Context: an optimization exercise on an open-source flow, tuned for small area and a short achievable clock period. The choices shown serve that exercise and are no tape-out recipe. Where RTL was checked, it was by simulation tests only, not by an equivalence proof against the original. The series may have gaps, and a smaller design here may also do less where the tests do not look. No functional check of the RTL was part of runs 1 to 7. Power and IR drop assume default switching activity.

**Run 1: track usage over the die**

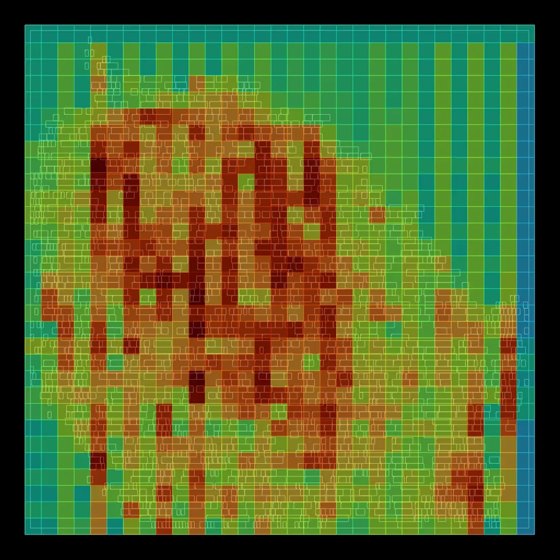
**Run 1: port wiring**

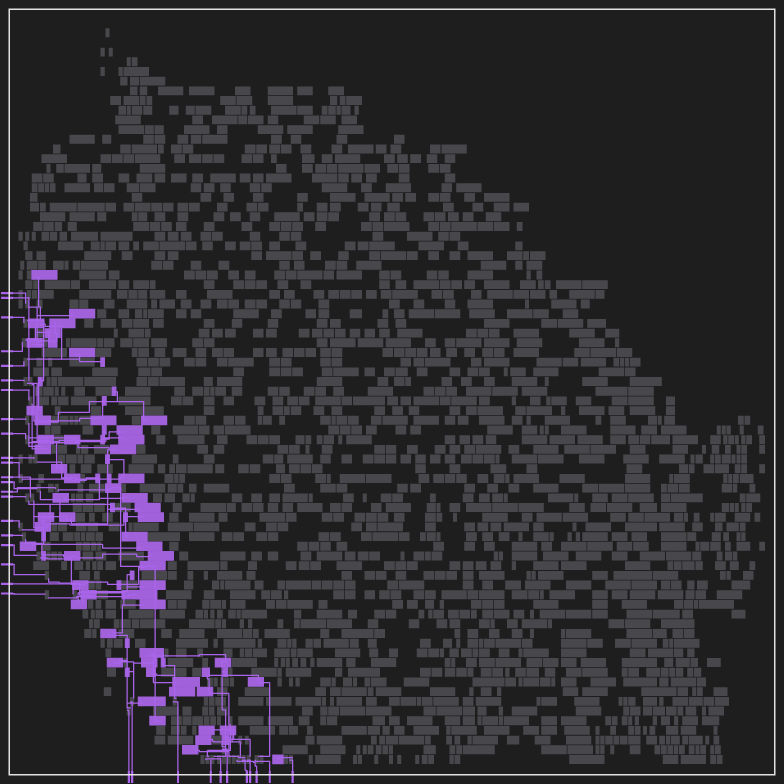
**Run 1: placement by cell class**

Fill, decap, tap and diode cells in grey.
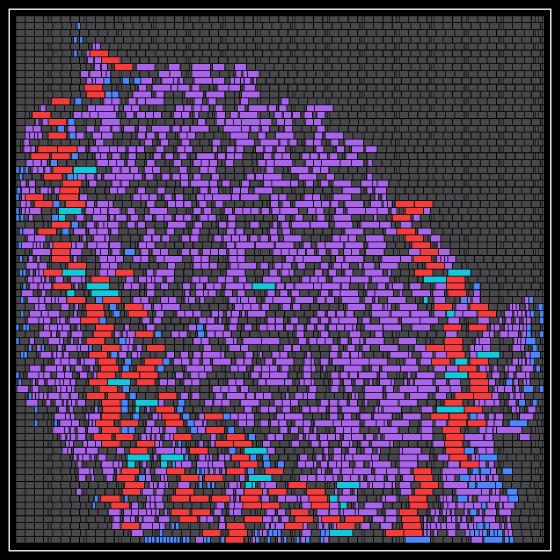
**Run 1: sequential cells grouped by signal name**

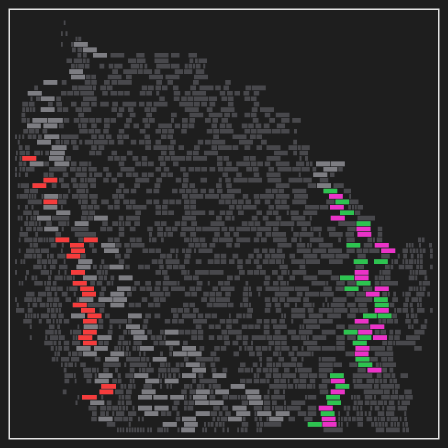
--- flow/design.v: outline only ---
// module part2: 646 lines
// module fa: 4 lines
// module ha: 4 lines
// module fpmul: 192 lines
module fpmul (
	input             clk,
	input      [31:0] X,
	input      [31:0] Y,
	output     [31:0] result,
	output reg        zero,
	output reg        underflow,
	output reg        overflow,
	output reg        nan
);
  // ...
==> flow/flow/run.sh <==
#!/bin/bash
export BUFFER_PORTS_ARGS="-buffer_cell sky130_fd_sc_hd__buf_1"
bash standard.sh > standard.log 2>&1
==> flow/standard.sh <==
#!/bin/bash
# synth_recipe.tcl (not shown) runs the flow's synth.tcl, then flattens the netlist and writes it again
# the make line also repeats each setting of config.mk as NAME=value (left out here)
make -C /OpenROAD-flow-scripts/flow DESIGN_CONFIG=/design/flow/config.mk WORK_HOME=/design/flow/orfs CLKGATE_MAP_FILE= SYNTH_SCRIPT=/design/flow/synth_recipe.tcl "${@:-finish}"
==> flow/config.mk <==
export PLATFORM = sky130hd
export DESIGN_NAME = fpmul
export DESIGN_NICKNAME = fpmul
export VERILOG_FILES = /design/flow/design.v
export SDC_FILE = /design/flow/constraint.sdc
export NUM_CORES = 4
export LEC_CHECK = 0
export CAP_MARGIN = 20
export CORE_MARGIN = 2
export CORE_UTILIZATION = 40
export SETUP_SLACK_MARGIN = 3.5
export SLEW_MARGIN = 20
export SYNTH_HIERARCHICAL = 1
export SYNTH_MINIMUM_KEEP_SIZE = 0
==> flow/constraint.sdc <==
create_clock -name core_clock -period 8.0 [get_ports {clk}]
set_input_delay 1.6000 -clock core_clock [delete_from_list [all_inputs] [get_ports {clk}]]
set_output_delay 1.6000 -clock core_clock [all_outputs]
set_load 0.01 [all_outputs]
==> key figures, run 1 <==
Status
  – Status: no timing/DRC/antenna violations

Finish
  – Fraction of layout cells with a size suffix above 1: 0.101
  – Count of inverters not on the clock network in the layout: 100
  – Number of buffers other than clock buffers in the final layout: 177
  – Number of sequential cells in the layout: 174
  – Cell area after layout: 19500 um2
  – Relative area of non-clock buffer cells in the final design: 0.0565
  – Fraction of area in clock buffers and inverters: 0.0299
  – Ant diodes: 1
  – Number of clock buffers in the layout: 20

Hold path
  – Type of the most critical hold path: reg -> reg

STA
  – Count of final setup violators: 0
  – Slew at the pin with the worst max-slew slack: 1070 ps
  – Highest attainable clock frequency: ~200 MHz
  – Slew margin rel.: 0.287
  – Crit path setup slack, layout: between 3000 and 4000 ps
  – Maximum clock skew at final layout: 12.9 ps

Worst setup path
  – Cell family contributing the most delay on the critical path: compound AO/OA/AOI/OAI gates
  – Path depth of the worst reg2reg path: 13
  – Crit Path Category: reg -> out
  – Cell-by-cell trace of the critical path: a21o_1 > a21o_1 > ha_2 > nor2_4 > o21ai_2 > a311oi_2 > buf_4 > o221ai_4 > a311oi_4 > buf_6 > buf_6 > xor2_4 > buf_12 > buf_12 > mux2i_1 > o21ai_1 > buf_2
  – Data required, critical path: 6400 ps
  – Count of buffer and inverter cells on the critical path: 6
  – Kind of launch point of the worst setup path: flop
  – Critical path peak fanout: 6
  – Slowest stage cell, crit path: sky130_fd_sc_hd__dfxtp_1
  – Worst setup slack for register-to-register paths: 3610 ps

Pwr
  – LEAKAGE: 7.71 nW
  – Power Density: roughly 420 nW/um2
  – Part of the total power dissipated in combinational logic: 0.717
  – P_int: approximately 0.0044 W
  – VDD IR max: 0.294 mV
  – Clk pwr share: 0.100

Detailed routing
  – Highest routing layer actually used: met5
  – Final antenna-violating net count: 0
  – Via Count: between 10000 and 15000
  – Number of DRC markers in iteration 0: around 1500
  – Number of iterations in the first detailed-routing pass: 7
  – Met2 Wirelength: 23.9 mm
  – Met1 wire length: 24.1 mm
  – Detailed-route wire length: 56.9 mm

Place
  – HPWL Detailed: just under 40 mm
  – Cell count after placement: between 2000 and 2500

CTS
  – Longest Clk Path Bufs: 2
  – CTS root buffer: sky130_fd_sc_hd__clkbuf_16
  – # H-tree levels: 4
  – Post-CTS Setup Bufs: 21
  – Post-CTS Hold Buffers: 0

Global routing
  – Largest net degree at the start of global routing: 32
  – Most used routing layer in global routing: met2
  – Vias in the first global route: roughly 15000
  – GR Util All Layers: 0.244
  – GR Layer Usage met2: 0.360

Floorplan
  – Tap cell count: 592
  – Full die area: 46000 um2
  – Initial cell density of the core: 0.403
  – Total core area: roughly 44000 um2

Synth
  – Warning count from the yosys run: 7
-- 'track usage over the die' (at the start) --
average wire per standard cell: 23.3 um
grt met3 use: 0.0738

-- 'port wiring' (at the start) --
| colour | port | direction | edge | end cells | buffers | wire |
|---|---|---|---|---|---|---|
| purple | X | input | 21 west, 11 south | 84 | 32 | 1520 um |
number of input and output port buffers inserted: 100
number of top-level pins: 101

-- 'placement by cell class' (at the start) --
| colour | class | cells | share of their area |
|---|---|---|---|
| blue | remaining buffers and delay cells | 177 | 5.9% |
| purple | remaining logic cells | 1468 | 72% |
| red | registers | 174 | 19% |
| cyan | clock drivers and dummy loads | 32 | 3.1% |
Row Count: 77
fraction of area in registers: 0.180
Final Util: 0.443

-- 'sequential cells grouped by signal name' (at the start) --
| colour | signal | sequential cells |
|---|---|---|
| red | xm_q | 23 |
| green | hp_q | 25 |
| magenta | hg_q | 24 |
storage element area: 3500 um2
sequential power: 0.00148 W

**Run 1: wiring heat map**

The bar under the picture is 50 um long. The die is cut into 21 by 21 equal tiles; dark purple is low, yellow is high, scaled to the fullest tile. Values are wire area over tile area, all layers added.
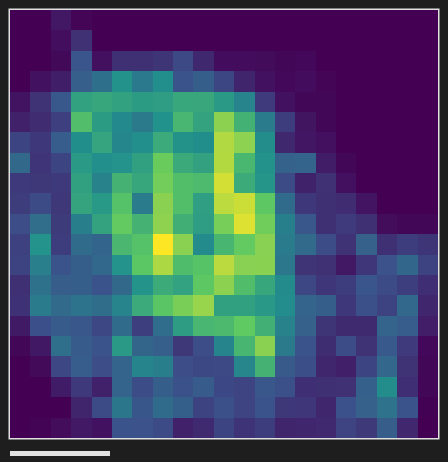

## Run 2: what changed since run 1
--- a/flow/design.v
+++ b/flow/design.v
@@ -632,15 +632,15 @@
 	wire wk408 = nn7 | wk404;
 	wire [47:0] ra = {wk406, ws405, ws401, wk394, wk388, ws387, wk376, wk368, ws367, wk352, wk342, ws341, wk322, wk310, ws309, wk286, wk272, ws271, wk244, wk228, wk212, ws211, wk182, wk168, wk154, wk140, wk126, wk114, ws111, wk90, wk80, wk70, wk60, ws57, ws49, wk36, wk30, ws27, ws21, wk14, ws11, ws7, wk4, wk2, pp1_0, pp0_2, pp0_1, neg[0]};
 	wire [47:0] rb = {ws407, wk402, wk398, ws397, ws393, wk382, ws381, ws375, wk360, ws359, ws351, wk332, ws331, ws321, wk298, ws297, ws285, wk258, ws257, ws243, ws227, wk196, ws195, ws181, ws167, ws153, ws139, ws125, ws113, ws101, ws89, ws79, ws69, ws59, ws51, ws43, ws35, ws29, ws23, ws17, ws13, ws9, ws5, ws3, ws1, 1'b0, 1'b0, pp0_0};
-	wire [10:0] l0 = {1'b0, ra[9:0]} + {1'b0, rb[9:0]};
-	assign lg[0] = l0[10];
-	assign lp[0] = &(ra[9:0] ^ rb[9:0]);
-	wire [7:0] l1 = {1'b0, ra[16:10]} + {1'b0, rb[16:10]};
-	assign lg[1] = l1[7];
-	assign lp[1] = &(ra[16:10] ^ rb[16:10]);
-	wire [6:0] l2 = {1'b0, ra[22:17]} + {1'b0, rb[22:17]};
-	assign lg[2] = l2[6];
-	assign lp[2] = &(ra[22:17] ^ rb[22:17]);
+	wire [12:0] l0 = {1'b0, ra[11:0]} + {1'b0, rb[11:0]};
+	assign lg[0] = l0[12];
+	assign lp[0] = &(ra[11:0] ^ rb[11:0]);
+	wire [6:0] l1 = {1'b0, ra[17:12]} + {1'b0, rb[17:12]};
+	assign lg[1] = l1[6];
+	assign lp[1] = &(ra[17:12] ^ rb[17:12]);
+	wire [5:0] l2 = {1'b0, ra[22:18]} + {1'b0, rb[22:18]};
+	assign lg[2] = l2[5];
+	assign lp[2] = &(ra[22:18] ^ rb[22:18]);
 	assign hp = ra[47:23] ^ rb[47:23];
 	assign hg = ra[47:23] & rb[47:23];
 endmodule
@@ -719,82 +719,87 @@
 		overflow  <= of_d;
 		nan       <= nan_d;
 	end
-	wire        cin = lg_q[2] | (lp_q[2] & (lg_q[1] | (lp_q[1] & (lg_q[0]))));   
-	wire g0_1 = hg_q[0] | (hp_q[0] & cin);
-	wire g0_3 = hg_q[2] | (hp_q[2] & hg_q[1]);
-	wire p0_3 = hp_q[2] & hp_q[1];
-	wire g0_5 = hg_q[4] | (hp_q[4] & hg_q[3]);
-	wire p0_5 = hp_q[4] & hp_q[3];
-	wire g0_7 = hg_q[6] | (hp_q[6] & hg_q[5]);
-	wire p0_7 = hp_q[6] & hp_q[5];
-	wire g0_9 = hg_q[8] | (hp_q[8] & hg_q[7]);
-	wire p0_9 = hp_q[8] & hp_q[7];
-	wire g0_11 = hg_q[10] | (hp_q[10] & hg_q[9]);
-	wire p0_11 = hp_q[10] & hp_q[9];
-	wire g0_13 = hg_q[12] | (hp_q[12] & hg_q[11]);
-	wire p0_13 = hp_q[12] & hp_q[11];
-	wire g0_15 = hg_q[14] | (hp_q[14] & hg_q[13]);
-	wire p0_15 = hp_q[14] & hp_q[13];
-	wire g0_17 = hg_q[16] | (hp_q[16] & hg_q[15]);
-	wire p0_17 = hp_q[16] & hp_q[15];
-	wire g0_19 = hg_q[18] | (hp_q[18] & hg_q[17]);
-	wire p0_19 = hp_q[18] & hp_q[17];
-	wire g0_21 = hg_q[20] | (hp_q[20] & hg_q[19]);
-	wire p0_21 = hp_q[20] & hp_q[19];
-	wire g0_23 = hg_q[22] | (hp_q[22] & hg_q[21]);
-	wire p0_23 = hp_q[22] & hp_q[21];
-	wire g0_25 = hg_q[24] | (hp_q[24] & hg_q[23]);
-	wire p0_25 = hp_q[24] & hp_q[23];
-	wire g1_2 = hg_q[1] | (hp_q[1] & g0_1);
-	wire p1_2 = hp_q[1] & 1'b0;
+	wire g0_1 = lg_q[1] | (lp_q[1] & lg_q[0]);
+	wire g0_3 = hg_q[0] | (hp_q[0] & lg_q[2]);
+	wire p0_3 = hp_q[0] & lp_q[2];
+	wire g0_5 = hg_q[2] | (hp_q[2] & hg_q[1]);
+	wire p0_5 = hp_q[2] & hp_q[1];
+	wire g0_7 = hg_q[4] | (hp_q[4] & hg_q[3]);
+	wire p0_7 = hp_q[4] & hp_q[3];
+	wire g0_9 = hg_q[6] | (hp_q[6] & hg_q[5]);
+	wire p0_9 = hp_q[6] & hp_q[5];
+	wire g0_11 = hg_q[8] | (hp_q[8] & hg_q[7]);
+	wire p0_11 = hp_q[8] & hp_q[7];
+	wire g0_13 = hg_q[10] | (hp_q[10] & hg_q[9]);
+	wire p0_13 = hp_q[10] & hp_q[9];
+	wire g0_15 = hg_q[12] | (hp_q[12] & hg_q[11]);
+	wire p0_15 = hp_q[12] & hp_q[11];
+	wire g0_17 = hg_q[14] | (hp_q[14] & hg_q[13]);
+	wire p0_17 = hp_q[14] & hp_q[13];
+	wire g0_19 = hg_q[16] | (hp_q[16] & hg_q[15]);
+	wire p0_19 = hp_q[16] & hp_q[15];
+	wire g0_21 = hg_q[18] | (hp_q[18] & hg_q[17]);
+	wire p0_21 = hp_q[18] & hp_q[17];
+	wire g0_23 = hg_q[20] | (hp_q[20] & hg_q[19]);
+	wire p0_23 = hp_q[20] & hp_q[19];
+	wire g0_25 = hg_q[22] | (hp_q[22] & hg_q[21]);
+	wire p0_25 = hp_q[22] & hp_q[21];
+	wire g0_27 = hg_q[24] | (hp_q[24] & hg_q[23]);
+	wire p0_27 = hp_q[24] & hp_q[23];
+	wire g1_2 = lg_q[2] | (lp_q[2] & g0_1);
+	wire p1_2 = lp_q[2] & 1'b0;
 	wire g1_3 = g0_3 | (p0_3 & g0_1);
 	wire p1_3 = p0_3 & 1'b0;
-	wire g1_6 = hg_q[5] | (hp_q[5] & g0_5);
-	wire p1_6 = hp_q[5] & p0_5;
+	wire g1_6 = hg_q[3] | (hp_q[3] & g0_5);
+	wire p1_6 = hp_q[3] & p0_5;
 	wire g1_7 = g0_7 | (p0_7 & g0_5);
 	wire p1_7 = p0_7 & p0_5;
-	wire g1_10 = hg_q[9] | (hp_q[9] & g0_9);
-	wire p1_10 = hp_q[9] & p0_9;
+	wire g1_10 = hg_q[7] | (hp_q[7] & g0_9);
+	wire p1_10 = hp_q[7] & p0_9;
 	wire g1_11 = g0_11 | (p0_11 & g0_9);
 	wire p1_11 = p0_11 & p0_9;
-	wire g1_14 = hg_q[13] | (hp_q[13] & g0_13);
-	wire p1_14 = hp_q[13] & p0_13;
+	wire g1_14 = hg_q[11] | (hp_q[11] & g0_13);
+	wire p1_14 = hp_q[11] & p0_13;
 	wire g1_15 = g0_15 | (p0_15 & g0_13);
 	wire p1_15 = p0_15 & p0_13;
-	wire g1_18 = hg_q[17] | (hp_q[17] & g0_17);
-	wire p1_18 = hp_q[17] & p0_17;
+	wire g1_18 = hg_q[15] | (hp_q[15] & g0_17);
+	wire p1_18 = hp_q[15] & p0_17;
 	wire g1_19 = g0_19 | (p0_19 & g0_17);
 	wire p1_19 = p0_19 & p0_17;
-	wire g1_22 = hg_q[21] | (hp_q[21] & g0_21);
-	wire p1_22 = hp_q[21] & p0_21;
+	wire g1_22 = hg_q[19] | (hp_q[19] & g0_21);
+	wire p1_22 = hp_q[19] & p0_21;
 	wire g1_23 = g0_23 | (p0_23 & g0_21);
 	wire p1_23 = p0_23 & p0_21;
-	wire g2_4 = hg_q[3] | (hp_q[3] & g1_3);
-	wire p2_4 = hp_q[3] & p1_3;
+	wire g1_26 = hg_q[23] | (hp_q[23] & g0_25);
+	wire p1_26 = hp_q[23] & p0_25;
+	wire g1_27 = g0_27 | (p0_27 & g0_25);
+	wire p1_27 = p0_27 & p0_25;
+	wire g2_4 = hg_q[1] | (hp_q[1] & g1_3);
+	wire p2_4 = hp_q[1] & p1_3;
 	wire g2_5 = g0_5 | (p0_5 & g1_3);
 	wire p2_5 = p0_5 & p1_3;
 	wire g2_6 = g1_6 | (p1_6 & g1_3);
 	wire p2_6 = p1_6 & p1_3;
 	wire g2_7 = g1_7 | (p1_7 & g1_3);
 	wire p2_7 = p1_7 & p1_3;
-	wire g2_12 = hg_q[11] | (hp_q[11] & g1_11);
-	wire p2_12 = hp_q[11] & p1_11;
+	wire g2_12 = hg_q[9] | (hp_q[9] & g1_11);
+	wire p2_12 = hp_q[9] & p1_11;
 	wire g2_13 = g0_13 | (p0_13 & g1_11);
 	wire p2_13 = p0_13 & p1_11;
 	wire g2_14 = g1_14 | (p1_14 & g1_11);
 	wire p2_14 = p1_14 & p1_11;
 	wire g2_15 = g1_15 | (p1_15 & g1_11);
 	wire p2_15 = p1_15 & p1_11;
-	wire g2_20 = hg_q[19] | (hp_q[19] & g1_19);
-	wire p2_20 = hp_q[19] & p1_19;
+	wire g2_20 = hg_q[17] | (hp_q[17] & g1_19);
+	wire p2_20 = hp_q[17] & p1_19;
 	wire g2_21 = g0_21 | (p0_21 & g1_19);
 	wire p2_21 = p0_21 & p1_19;
 	wire g2_22 = g1_22 | (p1_22 & g1_19);
 	wire p2_22 = p1_22 & p1_19;
 	wire g2_23 = g1_23 | (p1_23 & g1_19);
 	wire p2_23 = p1_23 & p1_19;
-	wire g3_8 = hg_q[7] | (hp_q[7] & g2_7);
-	wire p3_8 = hp_q[7] & p2_7;
+	wire g3_8 = hg_q[5] | (hp_q[5] & g2_7);
+	wire p3_8 = hp_q[5] & p2_7;
 	wire g3_9 = g0_9 | (p0_9 & g2_7);
 	wire p3_9 = p0_9 & p2_7;
 	wire g3_10 = g1_10 | (p1_10 & g2_7);
@@ -809,12 +814,16 @@
 	wire p3_14 = p2_14 & p2_7;
 	wire g3_15 = g2_15 | (p2_15 & g2_7);
 	wire p3_15 = p2_15 & p2_7;
-	wire g3_24 = hg_q[23] | (hp_q[23] & g2_23);
-	wire p3_24 = hp_q[23] & p2_23;
+	wire g3_24 = hg_q[21] | (hp_q[21] & g2_23);
+	wire p3_24 = hp_q[21] & p2_23;
 	wire g3_25 = g0_25 | (p0_25 & g2_23);
 	wire p3_25 = p0_25 & p2_23;
-	wire g4_16 = hg_q[15] | (hp_q[15] & g3_15);
-	wire p4_16 = hp_q[15] & p3_15;
+	wire g3_26 = g1_26 | (p1_26 & g2_23);
+	wire p3_26 = p1_26 & p2_23;
+	wire g3_27 = g1_27 | (p1_27 & g2_23);
+	wire p3_27 = p1_27 & p2_23;
+	wire g4_16 = hg_q[13] | (hp_q[13] & g3_15);
+	wire p4_16 = hp_q[13] & p3_15;
 	wire g4_17 = g0_17 | (p0_17 & g3_15);
 	wire p4_17 = p0_17 & p3_15;
 	wire g4_18 = g1_18 | (p1_18 & g3_15);
@@ -833,7 +842,11 @@
 	wire p4_24 = p3_24 & p3_15;
 	wire g4_25 = g3_25 | (p3_25 & g3_15);
 	wire p4_25 = p3_25 & p3_15;
-	wire [24:0] cy = {g4_24, g4_23, g4_22, g4_21, g4_20, g4_19, g4_18, g4_17, g4_16, g3_15, g3_14, g3_13, g3_12, g3_11, g3_10, g3_9, g3_8, g2_7, g2_6, g2_5, g2_4, g1_3, g1_2, g0_1, cin};   
+	wire g4_26 = g3_26 | (p3_26 & g3_15);
+	wire p4_26 = p3_26 & p3_15;
+	wire g4_27 = g3_27 | (p3_27 & g3_15);
+	wire p4_27 = p3_27 & p3_15;
+	wire [24:0] cy = {g4_26, g4_25, g4_24, g4_23, g4_22, g4_21, g4_20, g4_19, g4_18, g4_17, g4_16, g3_15, g3_14, g3_13, g3_12, g3_11, g3_10, g3_9, g3_8, g2_7, g2_6, g2_5, g2_4, g1_3, g1_2};   
 	wire [24:0] sum = hp_q ^ cy;
 	wire [24:0] t = sum[24:0];   
 	wire        kill = zero | underflow | overflow | nan;
**Run 2: wiring heat map**

The bar under the picture is 50 um long. The die is cut into 22 by 22 equal tiles; dark purple is low, yellow is high, scaled to the fullest tile. Values are wire area over tile area, all layers added.
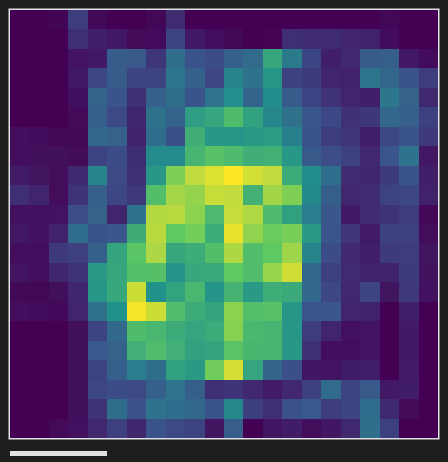
densest ninth of the die: centre
mean over tiles: 0.20
emptiest ninth of the die: north-west
fullest tile: 0.71
GR Util All Layers: 0.235
average wire per standard cell: 23.7 um
Via Count: 14956
detailed-route wire length: 58.2 mm

**Run 2: sequential cells grouped by signal name**

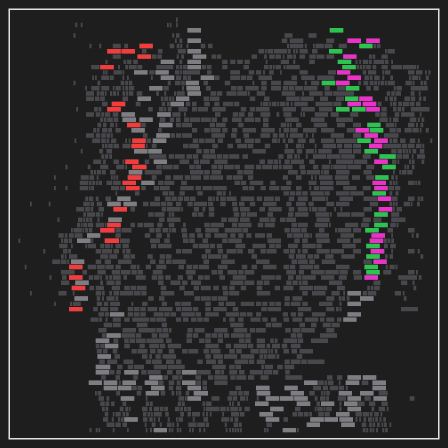
| colour | signal | sequential cells |
|---|---|---|
| magenta | hg_q | 24 |
| red | xm_q | 23 |
| green | hp_q | 25 |
not coloured: 102
storage element area: 3500 um2
Final Util: 0.434
sequential power: 0.00146 W
fraction of area in registers: 0.173

**Run 2: port wiring**

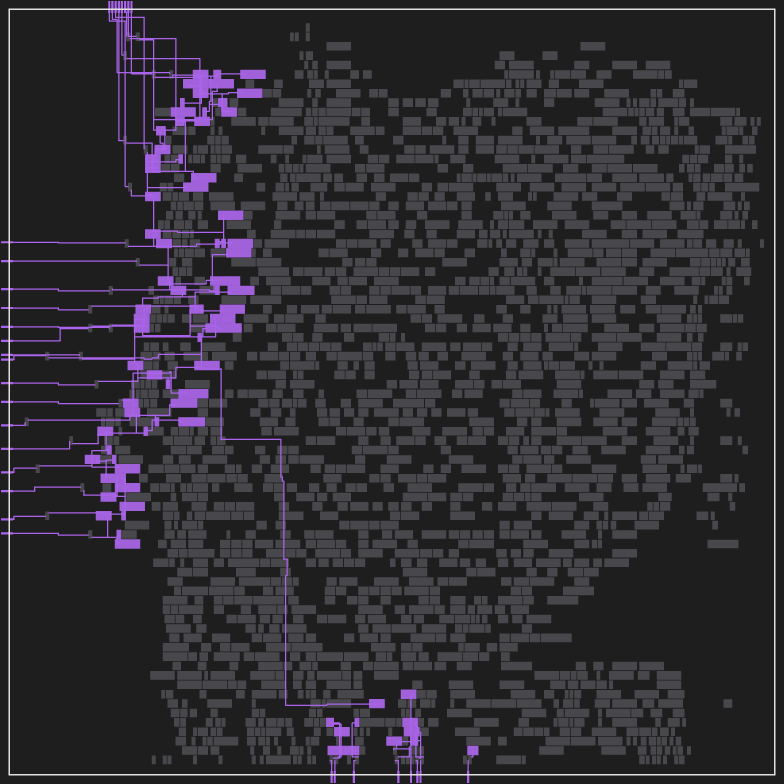
| colour | port | direction | edge | end cells | buffers | wire |
|---|---|---|---|---|---|---|
| purple | X | input | 16 west, 8 north, 8 south | 85 | 32 | 1950 um |

==> key figures, run 2 <==
Status
  – Status: no timing/DRC/antenna violations (unchanged)

Finish
  – Fraction of layout cells with a size suffix above 1: 0.148 (was 0.101)
  – Number of buffers other than clock buffers in the final layout: 167 (was 177)
  – Count of inverters not on the clock network in the layout: 105 (was 100)
  – Ant diodes: 0 (was 1)

Global routing
  – Vias in the first global route: 15187 (was 15180)
  – Most used routing layer in global routing: met2 (unchanged)

Pwr
  – P_int: 0.00432 W (was 0.00440 W)
  – Part of the total power dissipated in combinational logic: 0.712 (was 0.717)
  – LEAKAGE: 8.03 nW (was 7.71 nW)
  – Power Density: 396 nW/um2 (was 416 nW/um2)

Detailed routing
  – Met1 wire length: 24.8 mm (was 24.1 mm)
  – Met2 Wirelength: 24.9 mm (was 23.9 mm)

CTS
  – Post-CTS Setup Bufs: 4 (was 21)
  – Post-CTS Hold Buffers: 0 (unchanged)
  – Longest Clk Path Bufs: 2 (unchanged)
  – CTS root buffer: sky130_fd_sc_hd__clkbuf_16 (unchanged)

Worst setup path
  – Path depth of the worst reg2reg path: 12 (was 13)
  – Critical path peak fanout: 7 (was 6)
  – Worst setup slack for register-to-register paths: 3760 ps (was 3610 ps)

Place
  – Cell count after placement: 2420 (was 2386)
  – HPWL Detailed: 39.9 mm (was 38.7 mm)

Floorplan
  – Full die area: 49000 um2 (was 46000 um2)

Hold path
  – Type of the most critical hold path: reg -> reg (unchanged)

STA
  – Crit path setup slack, layout: 3520 ps (was 3020 ps)
**Run 2: track usage over the die**

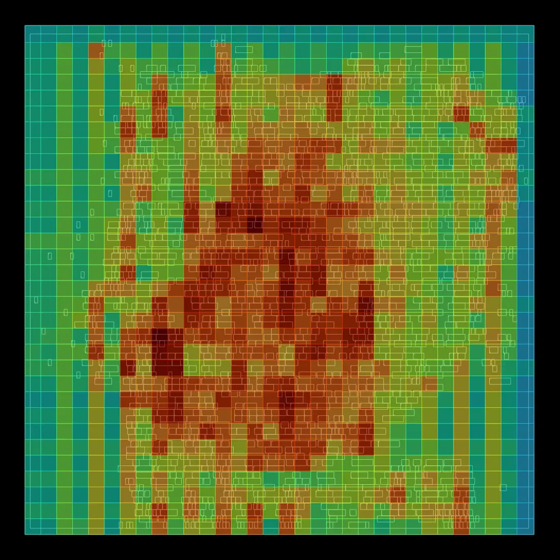

## Run 3: what changed since run 2
--- a/flow/config.mk
+++ b/flow/config.mk
@@ -8,7 +8,7 @@
 export CAP_MARGIN = 20
 export CORE_MARGIN = 2
 export CORE_UTILIZATION = 40
-export SETUP_SLACK_MARGIN = 3.5
+export SETUP_SLACK_MARGIN = 4.5
 export SLEW_MARGIN = 20
 export SYNTH_HIERARCHICAL = 1
 export SYNTH_MINIMUM_KEEP_SIZE = 0
**Run 3: track usage over the die**

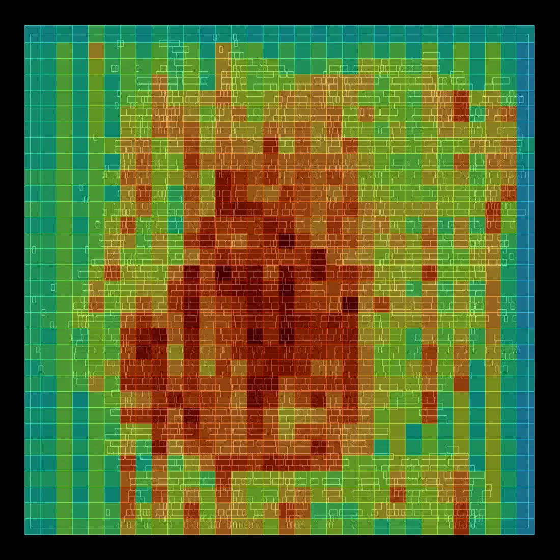
Final Util: 0.488
average wire per standard cell: 24.9 um
GR Layer Usage met2: 0.359
GR Util All Layers: 0.247
grt met3 use: 0.0700

**Run 3: sequential cells grouped by signal name**

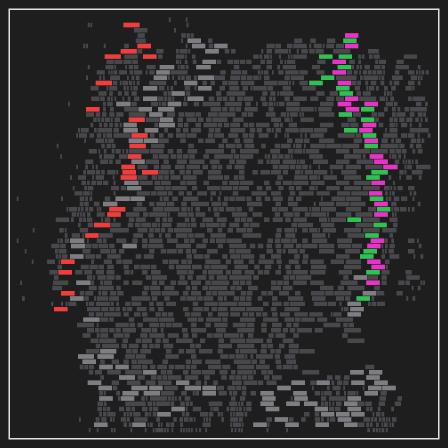
| colour | signal | sequential cells |
|---|---|---|
| red | xm_q | 23 |
| magenta | hg_q | 24 |
| green | hp_q | 25 |
not coloured: 102
storage element area: 3600 um2
sequential power: 0.00149 W
fraction of area in registers: 0.158

**Run 3: placement by cell class**

Fill, decap, tap and diode cells in grey.
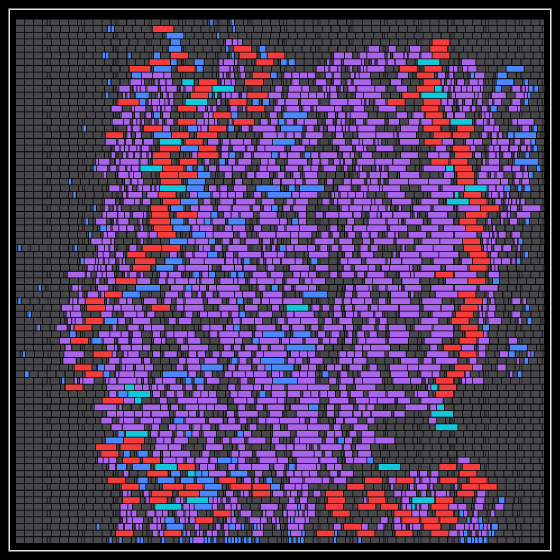
| colour | class | cells | share of their area |
|---|---|---|---|
| blue | remaining buffers and delay cells | 242 | 10% |
| red | registers | 174 | 16% |
| cyan | clock drivers and dummy loads | 31 | 2.7% |
| purple | remaining logic cells | 1481 | 71% |
cell area after layout: 22700 um2
total core area: 46600 um2
Row Count: 79

==> key figures, run 3 <==
Status
  – Status: no timing/DRC/antenna violations (unchanged)

Detailed routing
  – Detailed-route wire length: 63.1 mm (was 58.2 mm)
  – Final antenna-violating net count: 0 (unchanged)
  – Met1 wire length: 25.7 mm (was 24.8 mm)
  – Number of DRC markers in iteration 0: 1623 (was 1638)
  – Highest routing layer actually used: met5 (was met4)
  – Met2 Wirelength: 26.7 mm (was 24.9 mm)
  – Via Count: 15635 (was 14956)
  – Number of iterations in the first detailed-routing pass: 6 (unchanged)

STA
  – Slew at the pin with the worst max-slew slack: 1000 ps (was 917 ps)
  – Crit path setup slack, layout: 3600 ps (was 3520 ps)
  – Maximum clock skew at final layout: 13.3 ps (about the same)
  – Slew margin rel.: 0.326 (was 0.384)
  – Count of final setup violators: 0 (unchanged)

Place
  – HPWL Detailed: 39.9 mm (about the same)
  – Cell count after placement: 2415 (was 2420)
  – Number of input and output port buffers inserted: 100 (unchanged)

Finish
  – Number of clock buffers in the layout: 20 (was 19)
  – Count of inverters not on the clock network in the layout: 105 (unchanged)
  – Fraction of layout cells with a size suffix above 1: 0.295 (was 0.148)
  – Ant diodes: 1 (was 0)
  – Fraction of area in clock buffers and inverters: 0.0265 (was 0.0295)
  – Number of buffers other than clock buffers in the final layout: 242 (was 167)
  – Number of sequential cells in the layout: 174 (unchanged)

Worst setup path
  – Crit Path Category: reg -> out (unchanged)
  – Critical path peak fanout: 8 (was 7)
  – Data required, critical path: 6400 ps (about the same)
  – Cell-by-cell trace of the critical path: a21o_1 > a21o_1 > a221oi_4 > o211ai_4 > a32o_2 > a21oi_4 > buf_12 > buf_12 > mux2i_1 > o21ai_1 > clkbuf_2 (was a21o_1 > a21o_1 > a221oi_4 > o211ai_4 > a32o_2 > a21oi_4 > buf_12 > clkbuf_16 > mux2i_1 > o21ai_1 > buf_1)
  – Worst setup slack for register-to-register paths: 4190 ps (was 3760 ps)
  – Kind of launch point of the worst setup path: flop (unchanged)
  – Path depth of the worst reg2reg path: 11 (was 12)
  – Cell family contributing the most delay on the critical path: compound AO/OA/AOI/OAI gates (unchanged)
  – Count of buffer and inverter cells on the critical path: 3 (unchanged)

Global routing
  – Largest net degree at the start of global routing: 29 (unchanged)
  – Vias in the first global route: 15349 (was 15187)
  – Most used routing layer in global routing: met2 (unchanged)

Pwr
  – VDD IR max: 0.339 mV (was 0.331 mV)
  – P_int: 0.00564 W (was 0.00432 W)
  – Power Density: 444 nW/um2 (was 396 nW/um2)
  – Clk pwr share: 0.085 (was 0.105)

CTS
  – Post-CTS Setup Bufs: 49 (was 4)
  – Longest Clk Path Bufs: 2 (unchanged)
  – Clock network latency to the later pin of the worst-skew pair: 470 ps (was 460 ps)
  – CTS root buffer: sky130_fd_sc_hd__clkbuf_16 (unchanged)
  – # H-tree levels: 4 (unchanged)

Floorplan
  – Tap cell count: 607 (unchanged)
  – Initial cell density of the core: 0.406 (unchanged)
  – Overall die width: 221 um (unchanged)
  – Number of top-level pins: 101 (unchanged)

Synth
  – Warning count from the yosys run: 7 (unchanged)

Hold path
  – Type of the most critical hold path: reg -> reg (unchanged)
**Run 3: port wiring**

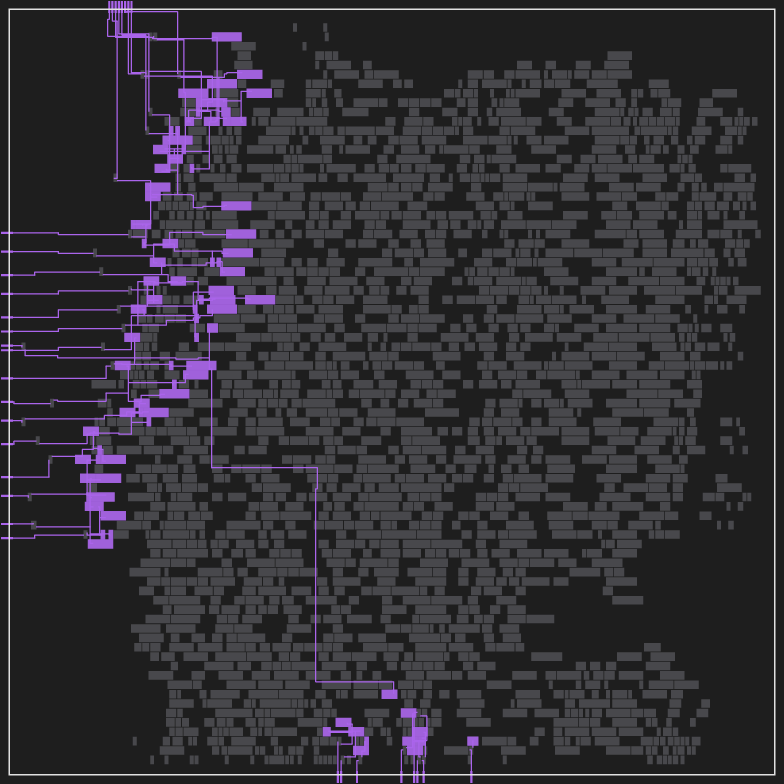

## Run 4: what changed since run 3
--- a/flow/config.mk
+++ b/flow/config.mk
@@ -8,7 +8,7 @@
 export CAP_MARGIN = 20
 export CORE_MARGIN = 2
 export CORE_UTILIZATION = 40
-export SETUP_SLACK_MARGIN = 4.5
+export SETUP_SLACK_MARGIN = 4
 export SLEW_MARGIN = 20
 export SYNTH_HIERARCHICAL = 1
 export SYNTH_MINIMUM_KEEP_SIZE = 0
**Run 4: port wiring**

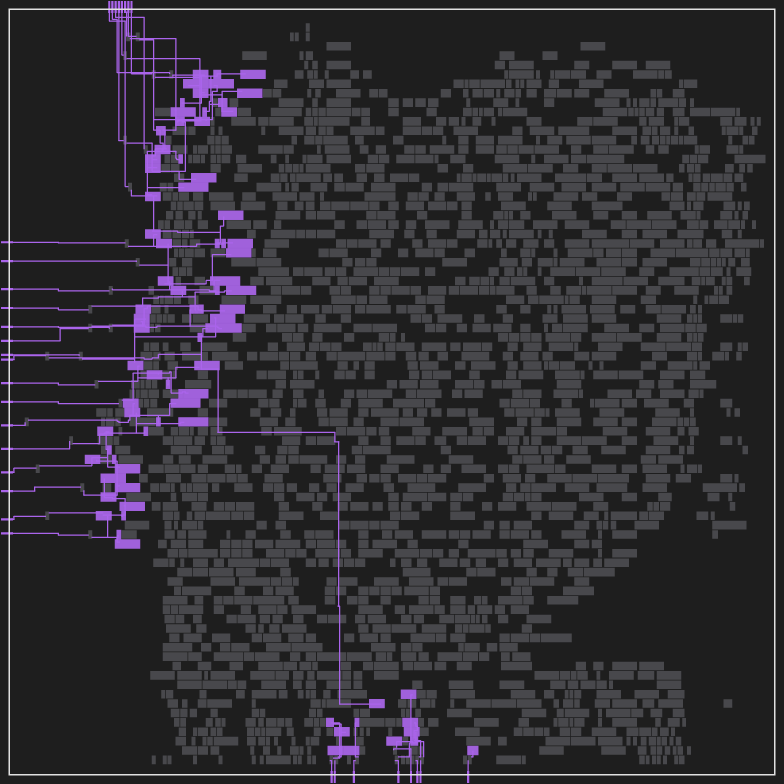
| colour | port | direction | edge | end cells | buffers | wire |
|---|---|---|---|---|---|---|
| purple | X | input | 16 west, 8 north, 8 south | 85 | 32 | 1940 um |

**Run 4: sequential cells grouped by signal name**

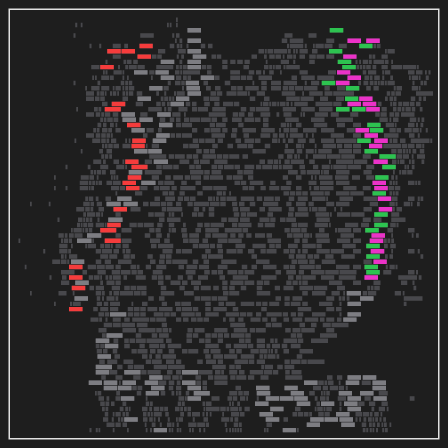
| colour | signal | sequential cells |
|---|---|---|
| green | hp_q | 25 |
| magenta | hg_q | 24 |
| red | xm_q | 23 |
not coloured: 102
sequential power: 0.00146 W
Final Util: 0.441

**Run 4: track usage over the die**

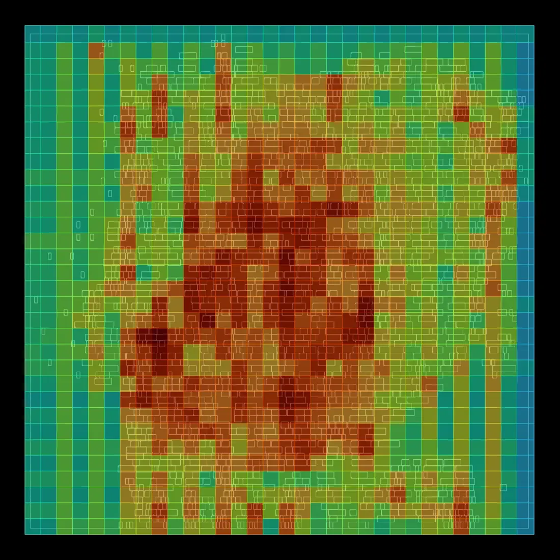
average wire per standard cell: 23.8 um
GR Layer Usage met1: 0.308
GR Layer Usage met2: 0.358

==> key figures, run 4 <==
Global routing
  – GR Util All Layers: 0.236 (was 0.247)
  – Largest net degree at the start of global routing: 29 (unchanged)

CTS
  – Post-CTS Setup Bufs: 6 (was 49)
  – Post-CTS Hold Buffers: 0 (unchanged)

Finish
  – Number of sequential cells in the layout: 174 (unchanged)
  – Fraction of area in registers: 0.172 (was 0.158)
  – Cell area after layout: 20500 um2 (was 22700 um2)
  – Count of inverters not on the clock network in the layout: 105 (unchanged)
  – Fraction of area in clock buffers and inverters: 0.0290 (was 0.0265)
  – Ant diodes: 0 (was 1)

Worst setup path
  – Path depth of the worst reg2reg path: 12 (was 11)
  – Kind of launch point of the worst setup path: flop (unchanged)
  – Count of buffer and inverter cells on the critical path: 3 (unchanged)
  – Crit Path Category: reg -> out (unchanged)
  – Data required, critical path: 6400 ps (about the same)
  – Worst setup slack for register-to-register paths: 4050 ps (was 4190 ps)

Place
  – HPWL Detailed: 39.9 mm (about the same)
  – Number of input and output port buffers inserted: 100 (unchanged)

Detailed routing
  – Number of iterations in the first detailed-routing pass: 6 (unchanged)
  – Met1 wire length: 24.7 mm (was 25.7 mm)
  – Final antenna-violating net count: 0 (unchanged)

Pwr
  – Clk pwr share: 0.102 (was 0.085)
  – P_int: 0.00449 W (was 0.00564 W)
  – Power Density: 402 nW/um2 (was 444 nW/um2)
  – VDD IR max: 0.390 mV (was 0.339 mV)
  – LEAKAGE: 8.09 nW (was 8.80 nW)

Floorplan
  – Initial cell density of the core: 0.406 (unchanged)
  – Total core area: 46600 um2 (unchanged)
  – Tap cell count: 607 (unchanged)
  – Overall die width: 221 um (unchanged)

STA
  – Count of final setup violators: 0 (unchanged)
  – Maximum clock skew at final layout: 12.8 ps (was 13.3 ps)
  – Highest attainable clock frequency: 223 MHz (was 227 MHz)

Status
  – Status: no timing/DRC/antenna violations (unchanged)
**Run 4: placement by cell class**

Fill, decap, tap and diode cells in grey.
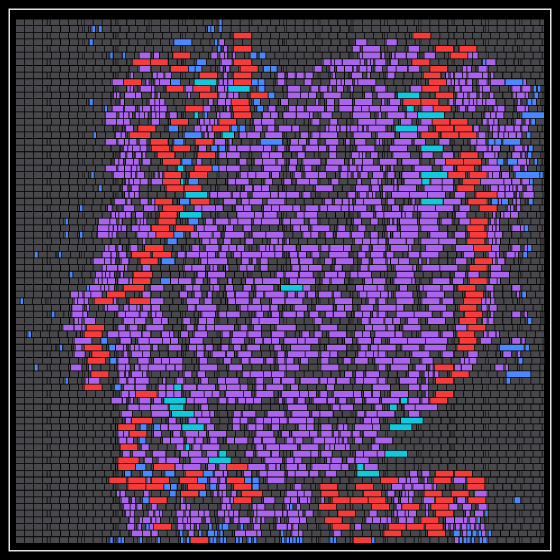

## Run 5: what changed since run 4
--- a/flow/config.mk
+++ b/flow/config.mk
@@ -8,7 +8,8 @@
 export CAP_MARGIN = 20
 export CORE_MARGIN = 2
 export CORE_UTILIZATION = 40
-export SETUP_SLACK_MARGIN = 4
+export CTS_BUF_LIST = sky130_fd_sc_hd__clkbuf_8
+export SETUP_SLACK_MARGIN = 3.5
 export SLEW_MARGIN = 20
 export SYNTH_HIERARCHICAL = 1
 export SYNTH_MINIMUM_KEEP_SIZE = 0
**Run 5: placement by cell class**

Fill, decap, tap and diode cells in grey.
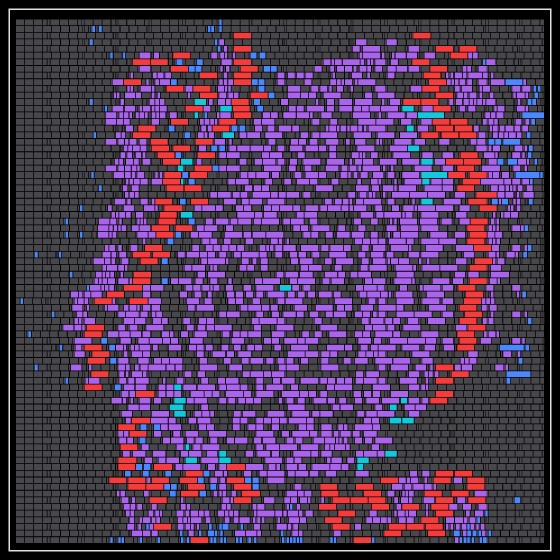
| colour | class | cells | share of their area |
|---|---|---|---|
| cyan | clock drivers and dummy loads | 32 | 2.1% |
| purple | remaining logic cells | 1481 | 74% |
| blue | remaining buffers and delay cells | 169 | 5.3% |
| red | registers | 174 | 18% |
fraction of area in registers: 0.175
Final Util: 0.431
cell area after layout: 20100 um2

**Run 5: port wiring**

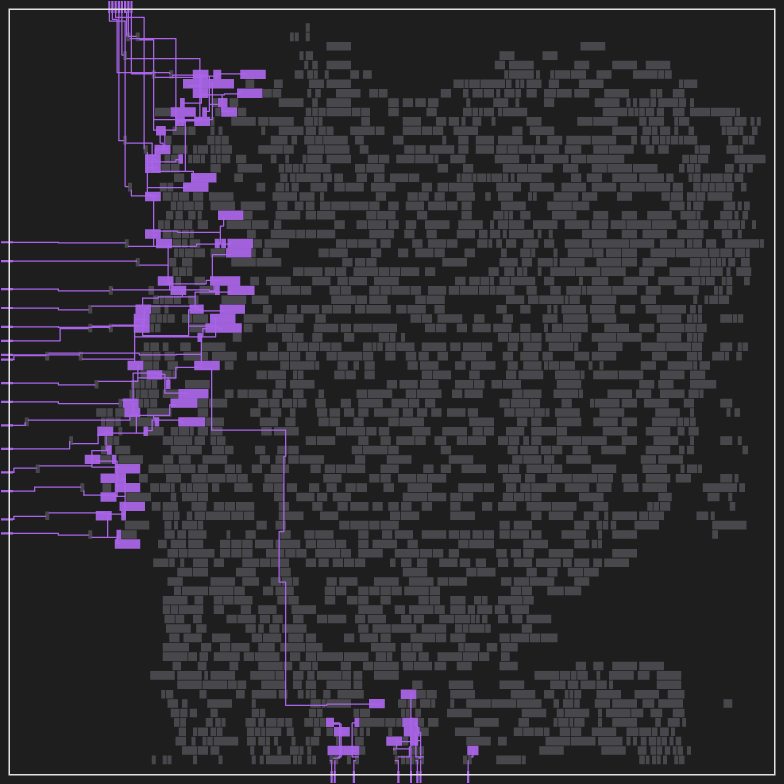
| colour | port | direction | edge | end cells | buffers | wire |
|---|---|---|---|---|---|---|
| purple | X | input | 16 west, 8 north, 8 south | 85 | 32 | 1950 um |

==> key figures, run 5 <==
Finish
  – Storage element area: 3500 um2 (was 3540 um2)
  – Fraction of layout cells with a size suffix above 1: 0.150 (was 0.172)
  – Number of sequential cells in the layout: 174 (unchanged)
  – Fraction of area in clock buffers and inverters: 0.0202 (was 0.0290)
  – Ant diodes: 0 (unchanged)
  – Relative area of non-clock buffer cells in the final design: 0.0510 (was 0.0555)
  – Number of buffers other than clock buffers in the final layout: 169 (was 170)
  – Number of clock buffers in the layout: 18 (was 19)
  – Count of inverters not on the clock network in the layout: 105 (unchanged)

CTS
  – Post-CTS Hold Buffers: 0 (unchanged)
  – Sink Count: 174 (unchanged)
  – Post-CTS Setup Bufs: 6 (unchanged)
  – Longest Clk Path Bufs: 2 (unchanged)
  – CTS root buffer: sky130_fd_sc_hd__clkbuf_8 (was sky130_fd_sc_hd__clkbuf_16)
  – Clock network latency to the later pin of the worst-skew pair: 510 ps (was 460 ps)

Detailed routing
  – Met2 Wirelength: 24.9 mm (was 25.2 mm)
  – Final antenna-violating net count: 0 (unchanged)
  – Detailed-route wire length: 58.1 mm (was 58.7 mm)
  – Number of DRC markers in iteration 0: 1582 (was 1625)
  – Number of iterations in the first detailed-routing pass: 6 (unchanged)
  – Met1 wire length: 23.8 mm (was 24.7 mm)
  – Via Count: 14941 (was 15017)

Floorplan
  – Total core area: 46600 um2 (unchanged)
  – Number of top-level pins: 101 (unchanged)
  – Row Count: 79 (unchanged)
  – Tap cell count: 607 (unchanged)
  – Overall die width: 221 um (unchanged)
  – Full die area: 49000 um2 (unchanged)

Hold path
  – Type of the most critical hold path: reg -> reg (unchanged)

Synth
  – Warning count from the yosys run: 7 (unchanged)

Pwr
  – P_int: 0.00415 W (was 0.00449 W)
  – Power Density: 389 nW/um2 (was 402 nW/um2)
  – VDD IR max: 0.389 mV (was 0.390 mV)
  – Clk pwr share: 0.080 (was 0.102)
  – LEAKAGE: 7.95 nW (was 8.09 nW)
  – Sequential power: 0.00146 W (about the same)

Global routing
  – First-pass GRT wire length: 90.3 mm (was 90.5 mm)
  – Most used routing layer in global routing: met2 (unchanged)
  – Largest net degree at the start of global routing: 29 (unchanged)

Worst setup path
  – Critical path peak fanout: 5 (unchanged)
  – Path depth of the worst reg2reg path: 12 (unchanged)
  – Data required, critical path: 6400 ps (about the same)
  – Kind of launch point of the worst setup path: flop (unchanged)
  – Crit Path Category: reg -> out (unchanged)
  – Cell family contributing the most delay on the critical path: compound AO/OA/AOI/OAI gates (unchanged)

STA
  – Count of final setup violators: 0 (unchanged)
  – Highest attainable clock frequency: 220 MHz (was 223 MHz)
  – Slew at the pin with the worst max-slew slack: 924 ps (was 946 ps)
  – Slew margin rel.: 0.379 (was 0.365)
  – Maximum clock skew at final layout: 16.0 ps (was 12.8 ps)

Place
  – Cell count after placement: 2420 (unchanged)
  – HPWL Detailed: 39.9 mm (unchanged)

Status
  – Status: no timing/DRC/antenna violations (unchanged)
**Run 5: track usage over the die**

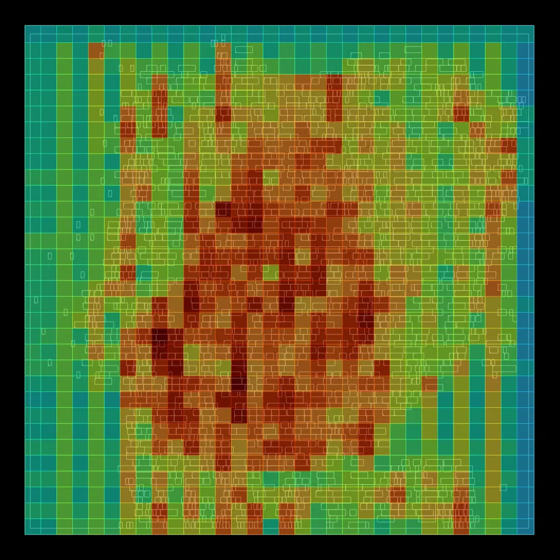
grt met3 use: 0.0709
GR Util All Layers: 0.235
GR Layer Usage met2: 0.359
average wire per standard cell: 23.6 um
GR Layer Usage met1: 0.306

**Run 5: wiring heat map**

The bar under the picture is 50 um long. The die is cut into 22 by 22 equal tiles; dark purple is low, yellow is high, scaled to the fullest tile. Values are wire area over tile area, all layers added.
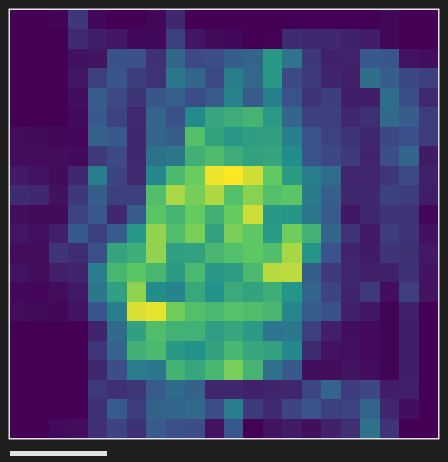

## Run 6: what changed since run 5
--- a/flow/design.v
+++ b/flow/design.v
@@ -673,7 +673,140 @@
 		assign s4_d[i]  = c[2] & c[1] & c[0];
 		assign neg_d[i] = yb[3*i+3] & ~(&yb[3*i+2:3*i]);
 	end endgenerate
-	wire [25:0] x3_d = {2'b01, X[22:0]} + {1'b1, X[22:0], 1'b0};   
+	wire [23:0] mx = {1'b1, X[22:0]};
+	wire [24:1] x3p = {1'b0, mx[23:1]} ^ mx[23:0];   
+	wire [24:1] x3g = {1'b0, mx[23:1]} & mx[23:0];
+	wire xg0_1 = x3g[2] | (x3p[2] & x3g[1]);
+	wire xp0_1 = x3p[2] & x3p[1];
+	wire xg0_3 = x3g[4] | (x3p[4] & x3g[3]);
+	wire xp0_3 = x3p[4] & x3p[3];
+	wire xg0_5 = x3g[6] | (x3p[6] & x3g[5]);
+	wire xp0_5 = x3p[6] & x3p[5];
+	wire xg0_7 = x3g[8] | (x3p[8] & x3g[7]);
+	wire xp0_7 = x3p[8] & x3p[7];
+	wire xg0_9 = x3g[10] | (x3p[10] & x3g[9]);
+	wire xp0_9 = x3p[10] & x3p[9];
+	wire xg0_11 = x3g[12] | (x3p[12] & x3g[11]);
+	wire xp0_11 = x3p[12] & x3p[11];
+	wire xg0_13 = x3g[14] | (x3p[14] & x3g[13]);
+	wire xp0_13 = x3p[14] & x3p[13];
+	wire xg0_15 = x3g[16] | (x3p[16] & x3g[15]);
+	wire xp0_15 = x3p[16] & x3p[15];
+	wire xg0_17 = x3g[18] | (x3p[18] & x3g[17]);
+	wire xp0_17 = x3p[18] & x3p[17];
+	wire xg0_19 = x3g[20] | (x3p[20] & x3g[19]);
+	wire xp0_19 = x3p[20] & x3p[19];
+	wire xg0_21 = x3g[22] | (x3p[22] & x3g[21]);
+	wire xp0_21 = x3p[22] & x3p[21];
+	wire xg0_23 = x3g[24] | (x3p[24] & x3g[23]);
+	wire xp0_23 = x3p[24] & x3p[23];
+	wire xg1_2 = x3g[3] | (x3p[3] & xg0_1);
+	wire xp1_2 = x3p[3] & xp0_1;
+	wire xg1_3 = xg0_3 | (xp0_3 & xg0_1);
+	wire xp1_3 = xp0_3 & xp0_1;
+	wire xg1_6 = x3g[7] | (x3p[7] & xg0_5);
+	wire xp1_6 = x3p[7] & xp0_5;
+	wire xg1_7 = xg0_7 | (xp0_7 & xg0_5);
+	wire xp1_7 = xp0_7 & xp0_5;
+	wire xg1_10 = x3g[11] | (x3p[11] & xg0_9);
+	wire xp1_10 = x3p[11] & xp0_9;
+	wire xg1_11 = xg0_11 | (xp0_11 & xg0_9);
+	wire xp1_11 = xp0_11 & xp0_9;
+	wire xg1_14 = x3g[15] | (x3p[15] & xg0_13);
+	wire xp1_14 = x3p[15] & xp0_13;
+	wire xg1_15 = xg0_15 | (xp0_15 & xg0_13);
+	wire xp1_15 = xp0_15 & xp0_13;
+	wire xg1_18 = x3g[19] | (x3p[19] & xg0_17);
+	wire xp1_18 = x3p[19] & xp0_17;
+	wire xg1_19 = xg0_19 | (xp0_19 & xg0_17);
+	wire xp1_19 = xp0_19 & xp0_17;
+	wire xg1_22 = x3g[23] | (x3p[23] & xg0_21);
+	wire xp1_22 = x3p[23] & xp0_21;
+	wire xg1_23 = xg0_23 | (xp0_23 & xg0_21);
+	wire xp1_23 = xp0_23 & xp0_21;
+	wire xg2_4 = x3g[5] | (x3p[5] & xg1_3);
+	wire xp2_4 = x3p[5] & xp1_3;
+	wire xg2_5 = xg0_5 | (xp0_5 & xg1_3);
+	wire xp2_5 = xp0_5 & xp1_3;
+	wire xg2_6 = xg1_6 | (xp1_6 & xg1_3);
+	wire xp2_6 = xp1_6 & xp1_3;
+	wire xg2_7 = xg1_7 | (xp1_7 & xg1_3);
+	wire xp2_7 = xp1_7 & xp1_3;
+	wire xg2_12 = x3g[13] | (x3p[13] & xg1_11);
+	wire xp2_12 = x3p[13] & xp1_11;
+	wire xg2_13 = xg0_13 | (xp0_13 & xg1_11);
+	wire xp2_13 = xp0_13 & xp1_11;
+	wire xg2_14 = xg1_14 | (xp1_14 & xg1_11);
+	wire xp2_14 = xp1_14 & xp1_11;
+	wire xg2_15 = xg1_15 | (xp1_15 & xg1_11);
+	wire xp2_15 = xp1_15 & xp1_11;
+	wire xg2_20 = x3g[21] | (x3p[21] & xg1_19);
+	wire xp2_20 = x3p[21] & xp1_19;
+	wire xg2_21 = xg0_21 | (xp0_21 & xg1_19);
+	wire xp2_21 = xp0_21 & xp1_19;
+	wire xg2_22 = xg1_22 | (xp1_22 & xg1_19);
+	wire xp2_22 = xp1_22 & xp1_19;
+	wire xg2_23 = xg1_23 | (xp1_23 & xg1_19);
+	wire xp2_23 = xp1_23 & xp1_19;
+	wire xg3_8 = x3g[9] | (x3p[9] & xg2_7);
+	wire xp3_8 = x3p[9] & xp2_7;
+	wire xg3_9 = xg0_9 | (xp0_9 & xg2_7);
+	wire xp3_9 = xp0_9 & xp2_7;
+	wire xg3_10 = xg1_10 | (xp1_10 & xg2_7);
+	wire xp3_10 = xp1_10 & xp2_7;
+	wire xg3_11 = xg1_11 | (xp1_11 & xg2_7);
+	wire xp3_11 = xp1_11 & xp2_7;
+	wire xg3_12 = xg2_12 | (xp2_12 & xg2_7);
+	wire xp3_12 = xp2_12 & xp2_7;
+	wire xg3_13 = xg2_13 | (xp2_13 & xg2_7);
+	wire xp3_13 = xp2_13 & xp2_7;
+	wire xg3_14 = xg2_14 | (xp2_14 & xg2_7);
+	wire xp3_14 = xp2_14 & xp2_7;
+	wire xg3_15 = xg2_15 | (xp2_15 & xg2_7);
+	wire xp3_15 = xp2_15 & xp2_7;
+	wire xg4_16 = x3g[17] | (x3p[17] & xg3_15);
+	wire xp4_16 = x3p[17] & xp3_15;
+	wire xg4_17 = xg0_17 | (xp0_17 & xg3_15);
+	wire xp4_17 = xp0_17 & xp3_15;
+	wire xg4_18 = xg1_18 | (xp1_18 & xg3_15);
+	wire xp4_18 = xp1_18 & xp3_15;
+	wire xg4_19 = xg1_19 | (xp1_19 & xg3_15);
+	wire xp4_19 = xp1_19 & xp3_15;
+	wire xg4_20 = xg2_20 | (xp2_20 & xg3_15);
+	wire xp4_20 = xp2_20 & xp3_15;
+	wire xg4_21 = xg2_21 | (xp2_21 & xg3_15);
+	wire xp4_21 = xp2_21 & xp3_15;
+	wire xg4_22 = xg2_22 | (xp2_22 & xg3_15);
+	wire xp4_22 = xp2_22 & xp3_15;
+	wire xg4_23 = xg2_23 | (xp2_23 & xg3_15);
+	wire xp4_23 = xp2_23 & xp3_15;
+	wire [25:0] x3_d;   
+	assign x3_d[0] = mx[0];
+	assign x3_d[1] = x3p[1];
+	assign x3_d[2] = x3p[2] ^ x3g[1];
+	assign x3_d[3] = x3p[3] ^ xg0_1;
+	assign x3_d[4] = x3p[4] ^ xg1_2;
+	assign x3_d[5] = x3p[5] ^ xg1_3;
+	assign x3_d[6] = x3p[6] ^ xg2_4;
+	assign x3_d[7] = x3p[7] ^ xg2_5;
+	assign x3_d[8] = x3p[8] ^ xg2_6;
+	assign x3_d[9] = x3p[9] ^ xg2_7;
+	assign x3_d[10] = x3p[10] ^ xg3_8;
+	assign x3_d[11] = x3p[11] ^ xg3_9;
+	assign x3_d[12] = x3p[12] ^ xg3_10;
+	assign x3_d[13] = x3p[13] ^ xg3_11;
+	assign x3_d[14] = x3p[14] ^ xg3_12;
+	assign x3_d[15] = x3p[15] ^ xg3_13;
+	assign x3_d[16] = x3p[16] ^ xg3_14;
+	assign x3_d[17] = x3p[17] ^ xg3_15;
+	assign x3_d[18] = x3p[18] ^ xg4_16;
+	assign x3_d[19] = x3p[19] ^ xg4_17;
+	assign x3_d[20] = x3p[20] ^ xg4_18;
+	assign x3_d[21] = x3p[21] ^ xg4_19;
+	assign x3_d[22] = x3p[22] ^ xg4_20;
+	assign x3_d[23] = x3p[23] ^ xg4_21;
+	assign x3_d[24] = x3p[24] ^ xg4_22;
+	assign x3_d[25] = xg4_23;
 	wire [8:0] esum_d = {1'b0, X[30:23]} + {1'b0, Y[30:23]};
 	wire       zero_d = (X[30:0] == 31'd0) | (Y[30:0] == 31'd0);
 	reg  [22:0] xm_q;
--- a/flow/config.mk
+++ b/flow/config.mk
@@ -8,7 +8,6 @@
 export CAP_MARGIN = 20
 export CORE_MARGIN = 2
 export CORE_UTILIZATION = 40
-export CTS_BUF_LIST = sky130_fd_sc_hd__clkbuf_8
 export SETUP_SLACK_MARGIN = 3.5
 export SLEW_MARGIN = 20
 export SYNTH_HIERARCHICAL = 1
**Run 6: wiring heat map**

The bar under the picture is 50 um long. The die is cut into 22 by 22 equal tiles; dark purple is low, yellow is high, scaled to the fullest tile. Values are wire area over tile area, all layers added.
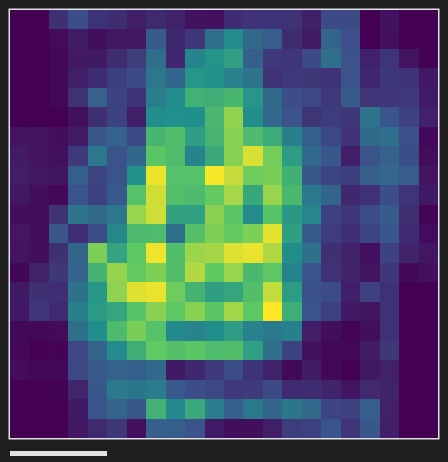
fullest tile: 0.66
densest ninth of the die: centre
mean over tiles: 0.20
nearly empty tiles: 11%
tiles over half the peak: 23%
detailed-route wire length: 57.7 mm
Via Count: 14429
average wire per standard cell: 23.8 um
GR Util All Layers: 0.242

**Run 6: port wiring**

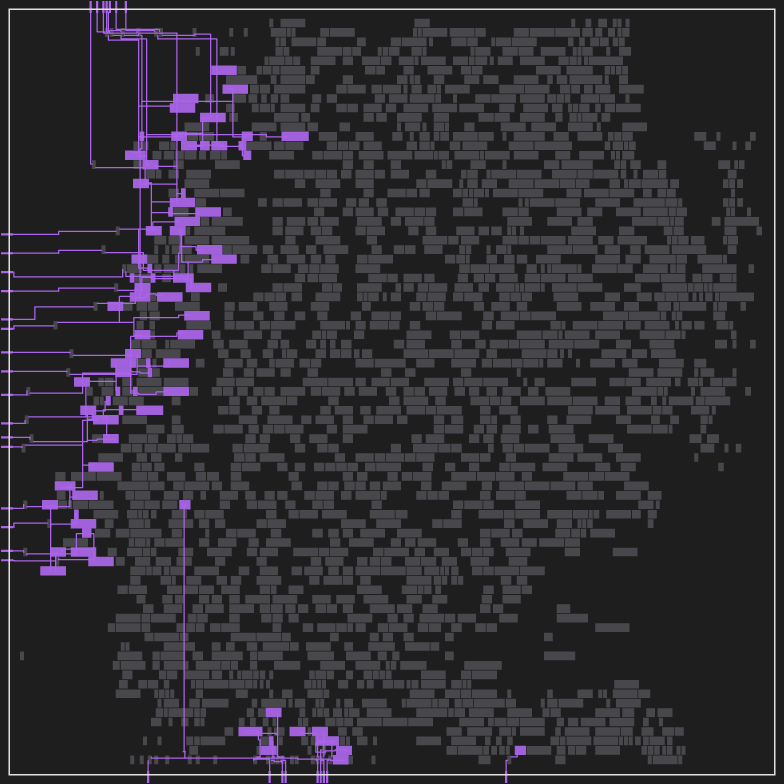
| colour | port | direction | edge | end cells | buffers | wire |
|---|---|---|---|---|---|---|
| purple | X | input | 16 west, 9 south, 7 north | 86 | 32 | 1840 um |

==> key figures, run 6 <==
CTS
  – Post-CTS Hold Buffers: 0 (unchanged)
  – # H-tree levels: 4 (unchanged)

Synth
  – Warning count from the yosys run: 7 (unchanged)

STA
  – Slew at the pin with the worst max-slew slack: 1040 ps (was 924 ps)
  – Count of final setup violators: 0 (unchanged)
  – Slew margin rel.: 0.304 (was 0.379)

Global routing
  – First-pass GRT wire length: 88.5 mm (was 90.3 mm)
  – GR Layer Usage met2: 0.363 (was 0.359)
  – Vias in the first global route: 14532 (was 15267)

Finish
  – Storage element area: 3500 um2 (unchanged)
  – Number of sequential cells in the layout: 174 (unchanged)
  – Count of inverters not on the clock network in the layout: 99 (was 105)
  – Ant diodes: 0 (unchanged)
  – Relative area of non-clock buffer cells in the final design: 0.0584 (was 0.0510)
  – Number of clock buffers in the layout: 18 (unchanged)
  – Fraction of layout cells with a size suffix above 1: 0.175 (was 0.150)

Pwr
  – VDD IR max: 0.297 mV (was 0.389 mV)
  – Part of the total power dissipated in combinational logic: 0.716 (was 0.733)
  – Clk pwr share: 0.108 (was 0.080)

Place
  – Number of input and output port buffers inserted: 100 (unchanged)
  – HPWL Detailed: 39.6 mm (was 39.9 mm)
  – Cell count after placement: 2366 (was 2420)

Worst setup path
  – Cell-by-cell trace of the critical path: a21o_1 > a21o_1 > a221o_1 > nor4_4 > buf_4 > o311ai_4 > a31oi_4 > xnor2_4 > buf_12 > buf_16 > buf_12 > a311o_1 > buf_2 (was a21o_1 > a21o_1 > a221oi_4 > o211ai_4 > a32o_2 > a21oi_4 > buf_12 > buf_16 > mux2i_1 > o21ai_1 > buf_2)
  – Path depth of the worst reg2reg path: 12 (unchanged)
  – Data required, critical path: 6400 ps (about the same)
  – Count of buffer and inverter cells on the critical path: 5 (was 3)
  – Crit Path Category: reg -> out (unchanged)

Detailed routing
  – Number of DRC markers in iteration 0: 1255 (was 1582)
  – Met1 wire length: 24.8 mm (was 23.8 mm)
  – Met2 Wirelength: 24.8 mm (was 24.9 mm)

Status
  – Status: no timing/DRC/antenna violations (unchanged)

Floorplan
  – Row Count: 79 (unchanged)
  – Number of top-level pins: 101 (unchanged)
**Run 6: track usage over the die**

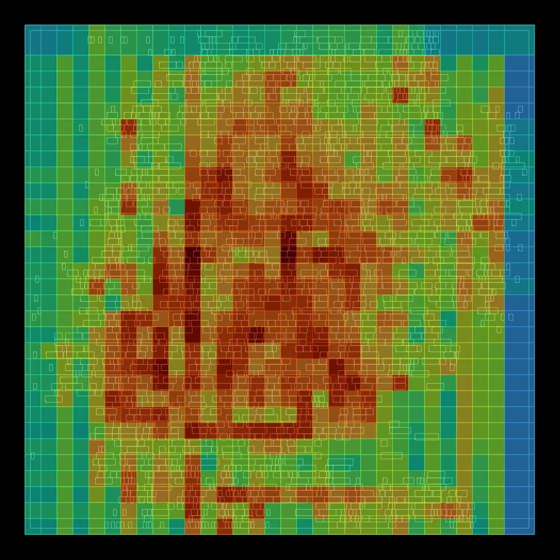
grt met3 use: 0.0653
most used routing layer in global routing: met2
GR Layer Usage met1: 0.320

**Run 6: sequential cells grouped by signal name**

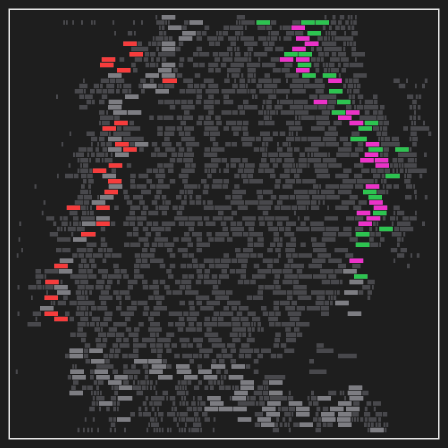

## Run 7: what changed since run 6
--- a/flow/design.v
+++ b/flow/design.v
@@ -662,7 +662,8 @@
 	output reg        overflow,
 	output reg        nan
 );
-	wire [24:0] yb = {1'b1, Y[22:0], 1'b0};   
+	reg  [22:0] ym_q;   
+	wire [24:0] yb = {1'b1, ym_q, 1'b0};   
 	wire [7:0]  s1_d, s2_d, s3_d, s4_d, neg_d;
 	genvar i;
 	generate for (i = 0; i < 8; i = i + 1) begin : enc
@@ -811,24 +812,19 @@
 	wire       zero_d = (X[30:0] == 31'd0) | (Y[30:0] == 31'd0);
 	reg  [22:0] xm_q;
 	reg  [25:1] x3_q;
-	reg  [7:0]  s1_q, s2_q, s3_q, s4_q, neg_q;
 	reg  [8:0]  esum_q;
 	reg         zero_q, sign_q;
 	always @(posedge clk) begin
 		xm_q   <= X[22:0];
+		ym_q   <= Y[22:0];
 		x3_q   <= x3_d[25:1];
-		s1_q   <= s1_d;
-		s2_q   <= s2_d;
-		s3_q   <= s3_d;
-		s4_q   <= s4_d;
-		neg_q  <= neg_d;
 		esum_q <= esum_d;
 		zero_q <= zero_d;
 		sign_q <= X[31] ^ Y[31];
 	end
 	wire [2:0]  lg_d, lp_d;
 	wire [24:0] hp_d, hg_d;
-	part2 core (.xm(xm_q), .x3(x3_q), .s1(s1_q), .s2(s2_q), .s3(s3_q), .s4(s4_q), .neg(neg_q),
+	part2 core (.xm(xm_q), .x3(x3_q), .s1(s1_d), .s2(s2_d), .s3(s3_d), .s4(s4_d), .neg(neg_d),
 		.lg(lg_d), .lp(lp_d), .hp(hp_d), .hg(hg_d));
 	wire       uf_d  = ~zero_q & (esum_q < 9'd127);
 	wire       nan_d = ~zero_q & (esum_q == 9'd382);
**Run 7: sequential cells grouped by signal name**

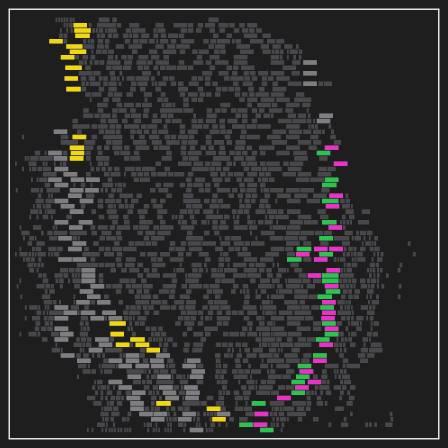
| colour | signal | sequential cells |
|---|---|---|
| magenta | hg_q | 24 |
| yellow | ym_q | 23 |
| green | hp_q | 25 |
not coloured: 85
storage element area: 3190 um2
Final Util: 0.449
sequential power: 0.00137 W
fraction of area in registers: 0.157

**Run 7: wiring heat map**

The bar under the picture is 50 um long. The die is cut into 22 by 22 equal tiles; dark purple is low, yellow is high, scaled to the fullest tile. Values are wire area over tile area, all layers added.
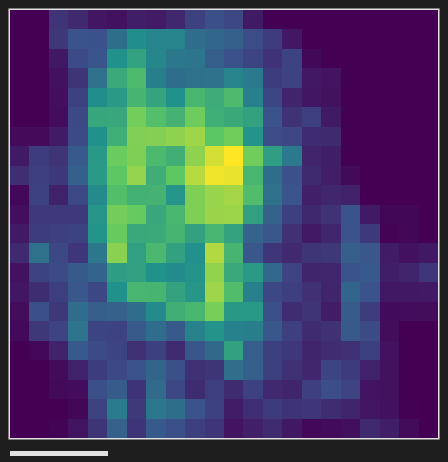
nearly empty tiles: 20%
mean over tiles: 0.21
emptiest ninth of the die: north-east
densest ninth of the die: centre
GR Util All Layers: 0.243
average wire per standard cell: 24.1 um

**Run 7: track usage over the die**

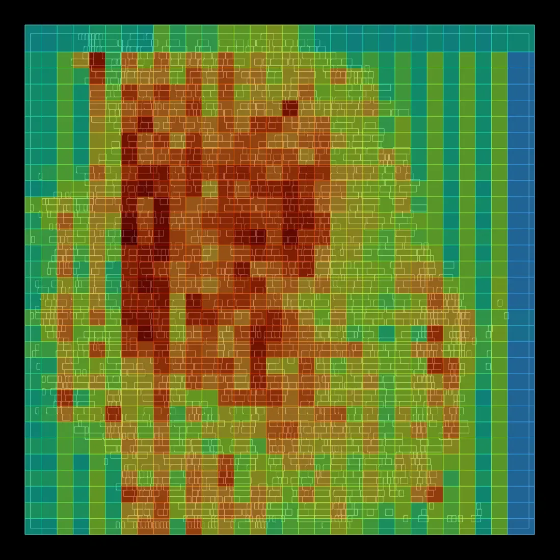
GR Layer Usage met2: 0.373
GR Layer Usage met1: 0.321
grt met3 use: 0.0632

==> key figures, run 7 <==
Worst setup path
  – Path depth of the worst reg2reg path: 10 (was 12)
  – Worst setup slack for register-to-register paths: 3630 ps (was 3760 ps)
  – Cell-by-cell trace of the critical path: buf_4 > a211oi_4 > o21bai_2 > a211oi_4 > a211oi_4 > o31ai_4 > buf_6 > xnor2_4 > buf_6 > or4_1 > a21oi_2 > buf_2 (was a21o_1 > a21o_1 > a221o_1 > nor4_4 > buf_4 > o311ai_4 > a31oi_4 > xnor2_4 > buf_12 > buf_16 > buf_12 > a311o_1 > buf_2)
  – Cell family contributing the most delay on the critical path: compound AO/OA/AOI/OAI gates (unchanged)
  – Count of buffer and inverter cells on the critical path: 4 (was 5)
  – Slowest stage cell, crit path: sky130_fd_sc_hd__or4_1 (was sky130_fd_sc_hd__a221o_1)
  – Crit Path Category: reg -> out (unchanged)

Global routing
  – Largest net degree at the start of global routing: 30 (was 29)
  – First-pass GRT wire length: 88.9 mm (was 88.5 mm)
  – Most used routing layer in global routing: met2 (unchanged)

Finish
  – Number of buffers other than clock buffers in the final layout: 194 (was 184)
  – Cell area after layout: 20400 um2 (was 20300 um2)
  – Number of clock buffers in the layout: 17 (was 18)
  – Fraction of layout cells with a size suffix above 1: 0.212 (was 0.175)
  – Number of sequential cells in the layout: 157 (was 174)

CTS
  – Longest Clk Path Bufs: 2 (unchanged)
  – # H-tree levels: 4 (unchanged)
  – Post-CTS Hold Buffers: 0 (unchanged)
  – Clock network latency to the later pin of the worst-skew pair: 450 ps (was 470 ps)
  – Post-CTS Setup Bufs: 16 (was 15)
  – Sink Count: 157 (was 174)

STA
  – Slew at the pin with the worst max-slew slack: 940 ps (was 1040 ps)
  – Highest attainable clock frequency: 214 MHz (was 205 MHz)
  – Count of final setup violators: 0 (unchanged)

Pwr
  – Part of the total power dissipated in combinational logic: 0.726 (was 0.716)
  – LEAKAGE: 8.01 nW (was 8.05 nW)
  – Power Density: 391 nW/um2 (was 407 nW/um2)

Synth
  – Warning count from the yosys run: 7 (unchanged)

Detailed routing
  – Via Count: 15005 (was 14429)
  – Number of iterations in the first detailed-routing pass: 6 (was 5)
  – Met2 Wirelength: 25.3 mm (was 24.8 mm)
  – Highest routing layer actually used: met5 (was met4)
  – Detailed-route wire length: 58.7 mm (was 57.7 mm)

Floorplan
  – Number of top-level pins: 101 (unchanged)
  – Initial cell density of the core: 0.406 (was 0.403)
  – Tap cell count: 600 (was 607)
  – Row Count: 78 (was 79)

Status
  – Status: no timing/DRC/antenna violations (unchanged)

Hold path
  – Type of the most critical hold path: reg -> reg (unchanged)
**Run 7: placement by cell class**

Fill, decap, tap and diode cells in grey.
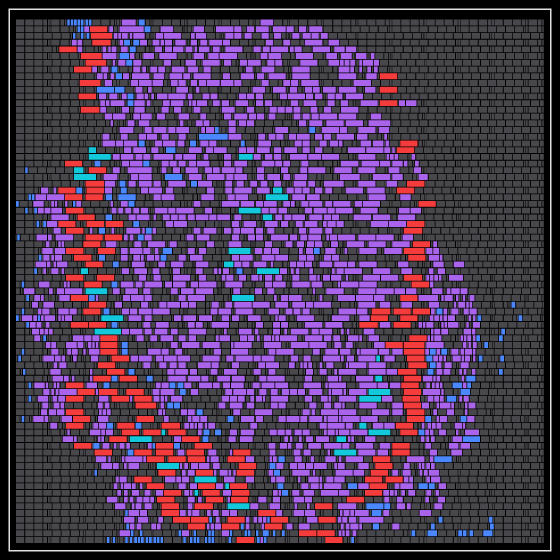

## Run 8: what changed since run 7
--- a/flow/design.v
+++ b/flow/design.v
@@ -4,7 +4,9 @@
 	input  [7:0]  s1, s2, s3, s4,  
 	input  [7:0]  neg,            
 	output [2:0]  lg, lp,          
-	output [24:0] hp, hg           
+	output [24:0] hp,              
+	output [24:0] hs0, hs1,        
+	output [12:0] ug, up           
 );
 	wire pp0_0 = ((s1[0] & xm[0]) | (s3[0] & xm[0])) ^ neg[0];
 	wire pp0_1 = ((s1[0] & xm[1]) | (s2[0] & xm[0]) | (s3[0] & x3[1])) ^ neg[0];
@@ -641,8 +643,84 @@
 	wire [5:0] l2 = {1'b0, ra[22:18]} + {1'b0, rb[22:18]};
 	assign lg[2] = l2[5];
 	assign lp[2] = &(ra[22:18] ^ rb[22:18]);
+	wire [24:0] hg = ra[47:23] & rb[47:23];
 	assign hp = ra[47:23] ^ rb[47:23];
-	assign hg = ra[47:23] & rb[47:23];
+	assign hs0[1] = hp[1] ^ hg[0];
+	assign hs1[1] = hp[1] ^ (hg[0] | hp[0]);
+	assign ug[0] = hg[1] | (hp[1] & hg[0]);
+	assign up[0] = hp[1] & hp[0];
+	assign hs0[0] = 1'b0;
+	assign hs1[0] = 1'b0;
+	assign hs0[3] = hp[3] ^ hg[2];
+	assign hs1[3] = hp[3] ^ (hg[2] | hp[2]);
+	assign ug[1] = hg[3] | (hp[3] & hg[2]);
+	assign up[1] = hp[3] & hp[2];
+	assign hs0[2] = 1'b0;
+	assign hs1[2] = 1'b0;
+	assign hs0[5] = hp[5] ^ hg[4];
+	assign hs1[5] = hp[5] ^ (hg[4] | hp[4]);
+	assign ug[2] = hg[5] | (hp[5] & hg[4]);
+	assign up[2] = hp[5] & hp[4];
+	assign hs0[4] = 1'b0;
+	assign hs1[4] = 1'b0;
+	assign hs0[7] = hp[7] ^ hg[6];
+	assign hs1[7] = hp[7] ^ (hg[6] | hp[6]);
+	assign ug[3] = hg[7] | (hp[7] & hg[6]);
+	assign up[3] = hp[7] & hp[6];
+	assign hs0[6] = 1'b0;
+	assign hs1[6] = 1'b0;
+	assign hs0[9] = hp[9] ^ hg[8];
+	assign hs1[9] = hp[9] ^ (hg[8] | hp[8]);
+	assign ug[4] = hg[9] | (hp[9] & hg[8]);
+	assign up[4] = hp[9] & hp[8];
+	assign hs0[8] = 1'b0;
+	assign hs1[8] = 1'b0;
+	assign hs0[11] = hp[11] ^ hg[10];
+	assign hs1[11] = hp[11] ^ (hg[10] | hp[10]);
+	assign ug[5] = hg[11] | (hp[11] & hg[10]);
+	assign up[5] = hp[11] & hp[10];
+	assign hs0[10] = 1'b0;
+	assign hs1[10] = 1'b0;
+	assign hs0[13] = hp[13] ^ hg[12];
+	assign hs1[13] = hp[13] ^ (hg[12] | hp[12]);
+	assign ug[6] = hg[13] | (hp[13] & hg[12]);
+	assign up[6] = hp[13] & hp[12];
+	assign hs0[12] = 1'b0;
+	assign hs1[12] = 1'b0;
+	assign hs0[15] = hp[15] ^ hg[14];
+	assign hs1[15] = hp[15] ^ (hg[14] | hp[14]);
+	assign ug[7] = hg[15] | (hp[15] & hg[14]);
+	assign up[7] = hp[15] & hp[14];
+	assign hs0[14] = 1'b0;
+	assign hs1[14] = 1'b0;
+	assign hs0[17] = hp[17] ^ hg[16];
+	assign hs1[17] = hp[17] ^ (hg[16] | hp[16]);
+	assign ug[8] = hg[17] | (hp[17] & hg[16]);
+	assign up[8] = hp[17] & hp[16];
+	assign hs0[16] = 1'b0;
+	assign hs1[16] = 1'b0;
+	assign hs0[19] = hp[19] ^ hg[18];
+	assign hs1[19] = hp[19] ^ (hg[18] | hp[18]);
+	assign ug[9] = hg[19] | (hp[19] & hg[18]);
+	assign up[9] = hp[19] & hp[18];
+	assign hs0[18] = 1'b0;
+	assign hs1[18] = 1'b0;
+	assign hs0[21] = hp[21] ^ hg[20];
+	assign hs1[21] = hp[21] ^ (hg[20] | hp[20]);
+	assign ug[10] = hg[21] | (hp[21] & hg[20]);
+	assign up[10] = hp[21] & hp[20];
+	assign hs0[20] = 1'b0;
+	assign hs1[20] = 1'b0;
+	assign hs0[23] = hp[23] ^ hg[22];
+	assign hs1[23] = hp[23] ^ (hg[22] | hp[22]);
+	assign ug[11] = hg[23] | (hp[23] & hg[22]);
+	assign up[11] = hp[23] & hp[22];
+	assign hs0[22] = 1'b0;
+	assign hs1[22] = 1'b0;
+	assign ug[12] = hg[24];
+	assign up[12] = hp[24];
+	assign hs0[24] = 1'b0;
+	assign hs1[24] = 1'b0;
 endmodule
 module fa (input a, b, c, output s, k);
 	assign s = a ^ b ^ c;
@@ -662,8 +740,7 @@
 	output reg        overflow,
 	output reg        nan
 );
-	reg  [22:0] ym_q;   
-	wire [24:0] yb = {1'b1, ym_q, 1'b0};   
+	wire [24:0] yb = {1'b1, Y[22:0], 1'b0};   
 	wire [7:0]  s1_d, s2_d, s3_d, s4_d, neg_d;
 	genvar i;
 	generate for (i = 0; i < 8; i = i + 1) begin : enc
@@ -812,34 +889,44 @@
 	wire       zero_d = (X[30:0] == 31'd0) | (Y[30:0] == 31'd0);
 	reg  [22:0] xm_q;
 	reg  [25:1] x3_q;
+	reg  [7:0]  s1_q, s2_q, s3_q, s4_q, neg_q;
 	reg  [8:0]  esum_q;
 	reg         zero_q, sign_q;
 	always @(posedge clk) begin
 		xm_q   <= X[22:0];
-		ym_q   <= Y[22:0];
 		x3_q   <= x3_d[25:1];
+		s1_q   <= s1_d;
+		s2_q   <= s2_d;
+		s3_q   <= s3_d;
+		s4_q   <= s4_d;
+		neg_q  <= neg_d;
 		esum_q <= esum_d;
 		zero_q <= zero_d;
 		sign_q <= X[31] ^ Y[31];
 	end
 	wire [2:0]  lg_d, lp_d;
-	wire [24:0] hp_d, hg_d;
-	part2 core (.xm(xm_q), .x3(x3_q), .s1(s1_d), .s2(s2_d), .s3(s3_d), .s4(s4_d), .neg(neg_d),
-		.lg(lg_d), .lp(lp_d), .hp(hp_d), .hg(hg_d));
+	wire [24:0] hp_d, hs0_d, hs1_d;
+	wire [12:0] ug_d, up_d;
+	part2 core (.xm(xm_q), .x3(x3_q), .s1(s1_q), .s2(s2_q), .s3(s3_q), .s4(s4_q), .neg(neg_q),
+		.lg(lg_d), .lp(lp_d), .hp(hp_d), .hs0(hs0_d), .hs1(hs1_d), .ug(ug_d), .up(up_d));
 	wire       uf_d  = ~zero_q & (esum_q < 9'd127);
 	wire       nan_d = ~zero_q & (esum_q == 9'd382);
 	wire       of_d  = ~zero_q & (esum_q > 9'd382);
 	wire [8:0] e0_d  = esum_q - 9'd127;
 	wire [8:0] e1_d  = esum_q - 9'd126;
 	reg  [2:0]  lg_q, lp_q;
-	reg  [24:0] hp_q, hg_q;
+	reg  [24:0] hp_q, hs0_q, hs1_q;
+	reg  [12:0] ug_q, up_q;
 	reg  [7:0]  e0_q, e1_q;
 	reg         sign_r;
 	always @(posedge clk) begin
 		lg_q      <= lg_d;
 		lp_q      <= lp_d;
 		hp_q      <= hp_d;
-		hg_q      <= hg_d;
+		hs0_q     <= hs0_d;
+		hs1_q     <= hs1_d;
+		ug_q      <= ug_d;
+		up_q      <= up_d;
 		e0_q      <= e0_d[7:0];
 		e1_q      <= e1_d[7:0];
 		sign_r    <= sign_q & ~zero_q & ~(esum_q < 9'd127);
@@ -849,86 +936,54 @@
 		nan       <= nan_d;
 	end
 	wire g0_1 = lg_q[1] | (lp_q[1] & lg_q[0]);
-	wire g0_3 = hg_q[0] | (hp_q[0] & lg_q[2]);
-	wire p0_3 = hp_q[0] & lp_q[2];
-	wire g0_5 = hg_q[2] | (hp_q[2] & hg_q[1]);
-	wire p0_5 = hp_q[2] & hp_q[1];
-	wire g0_7 = hg_q[4] | (hp_q[4] & hg_q[3]);
-	wire p0_7 = hp_q[4] & hp_q[3];
-	wire g0_9 = hg_q[6] | (hp_q[6] & hg_q[5]);
-	wire p0_9 = hp_q[6] & hp_q[5];
-	wire g0_11 = hg_q[8] | (hp_q[8] & hg_q[7]);
-	wire p0_11 = hp_q[8] & hp_q[7];
-	wire g0_13 = hg_q[10] | (hp_q[10] & hg_q[9]);
-	wire p0_13 = hp_q[10] & hp_q[9];
-	wire g0_15 = hg_q[12] | (hp_q[12] & hg_q[11]);
-	wire p0_15 = hp_q[12] & hp_q[11];
-	wire g0_17 = hg_q[14] | (hp_q[14] & hg_q[13]);
-	wire p0_17 = hp_q[14] & hp_q[13];
-	wire g0_19 = hg_q[16] | (hp_q[16] & hg_q[15]);
-	wire p0_19 = hp_q[16] & hp_q[15];
-	wire g0_21 = hg_q[18] | (hp_q[18] & hg_q[17]);
-	wire p0_21 = hp_q[18] & hp_q[17];
-	wire g0_23 = hg_q[20] | (hp_q[20] & hg_q[19]);
-	wire p0_23 = hp_q[20] & hp_q[19];
-	wire g0_25 = hg_q[22] | (hp_q[22] & hg_q[21]);
-	wire p0_25 = hp_q[22] & hp_q[21];
-	wire g0_27 = hg_q[24] | (hp_q[24] & hg_q[23]);
-	wire p0_27 = hp_q[24] & hp_q[23];
+	wire g0_3 = ug_q[0] | (up_q[0] & lg_q[2]);
+	wire p0_3 = up_q[0] & lp_q[2];
+	wire g0_5 = ug_q[2] | (up_q[2] & ug_q[1]);
+	wire p0_5 = up_q[2] & up_q[1];
+	wire g0_7 = ug_q[4] | (up_q[4] & ug_q[3]);
+	wire p0_7 = up_q[4] & up_q[3];
+	wire g0_9 = ug_q[6] | (up_q[6] & ug_q[5]);
+	wire p0_9 = up_q[6] & up_q[5];
+	wire g0_11 = ug_q[8] | (up_q[8] & ug_q[7]);
+	wire p0_11 = up_q[8] & up_q[7];
+	wire g0_13 = ug_q[10] | (up_q[10] & ug_q[9]);
+	wire p0_13 = up_q[10] & up_q[9];
+	wire g0_15 = ug_q[12] | (up_q[12] & ug_q[11]);
+	wire p0_15 = up_q[12] & up_q[11];
 	wire g1_2 = lg_q[2] | (lp_q[2] & g0_1);
 	wire p1_2 = lp_q[2] & 1'b0;
 	wire g1_3 = g0_3 | (p0_3 & g0_1);
 	wire p1_3 = p0_3 & 1'b0;
-	wire g1_6 = hg_q[3] | (hp_q[3] & g0_5);
-	wire p1_6 = hp_q[3] & p0_5;
+	wire g1_6 = ug_q[3] | (up_q[3] & g0_5);
+	wire p1_6 = up_q[3] & p0_5;
 	wire g1_7 = g0_7 | (p0_7 & g0_5);
 	wire p1_7 = p0_7 & p0_5;
-	wire g1_10 = hg_q[7] | (hp_q[7] & g0_9);
-	wire p1_10 = hp_q[7] & p0_9;
+	wire g1_10 = ug_q[7] | (up_q[7] & g0_9);
+	wire p1_10 = up_q[7] & p0_9;
 	wire g1_11 = g0_11 | (p0_11 & g0_9);
 	wire p1_11 = p0_11 & p0_9;
-	wire g1_14 = hg_q[11] | (hp_q[11] & g0_13);
-	wire p1_14 = hp_q[11] & p0_13;
+	wire g1_14 = ug_q[11] | (up_q[11] & g0_13);
+	wire p1_14 = up_q[11] & p0_13;
 	wire g1_15 = g0_15 | (p0_15 & g0_13);
 	wire p1_15 = p0_15 & p0_13;
-	wire g1_18 = hg_q[15] | (hp_q[15] & g0_17);
-	wire p1_18 = hp_q[15] & p0_17;
-	wire g1_19 = g0_19 | (p0_19 & g0_17);
-	wire p1_19 = p0_19 & p0_17;
-	wire g1_22 = hg_q[19] | (hp_q[19] & g0_21);
-	wire p1_22 = hp_q[19] & p0_21;
-	wire g1_23 = g0_23 | (p0_23 & g0_21);
-	wire p1_23 = p0_23 & p0_21;
-	wire g1_26 = hg_q[23] | (hp_q[23] & g0_25);
-	wire p1_26 = hp_q[23] & p0_25;
-	wire g1_27 = g0_27 | (p0_27 & g0_25);
-	wire p1_27 = p0_27 & p0_25;
-	wire g2_4 = hg_q[1] | (hp_q[1] & g1_3);
-	wire p2_4 = hp_q[1] & p1_3;
+	wire g2_4 = ug_q[1] | (up_q[1] & g1_3);
+	wire p2_4 = up_q[1] & p1_3;
 	wire g2_5 = g0_5 | (p0_5 & g1_3);
 	wire p2_5 = p0_5 & p1_3;
 	wire g2_6 = g1_6 | (p1_6 & g1_3);
 	wire p2_6 = p1_6 & p1_3;
 	wire g2_7 = g1_7 | (p1_7 & g1_3);
 	wire p2_7 = p1_7 & p1_3;
-	wire g2_12 = hg_q[9] | (hp_q[9] & g1_11);
-	wire p2_12 = hp_q[9] & p1_11;
+	wire g2_12 = ug_q[9] | (up_q[9] & g1_11);
+	wire p2_12 = up_q[9] & p1_11;
 	wire g2_13 = g0_13 | (p0_13 & g1_11);
 	wire p2_13 = p0_13 & p1_11;
 	wire g2_14 = g1_14 | (p1_14 & g1_11);
 	wire p2_14 = p1_14 & p1_11;
 	wire g2_15 = g1_15 | (p1_15 & g1_11);
 	wire p2_15 = p1_15 & p1_11;
-	wire g2_20 = hg_q[17] | (hp_q[17] & g1_19);
-	wire p2_20 = hp_q[17] & p1_19;
-	wire g2_21 = g0_21 | (p0_21 & g1_19);
-	wire p2_21 = p0_21 & p1_19;
-	wire g2_22 = g1_22 | (p1_22 & g1_19);
-	wire p2_22 = p1_22 & p1_19;
-	wire g2_23 = g1_23 | (p1_23 & g1_19);
-	wire p2_23 = p1_23 & p1_19;
-	wire g3_8 = hg_q[5] | (hp_q[5] & g2_7);
-	wire p3_8 = hp_q[5] & p2_7;
+	wire g3_8 = ug_q[5] | (up_q[5] & g2_7);
+	wire p3_8 = up_q[5] & p2_7;
 	wire g3_9 = g0_9 | (p0_9 & g2_7);
 	wire p3_9 = p0_9 & p2_7;
 	wire g3_10 = g1_10 | (p1_10 & g2_7);
@@ -943,40 +998,32 @@
 	wire p3_14 = p2_14 & p2_7;
 	wire g3_15 = g2_15 | (p2_15 & g2_7);
 	wire p3_15 = p2_15 & p2_7;
-	wire g3_24 = hg_q[21] | (hp_q[21] & g2_23);
-	wire p3_24 = hp_q[21] & p2_23;
-	wire g3_25 = g0_25 | (p0_25 & g2_23);
-	wire p3_25 = p0_25 & p2_23;
-	wire g3_26 = g1_26 | (p1_26 & g2_23);
-	wire p3_26 = p1_26 & p2_23;
-	wire g3_27 = g1_27 | (p1_27 & g2_23);
-	wire p3_27 = p1_27 & p2_23;
-	wire g4_16 = hg_q[13] | (hp_q[13] & g3_15);
-	wire p4_16 = hp_q[13] & p3_15;
-	wire g4_17 = g0_17 | (p0_17 & g3_15);
-	wire p4_17 = p0_17 & p3_15;
-	wire g4_18 = g1_18 | (p1_18 & g3_15);
-	wire p4_18 = p1_18 & p3_15;
-	wire g4_19 = g1_19 | (p1_19 & g3_15);
-	wire p4_19 = p1_19 & p3_15;
-	wire g4_20 = g2_20 | (p2_20 & g3_15);
-	wire p4_20 = p2_20 & p3_15;
-	wire g4_21 = g2_21 | (p2_21 & g3_15);
-	wire p4_21 = p2_21 & p3_15;
-	wire g4_22 = g2_22 | (p2_22 & g3_15);
-	wire p4_22 = p2_22 & p3_15;
-	wire g4_23 = g2_23 | (p2_23 & g3_15);
-	wire p4_23 = p2_23 & p3_15;
-	wire g4_24 = g3_24 | (p3_24 & g3_15);
-	wire p4_24 = p3_24 & p3_15;
-	wire g4_25 = g3_25 | (p3_25 & g3_15);
-	wire p4_25 = p3_25 & p3_15;
-	wire g4_26 = g3_26 | (p3_26 & g3_15);
-	wire p4_26 = p3_26 & p3_15;
-	wire g4_27 = g3_27 | (p3_27 & g3_15);
-	wire p4_27 = p3_27 & p3_15;
-	wire [24:0] cy = {g4_26, g4_25, g4_24, g4_23, g4_22, g4_21, g4_20, g4_19, g4_18, g4_17, g4_16, g3_15, g3_14, g3_13, g3_12, g3_11, g3_10, g3_9, g3_8, g2_7, g2_6, g2_5, g2_4, g1_3, g1_2};   
-	wire [24:0] sum = hp_q ^ cy;
+	wire [24:0] sum;
+	assign sum[0] = hp_q[0] ^ g1_2;
+	assign sum[1] = g1_2 ? hs1_q[1] : hs0_q[1];
+	assign sum[2] = hp_q[2] ^ g1_3;
+	assign sum[3] = g1_3 ? hs1_q[3] : hs0_q[3];
+	assign sum[4] = hp_q[4] ^ g2_4;
+	assign sum[5] = g2_4 ? hs1_q[5] : hs0_q[5];
+	assign sum[6] = hp_q[6] ^ g2_5;
+	assign sum[7] = g2_5 ? hs1_q[7] : hs0_q[7];
+	assign sum[8] = hp_q[8] ^ g2_6;
+	assign sum[9] = g2_6 ? hs1_q[9] : hs0_q[9];
+	assign sum[10] = hp_q[10] ^ g2_7;
+	assign sum[11] = g2_7 ? hs1_q[11] : hs0_q[11];
+	assign sum[12] = hp_q[12] ^ g3_8;
+	assign sum[13] = g3_8 ? hs1_q[13] : hs0_q[13];
+	assign sum[14] = hp_q[14] ^ g3_9;
+	assign sum[15] = g3_9 ? hs1_q[15] : hs0_q[15];
+	assign sum[16] = hp_q[16] ^ g3_10;
+	assign sum[17] = g3_10 ? hs1_q[17] : hs0_q[17];
+	assign sum[18] = hp_q[18] ^ g3_11;
+	assign sum[19] = g3_11 ? hs1_q[19] : hs0_q[19];
+	assign sum[20] = hp_q[20] ^ g3_12;
+	assign sum[21] = g3_12 ? hs1_q[21] : hs0_q[21];
+	assign sum[22] = hp_q[22] ^ g3_13;
+	assign sum[23] = g3_13 ? hs1_q[23] : hs0_q[23];
+	assign sum[24] = hp_q[24] ^ g3_14;
 	wire [24:0] t = sum[24:0];   
 	wire        kill = zero | underflow | overflow | nan;
 	wire [22:0] mant = t[24] ? t[23:1] : t[22:0];
--- a/flow/config.mk
+++ b/flow/config.mk
@@ -8,7 +8,7 @@
 export CAP_MARGIN = 20
 export CORE_MARGIN = 2
 export CORE_UTILIZATION = 40
-export SETUP_SLACK_MARGIN = 3.5
+export SETUP_SLACK_MARGIN = 3.25
 export SLEW_MARGIN = 20
 export SYNTH_HIERARCHICAL = 1
 export SYNTH_MINIMUM_KEEP_SIZE = 0
**Run 8: placement by cell class**

Fill, decap, tap and diode cells in grey.
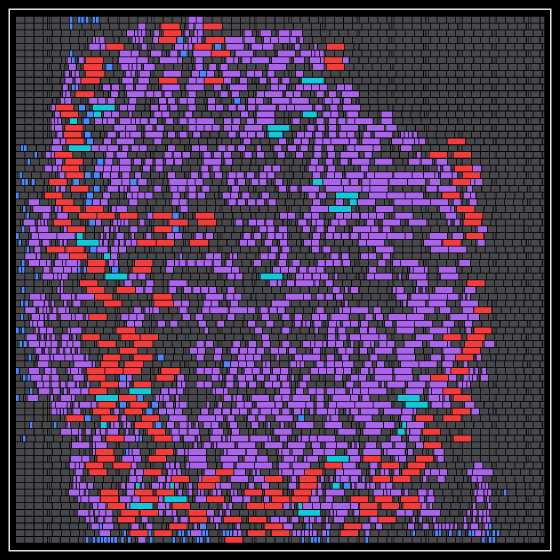
| colour | class | cells | share of their area |
|---|---|---|---|
| cyan | clock drivers and dummy loads | 32 | 3.0% |
| purple | remaining logic cells | 1489 | 74% |
| red | registers | 186 | 20% |
| blue | remaining buffers and delay cells | 136 | 3.5% |
cell area after layout: 19500 um2
Row Count: 78
Final Util: 0.431
fraction of area in registers: 0.193

**Run 8: sequential cells grouped by signal name**

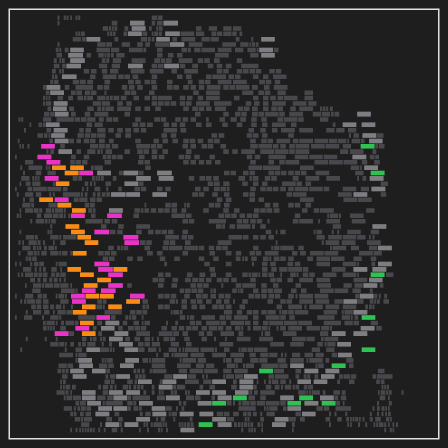
| colour | signal | sequential cells |
|---|---|---|
| magenta | xm_q | 23 |
| orange | x3_q | 25 |
| green | hp_q | 13 |
storage element area: 3760 um2
sequential power: 0.00171 W

**Run 8: wiring heat map**

The bar under the picture is 50 um long. The die is cut into 22 by 22 equal tiles; dark purple is low, yellow is high, scaled to the fullest tile. Values are wire area over tile area, all layers added.
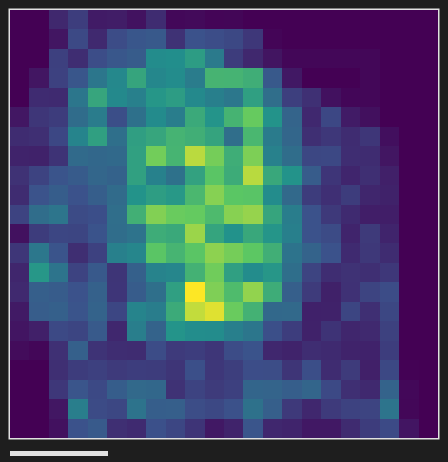
mean over tiles: 0.20
nearly empty tiles: 19%
emptiest ninth of the die: north-east
densest ninth of the die: centre
fullest tile: 0.78
GR Util All Layers: 0.247
average wire per standard cell: 23.7 um

==> key figures, run 8 <==
Floorplan
  – Total core area: 45200 um2 (was 45400 um2)
  – Initial cell density of the core: 0.403 (was 0.406)
  – Overall die width: 217 um (was 219 um)

STA
  – Maximum clock skew at final layout: 18.4 ps (was 17.5 ps)
  – Crit path setup slack, layout: 3330 ps (about the same)
  – Count of final setup violators: 0 (unchanged)
  – Slew at the pin with the worst max-slew slack: 968 ps (was 940 ps)
  – Highest attainable clock frequency: 214 MHz (about the same)
  – Slew margin rel.: 0.354 (was 0.373)

Pwr
  – Part of the total power dissipated in combinational logic: 0.739 (was 0.726)
  – LEAKAGE: 7.72 nW (was 8.01 nW)

Worst setup path
  – Data required, critical path: 8340 ps (was 6400 ps)
  – Slowest stage cell, crit path: sky130_fd_sc_hd__dfxtp_1 (was sky130_fd_sc_hd__or4_1)
  – Critical path peak fanout: 13 (was 5)
  – Crit Path Category: reg -> reg (was reg -> out)
  – Kind of launch point of the worst setup path: flop (unchanged)

Detailed routing
  – Number of iterations in the first detailed-routing pass: 6 (unchanged)
  – Met2 Wirelength: 25.3 mm (about the same)
  – Final antenna-violating net count: 0 (unchanged)
  – Number of DRC markers in iteration 0: 1737 (was 1525)

Global routing
  – Most used routing layer in global routing: met2 (unchanged)
  – Largest net degree at the start of global routing: 28 (was 30)
  – Grt met3 use: 0.0625 (was 0.0632)
  – Vias in the first global route: 14590 (was 14946)

Finish
  – Number of sequential cells in the layout: 186 (was 157)
  – Count of inverters not on the clock network in the layout: 124 (was 98)
  – Fraction of layout cells with a size suffix above 1: 0.0629 (was 0.212)
  – Fraction of area in clock buffers and inverters: 0.0285 (was 0.0286)
  – Number of clock buffers in the layout: 17 (unchanged)
  – Ant diodes: 0 (unchanged)

Status
  – Status: no timing/DRC/antenna violations (unchanged)

CTS
  – Sink Count: 186 (was 157)
  – Post-CTS Hold Buffers: 0 (unchanged)
  – # H-tree levels: 4 (unchanged)
  – CTS root buffer: sky130_fd_sc_hd__clkbuf_16 (unchanged)
  – Clock network latency to the later pin of the worst-skew pair: 480 ps (was 450 ps)

Hold path
  – Type of the most critical hold path: reg -> reg (unchanged)

Synth
  – Warning count from the yosys run: 7 (unchanged)

Place
  – Cell count after placement: 2410 (was 2374)
  – HPWL Detailed: 41.8 mm (was 39.8 mm)
**Run 8: track usage over the die**

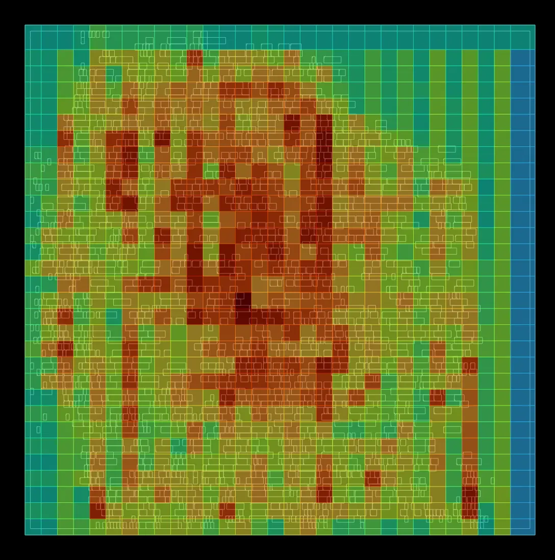

## Run 9: what changed since run 8
--- a/flow/config.mk
+++ b/flow/config.mk
@@ -8,7 +8,7 @@
 export CAP_MARGIN = 20
 export CORE_MARGIN = 2
 export CORE_UTILIZATION = 40
-export SETUP_SLACK_MARGIN = 3.25
+export SETUP_SLACK_MARGIN = 3.5
 export SLEW_MARGIN = 20
 export SYNTH_HIERARCHICAL = 1
 export SYNTH_MINIMUM_KEEP_SIZE = 0
**Run 9: track usage over the die**

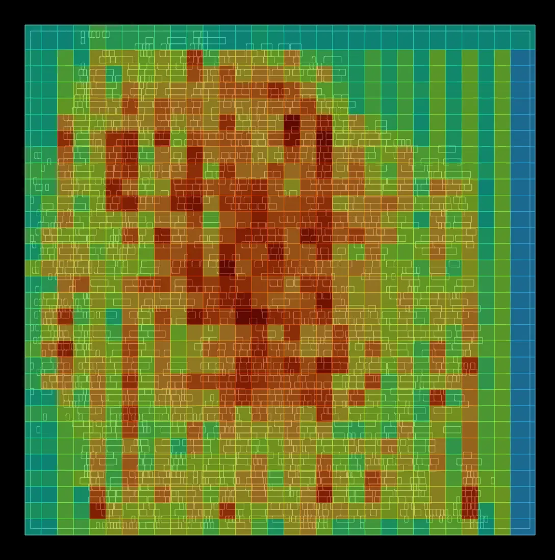
GR Layer Usage met1: 0.341
Final Util: 0.434
grt met3 use: 0.0629
average wire per standard cell: 23.7 um
GR Layer Usage met2: 0.374

**Run 9: sequential cells grouped by signal name**

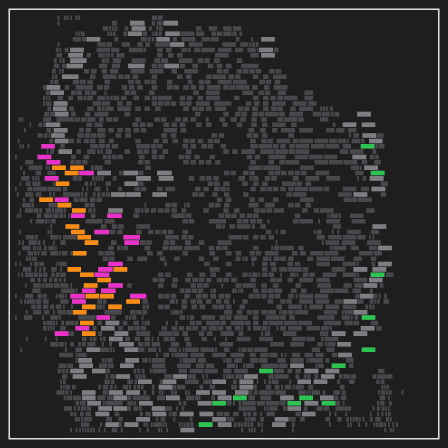
| colour | signal | sequential cells |
|---|---|---|
| orange | x3_q | 25 |
| green | hp_q | 13 |
| magenta | xm_q | 23 |
not coloured: 125
sequential power: 0.00172 W
storage element area: 3780 um2
fraction of area in registers: 0.193

==> key figures, run 9 <==
Global routing
  – GR Util All Layers: 0.247 (about the same)
  – First-pass GRT wire length: 89.1 mm (was 88.9 mm)
  – Most used routing layer in global routing: met2 (unchanged)

CTS
  – Post-CTS Setup Bufs: 3 (was 0)
  – Longest Clk Path Bufs: 2 (unchanged)
  – # H-tree levels: 4 (unchanged)
  – Post-CTS Hold Buffers: 0 (unchanged)

Finish
  – Fraction of layout cells with a size suffix above 1: 0.0742 (was 0.0629)
  – Count of inverters not on the clock network in the layout: 124 (unchanged)
  – Fraction of area in clock buffers and inverters: 0.0284 (was 0.0285)
  – Relative area of non-clock buffer cells in the final design: 0.0343 (was 0.0332)
  – Cell area after layout: 19600 um2 (was 19500 um2)
  – Number of sequential cells in the layout: 186 (unchanged)
  – Number of clock buffers in the layout: 17 (unchanged)
  – Number of buffers other than clock buffers in the final layout: 139 (was 136)

Detailed routing
  – Highest routing layer actually used: met4 (unchanged)
  – Met2 Wirelength: 25.7 mm (was 25.3 mm)
  – Detailed-route wire length: 58.0 mm (was 57.8 mm)
  – Final antenna-violating net count: 0 (unchanged)
  – Via Count: 14800 (was 14835)

Worst setup path
  – Path depth of the worst reg2reg path: 10 (unchanged)
  – Kind of launch point of the worst setup path: flop (unchanged)
  – Data required, critical path: 8350 ps (was 8340 ps)
  – Slowest stage cell, crit path: sky130_fd_sc_hd__dfxtp_1 (unchanged)
  – Cell-by-cell trace of the critical path: a22o_1 > a221oi_2 > xnor2_1 > fa_2 > fa_1 > fa_1 > fa_1 > fa_1 > ha_1 > fa_1 (was a22o_1 > a221oi_1 > xnor2_1 > fa_1 > fa_1 > fa_1 > fa_1 > fa_1 > ha_1 > fa_1)
  – Cell family contributing the most delay on the critical path: adder cells (unchanged)
  – Count of buffer and inverter cells on the critical path: 0 (unchanged)

Pwr
  – LEAKAGE: 7.76 nW (was 7.72 nW)
  – Clk pwr share: 0.084 (about the same)
  – VDD IR max: 0.391 mV (was 0.393 mV)

STA
  – Slew margin rel.: 0.352 (was 0.354)
  – Crit path setup slack, layout: 3540 ps (was 3330 ps)

Synth
  – Warning count from the yosys run: 7 (unchanged)

Status
  – Status: no timing/DRC/antenna violations (unchanged)

Floorplan
  – Overall die width: 217 um (unchanged)
  – Row Count: 78 (unchanged)

Place
  – Number of input and output port buffers inserted: 100 (unchanged)

Hold path
  – Type of the most critical hold path: reg -> reg (unchanged)
**Run 9: port wiring**

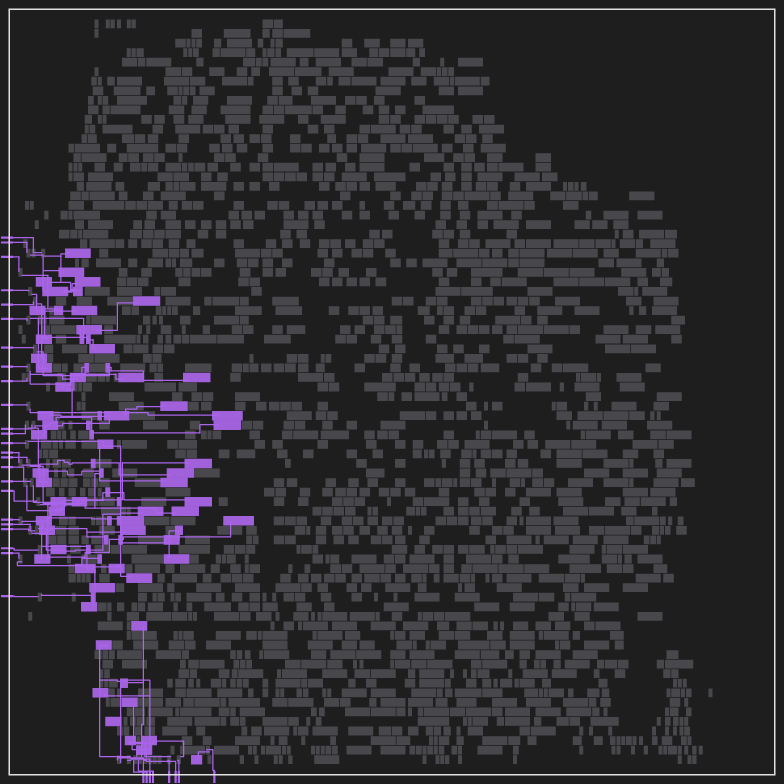
| colour | port | direction | edge | end cells | buffers | wire |
|---|---|---|---|---|---|---|
| purple | X | input | 24 west, 8 south | 85 | 32 | 1650 um |

**Run 9: wiring heat map**

The bar under the picture is 50 um long. The die is cut into 22 by 22 equal tiles; dark purple is low, yellow is high, scaled to the fullest tile. Values are wire area over tile area, all layers added.
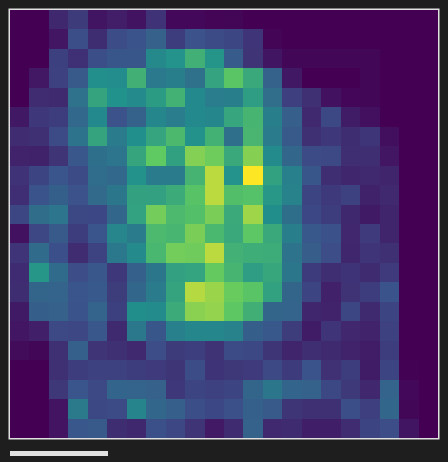

## Run 10: what changed since run 9
--- a/flow/config.mk
+++ b/flow/config.mk
@@ -8,6 +8,7 @@
 export CAP_MARGIN = 20
 export CORE_MARGIN = 2
 export CORE_UTILIZATION = 40
+export CTS_BUF_LIST = sky130_fd_sc_hd__clkbuf_8
 export SETUP_SLACK_MARGIN = 3.5
 export SLEW_MARGIN = 20
 export SYNTH_HIERARCHICAL = 1
**Run 10: wiring heat map**

The bar under the picture is 50 um long. The die is cut into 22 by 22 equal tiles; dark purple is low, yellow is high, scaled to the fullest tile. Values are wire area over tile area, all layers added.
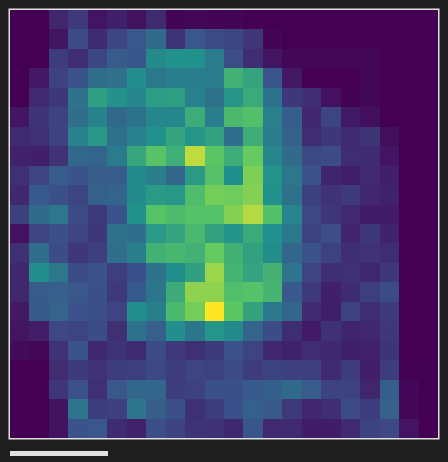
densest ninth of the die: centre
tiles over half the peak: 14%
fullest tile: 0.81
nearly empty tiles: 19%
mean over tiles: 0.20
emptiest ninth of the die: north-east
GR Util All Layers: 0.246
detailed-route wire length: 57.9 mm
average wire per standard cell: 23.7 um
Via Count: 14819

**Run 10: port wiring**

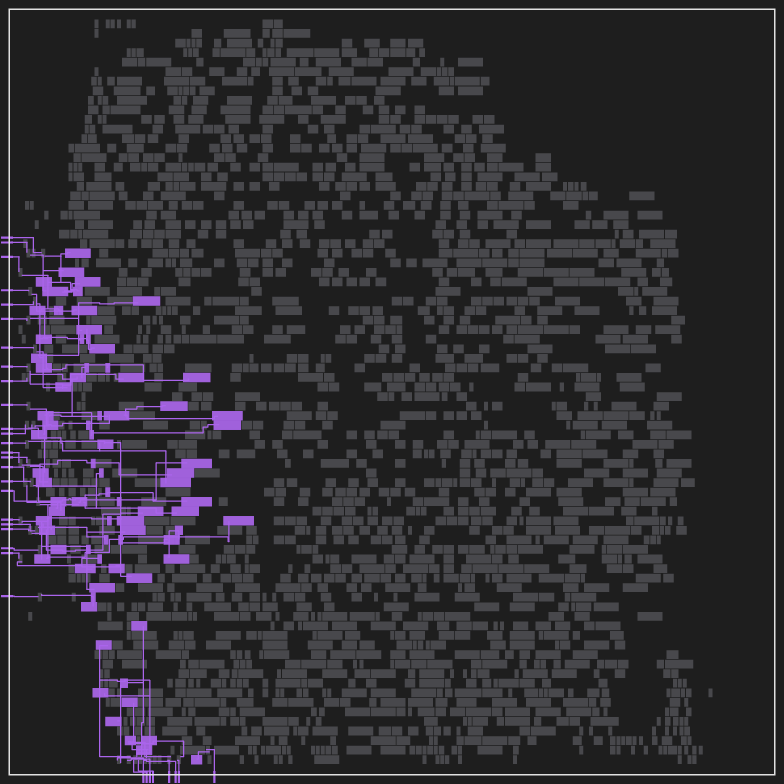
| colour | port | direction | edge | end cells | buffers | wire |
|---|---|---|---|---|---|---|
| purple | X | input | 24 west, 8 south | 85 | 32 | 1650 um |

==> key figures, run 10 <==
Detailed routing
  – Number of DRC markers in iteration 0: 1745 (was 1717)
  – Final antenna-violating net count: 0 (unchanged)
  – Met2 Wirelength: 25.5 mm (was 25.7 mm)

Floorplan
  – Initial cell density of the core: 0.403 (unchanged)
  – Tap cell count: 600 (unchanged)
  – Row Count: 78 (unchanged)
  – Total core area: 45200 um2 (unchanged)
  – Number of top-level pins: 101 (unchanged)
  – Full die area: 47300 um2 (unchanged)
  – Overall die width: 217 um (unchanged)

STA
  – Highest attainable clock frequency: 225 MHz (was 224 MHz)
  – Count of final setup violators: 0 (unchanged)
  – Slew margin rel.: 0.528 (was 0.352)
  – Slew at the pin with the worst max-slew slack: 708 ps (was 971 ps)

CTS
  – Post-CTS Hold Buffers: 0 (unchanged)
  – Post-CTS Setup Bufs: 3 (unchanged)
  – Clock network latency to the later pin of the worst-skew pair: 530 ps (was 470 ps)
  – Longest Clk Path Bufs: 2 (unchanged)
  – Sink Count: 186 (unchanged)
  – # H-tree levels: 4 (unchanged)

Worst setup path
  – Path depth of the worst reg2reg path: 10 (unchanged)
  – Worst setup slack for register-to-register paths: 3550 ps (was 3540 ps)
  – Critical path peak fanout: 25 (was 8)
  – Kind of launch point of the worst setup path: flop (unchanged)
  – Cell family contributing the most delay on the critical path: adder cells (unchanged)

Status
  – Status: no timing/DRC/antenna violations (unchanged)

Global routing
  – First-pass GRT wire length: 88.9 mm (was 89.1 mm)
  – Vias in the first global route: 14563 (was 14608)
  – GR Layer Usage met2: 0.372 (was 0.374)

Finish
  – Relative area of non-clock buffer cells in the final design: 0.0346 (was 0.0343)
  – Storage element area: 3790 um2 (was 3780 um2)
  – Fraction of area in clock buffers and inverters: 0.0187 (was 0.0284)
  – Number of buffers other than clock buffers in the final layout: 139 (unchanged)
  – Number of clock buffers in the layout: 17 (unchanged)
  – Cell area after layout: 19400 um2 (was 19600 um2)
  – Number of sequential cells in the layout: 186 (unchanged)
  – Fraction of layout cells with a size suffix above 1: 0.0775 (was 0.0742)
  – Count of inverters not on the clock network in the layout: 124 (unchanged)

Synth
  – Warning count from the yosys run: 7 (unchanged)

Pwr
  – Part of the total power dissipated in combinational logic: 0.757 (was 0.740)
  – P_int: 0.00504 W (was 0.00522 W)
  – VDD IR max: 0.393 mV (was 0.391 mV)
  – Sequential power: 0.00171 W (was 0.00172 W)
  – Clk pwr share: 0.063 (was 0.084)
  – LEAKAGE: 7.69 nW (was 7.76 nW)
  – Power Density: 490 nW/um2 (was 497 nW/um2)

Place
  – HPWL Detailed: 41.8 mm (unchanged)
  – Cell count after placement: 2410 (unchanged)
  – Number of input and output port buffers inserted: 100 (unchanged)

Hold path
  – Type of the most critical hold path: reg -> reg (unchanged)
**Run 10: placement by cell class**

Fill, decap, tap and diode cells in grey.
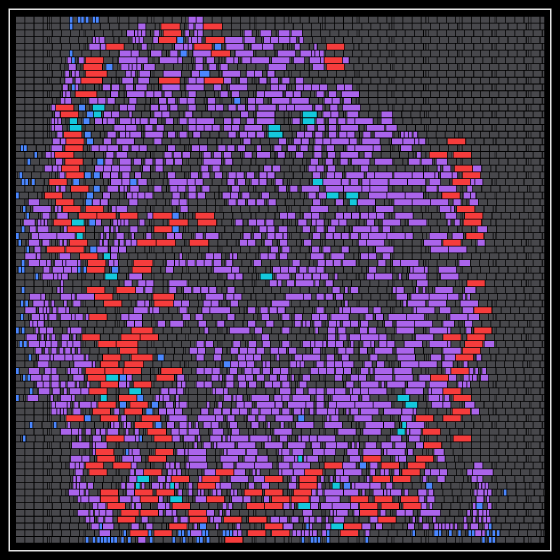
| colour | class | cells | share of their area |
|---|---|---|---|
| blue | remaining buffers and delay cells | 139 | 3.6% |
| cyan | clock drivers and dummy loads | 32 | 1.9% |
| red | registers | 186 | 20% |
| purple | remaining logic cells | 1489 | 74% |
Final Util: 0.430
fraction of area in registers: 0.195

**Run 10: sequential cells grouped by signal name**

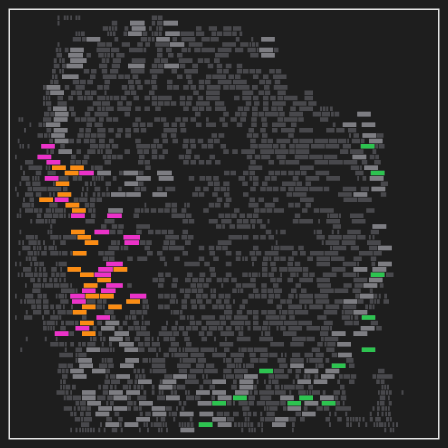

## Run 11: what changed since run 10
--- a/flow/config.mk
+++ b/flow/config.mk
@@ -13,3 +13,4 @@
 export SLEW_MARGIN = 20
 export SYNTH_HIERARCHICAL = 1
 export SYNTH_MINIMUM_KEEP_SIZE = 0
+export TNS_END_PERCENT = 0
**Run 11: sequential cells grouped by signal name**

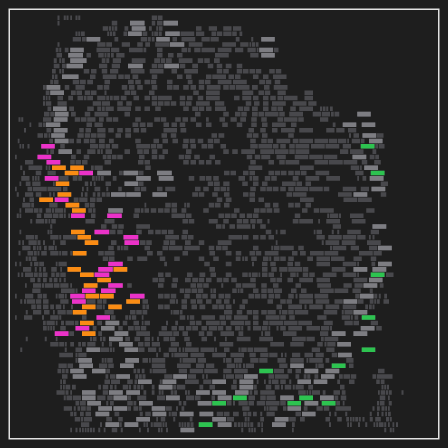
| colour | signal | sequential cells |
|---|---|---|
| orange | x3_q | 25 |
| green | hp_q | 13 |
| magenta | xm_q | 23 |
not coloured: 125
sequential power: 0.00171 W
fraction of area in registers: 0.195

**Run 11: track usage over the die**

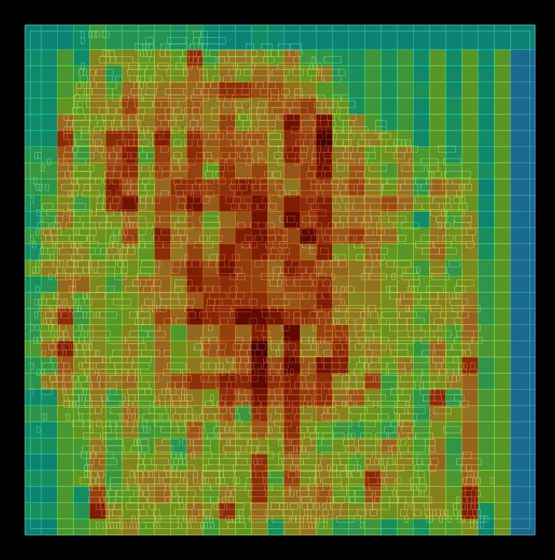
GR Util All Layers: 0.246
average wire per standard cell: 23.6 um
GR Layer Usage met1: 0.341
grt met3 use: 0.0597
Final Util: 0.428

==> key figures, run 11 <==
Pwr
  – VDD IR max: 0.392 mV (was 0.393 mV)
  – P_int: 0.00503 W (was 0.00504 W)
  – Part of the total power dissipated in combinational logic: 0.756 (was 0.757)
  – LEAKAGE: 7.65 nW (was 7.69 nW)

STA
  – Maximum clock skew at final layout: 25.9 ps (was 21.0 ps)
  – Crit path setup slack, layout: 3540 ps (was 3550 ps)
  – Slew at the pin with the worst max-slew slack: 996 ps (was 708 ps)
  – Highest attainable clock frequency: 224 MHz (was 225 MHz)
  – Count of final setup violators: 0 (unchanged)

Finish
  – Number of sequential cells in the layout: 186 (unchanged)
  – Count of inverters not on the clock network in the layout: 124 (unchanged)
  – Fraction of layout cells with a size suffix above 1: 0.0704 (was 0.0775)
  – Number of buffers other than clock buffers in the final layout: 139 (unchanged)
  – Ant diodes: 0 (unchanged)
  – Fraction of area in clock buffers and inverters: 0.0188 (was 0.0187)
  – Storage element area: 3770 um2 (was 3790 um2)

Status
  – Status: no timing/DRC/antenna violations (unchanged)

Worst setup path
  – Data required, critical path: 8400 ps (about the same)
  – Crit Path Category: reg -> reg (unchanged)
  – Worst setup slack for register-to-register paths: 3540 ps (was 3550 ps)
  – Slowest stage cell, crit path: sky130_fd_sc_hd__dfxtp_2 (unchanged)
  – Critical path peak fanout: 25 (unchanged)

Floorplan
  – Tap cell count: 600 (unchanged)
  – Row Count: 78 (unchanged)
  – Number of top-level pins: 101 (unchanged)
  – Overall die width: 217 um (unchanged)
  – Full die area: 47300 um2 (unchanged)

Detailed routing
  – Met1 wire length: 25.3 mm (was 25.2 mm)
  – Met2 Wirelength: 25.4 mm (was 25.5 mm)
  – Via Count: 14836 (was 14819)
  – Detailed-route wire length: 57.8 mm (was 57.9 mm)

Global routing
  – Largest net degree at the start of global routing: 28 (unchanged)
  – Most used routing layer in global routing: met2 (unchanged)
  – Vias in the first global route: 14576 (was 14563)
  – GR Layer Usage met2: 0.372 (about the same)

CTS
  – Post-CTS Setup Bufs: 3 (unchanged)
  – # H-tree levels: 4 (unchanged)
  – Clock network latency to the later pin of the worst-skew pair: 530 ps (about the same)

Place
  – Cell count after placement: 2410 (unchanged)

Synth
  – Warning count from the yosys run: 7 (unchanged)
**Run 11: placement by cell class**

Fill, decap, tap and diode cells in grey.
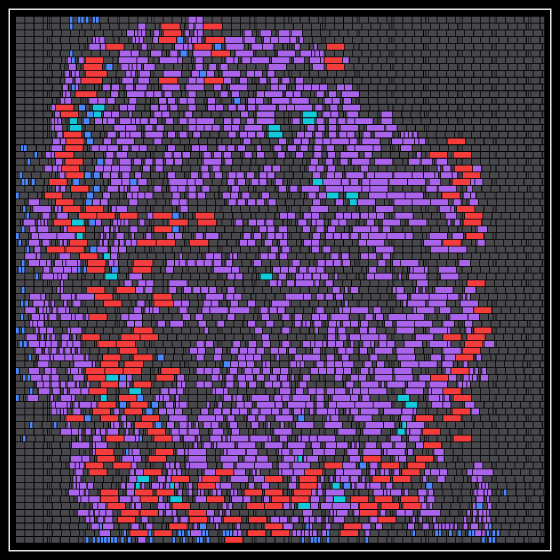
| colour | class | cells | share of their area |
|---|---|---|---|
| blue | remaining buffers and delay cells | 139 | 3.6% |
| cyan | clock drivers and dummy loads | 32 | 2.0% |
| red | registers | 186 | 20% |
| purple | remaining logic cells | 1489 | 74% |
cell area after layout: 19300 um2
total core area: 45200 um2


## Gallery

Wiring heat map.
The bar under the picture is 50 um long. The die is cut into 22 by 22 equal tiles; dark purple is low, yellow is high, scaled to the fullest tile. Values are wire area over tile area, all layers added.
(a)
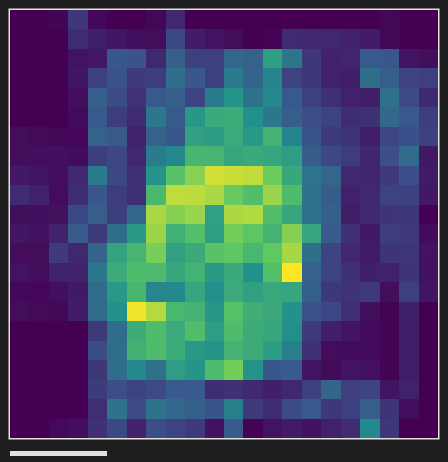
(b)
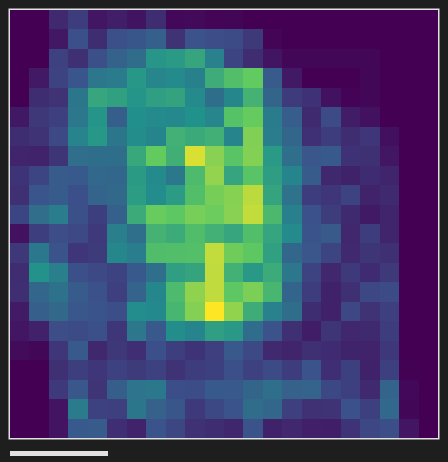
(a) comes from run 4.
(b) comes from run 11.

Key to (a):
mean over tiles: 0.20
emptiest ninth of the die: north-west
tiles over half the peak: 23%
fullest tile: 0.77
nearly empty tiles: 16%

==> separate check: timing with driven ports <==
No port has a modelled driver above. Below, the same layouts with a new extraction and two added sets of constraints.
Step 1, drivers: a clkbuf_16 drives clk and a buf_2 each remaining input, both assumed.
Step 2 moves the port delays by t, midway between the first and last clock arrival at a register: inputs arrive t later, outputs are due t later. That takes back most of the time a late clock gives input paths.
Slacks: ideal ports / drivers / drivers and shift; pairs: ideal ports / drivers.
| run | t, ns | setup WS [ns] | worst hold slack (ns) | worst data-port slew with drivers (ns) | pins driven straight from the clock port |
|---|---|---|---|---|---|
| run 1 | 0.501 | 3.021 / 2.965 / 3.466 | 0.413 / 0.413 / 0.413 | 0.05 | 1 |
| run 2 | 0.508 | 3.517 / 3.461 / 3.735 | 0.405 / 0.405 / 0.405 | 0.05 | 1 |
| run 3 | 0.514 | 3.600 / 3.549 / 4.063 | 0.420 / 0.420 / 0.420 | 0.05 | 1 |
| run 4 | 0.506 | 3.508 / 3.452 / 3.851 | 0.404 / 0.404 / 0.404 | 0.05 | 1 |
| run 5 | 0.546 | 3.451 / 3.403 / 3.743 | 0.410 / 0.410 / 0.410 | 0.05 | 1 |
| run 6 | 0.527 | 3.127 / 3.070 / 3.314 | 0.418 / 0.418 / 0.418 | 0.07 | 1 |
| run 7 | 0.492 | 3.330 / 3.280 / 3.617 | 0.437 / 0.437 / 0.437 | 0.05 | 1 |
| run 8 | 0.518 | 3.329 / 3.329 / 3.329 | 0.438 / 0.438 / 0.438 | 0.06 | 1 |
| run 9 | 0.515 | 3.535 / 3.535 / 3.535 | 0.439 / 0.439 / 0.439 | 0.06 | 1 |
| run 10 | 0.565 | 3.550 / 3.550 / 3.550 | 0.450 / 0.450 / 0.450 | 0.07 | 1 |
| run 11 | 0.565 | 3.541 / 3.534 / 3.541 | 0.453 / 0.453 / 0.453 | 0.07 | 1 |
After both steps every run listed still meets setup and hold.
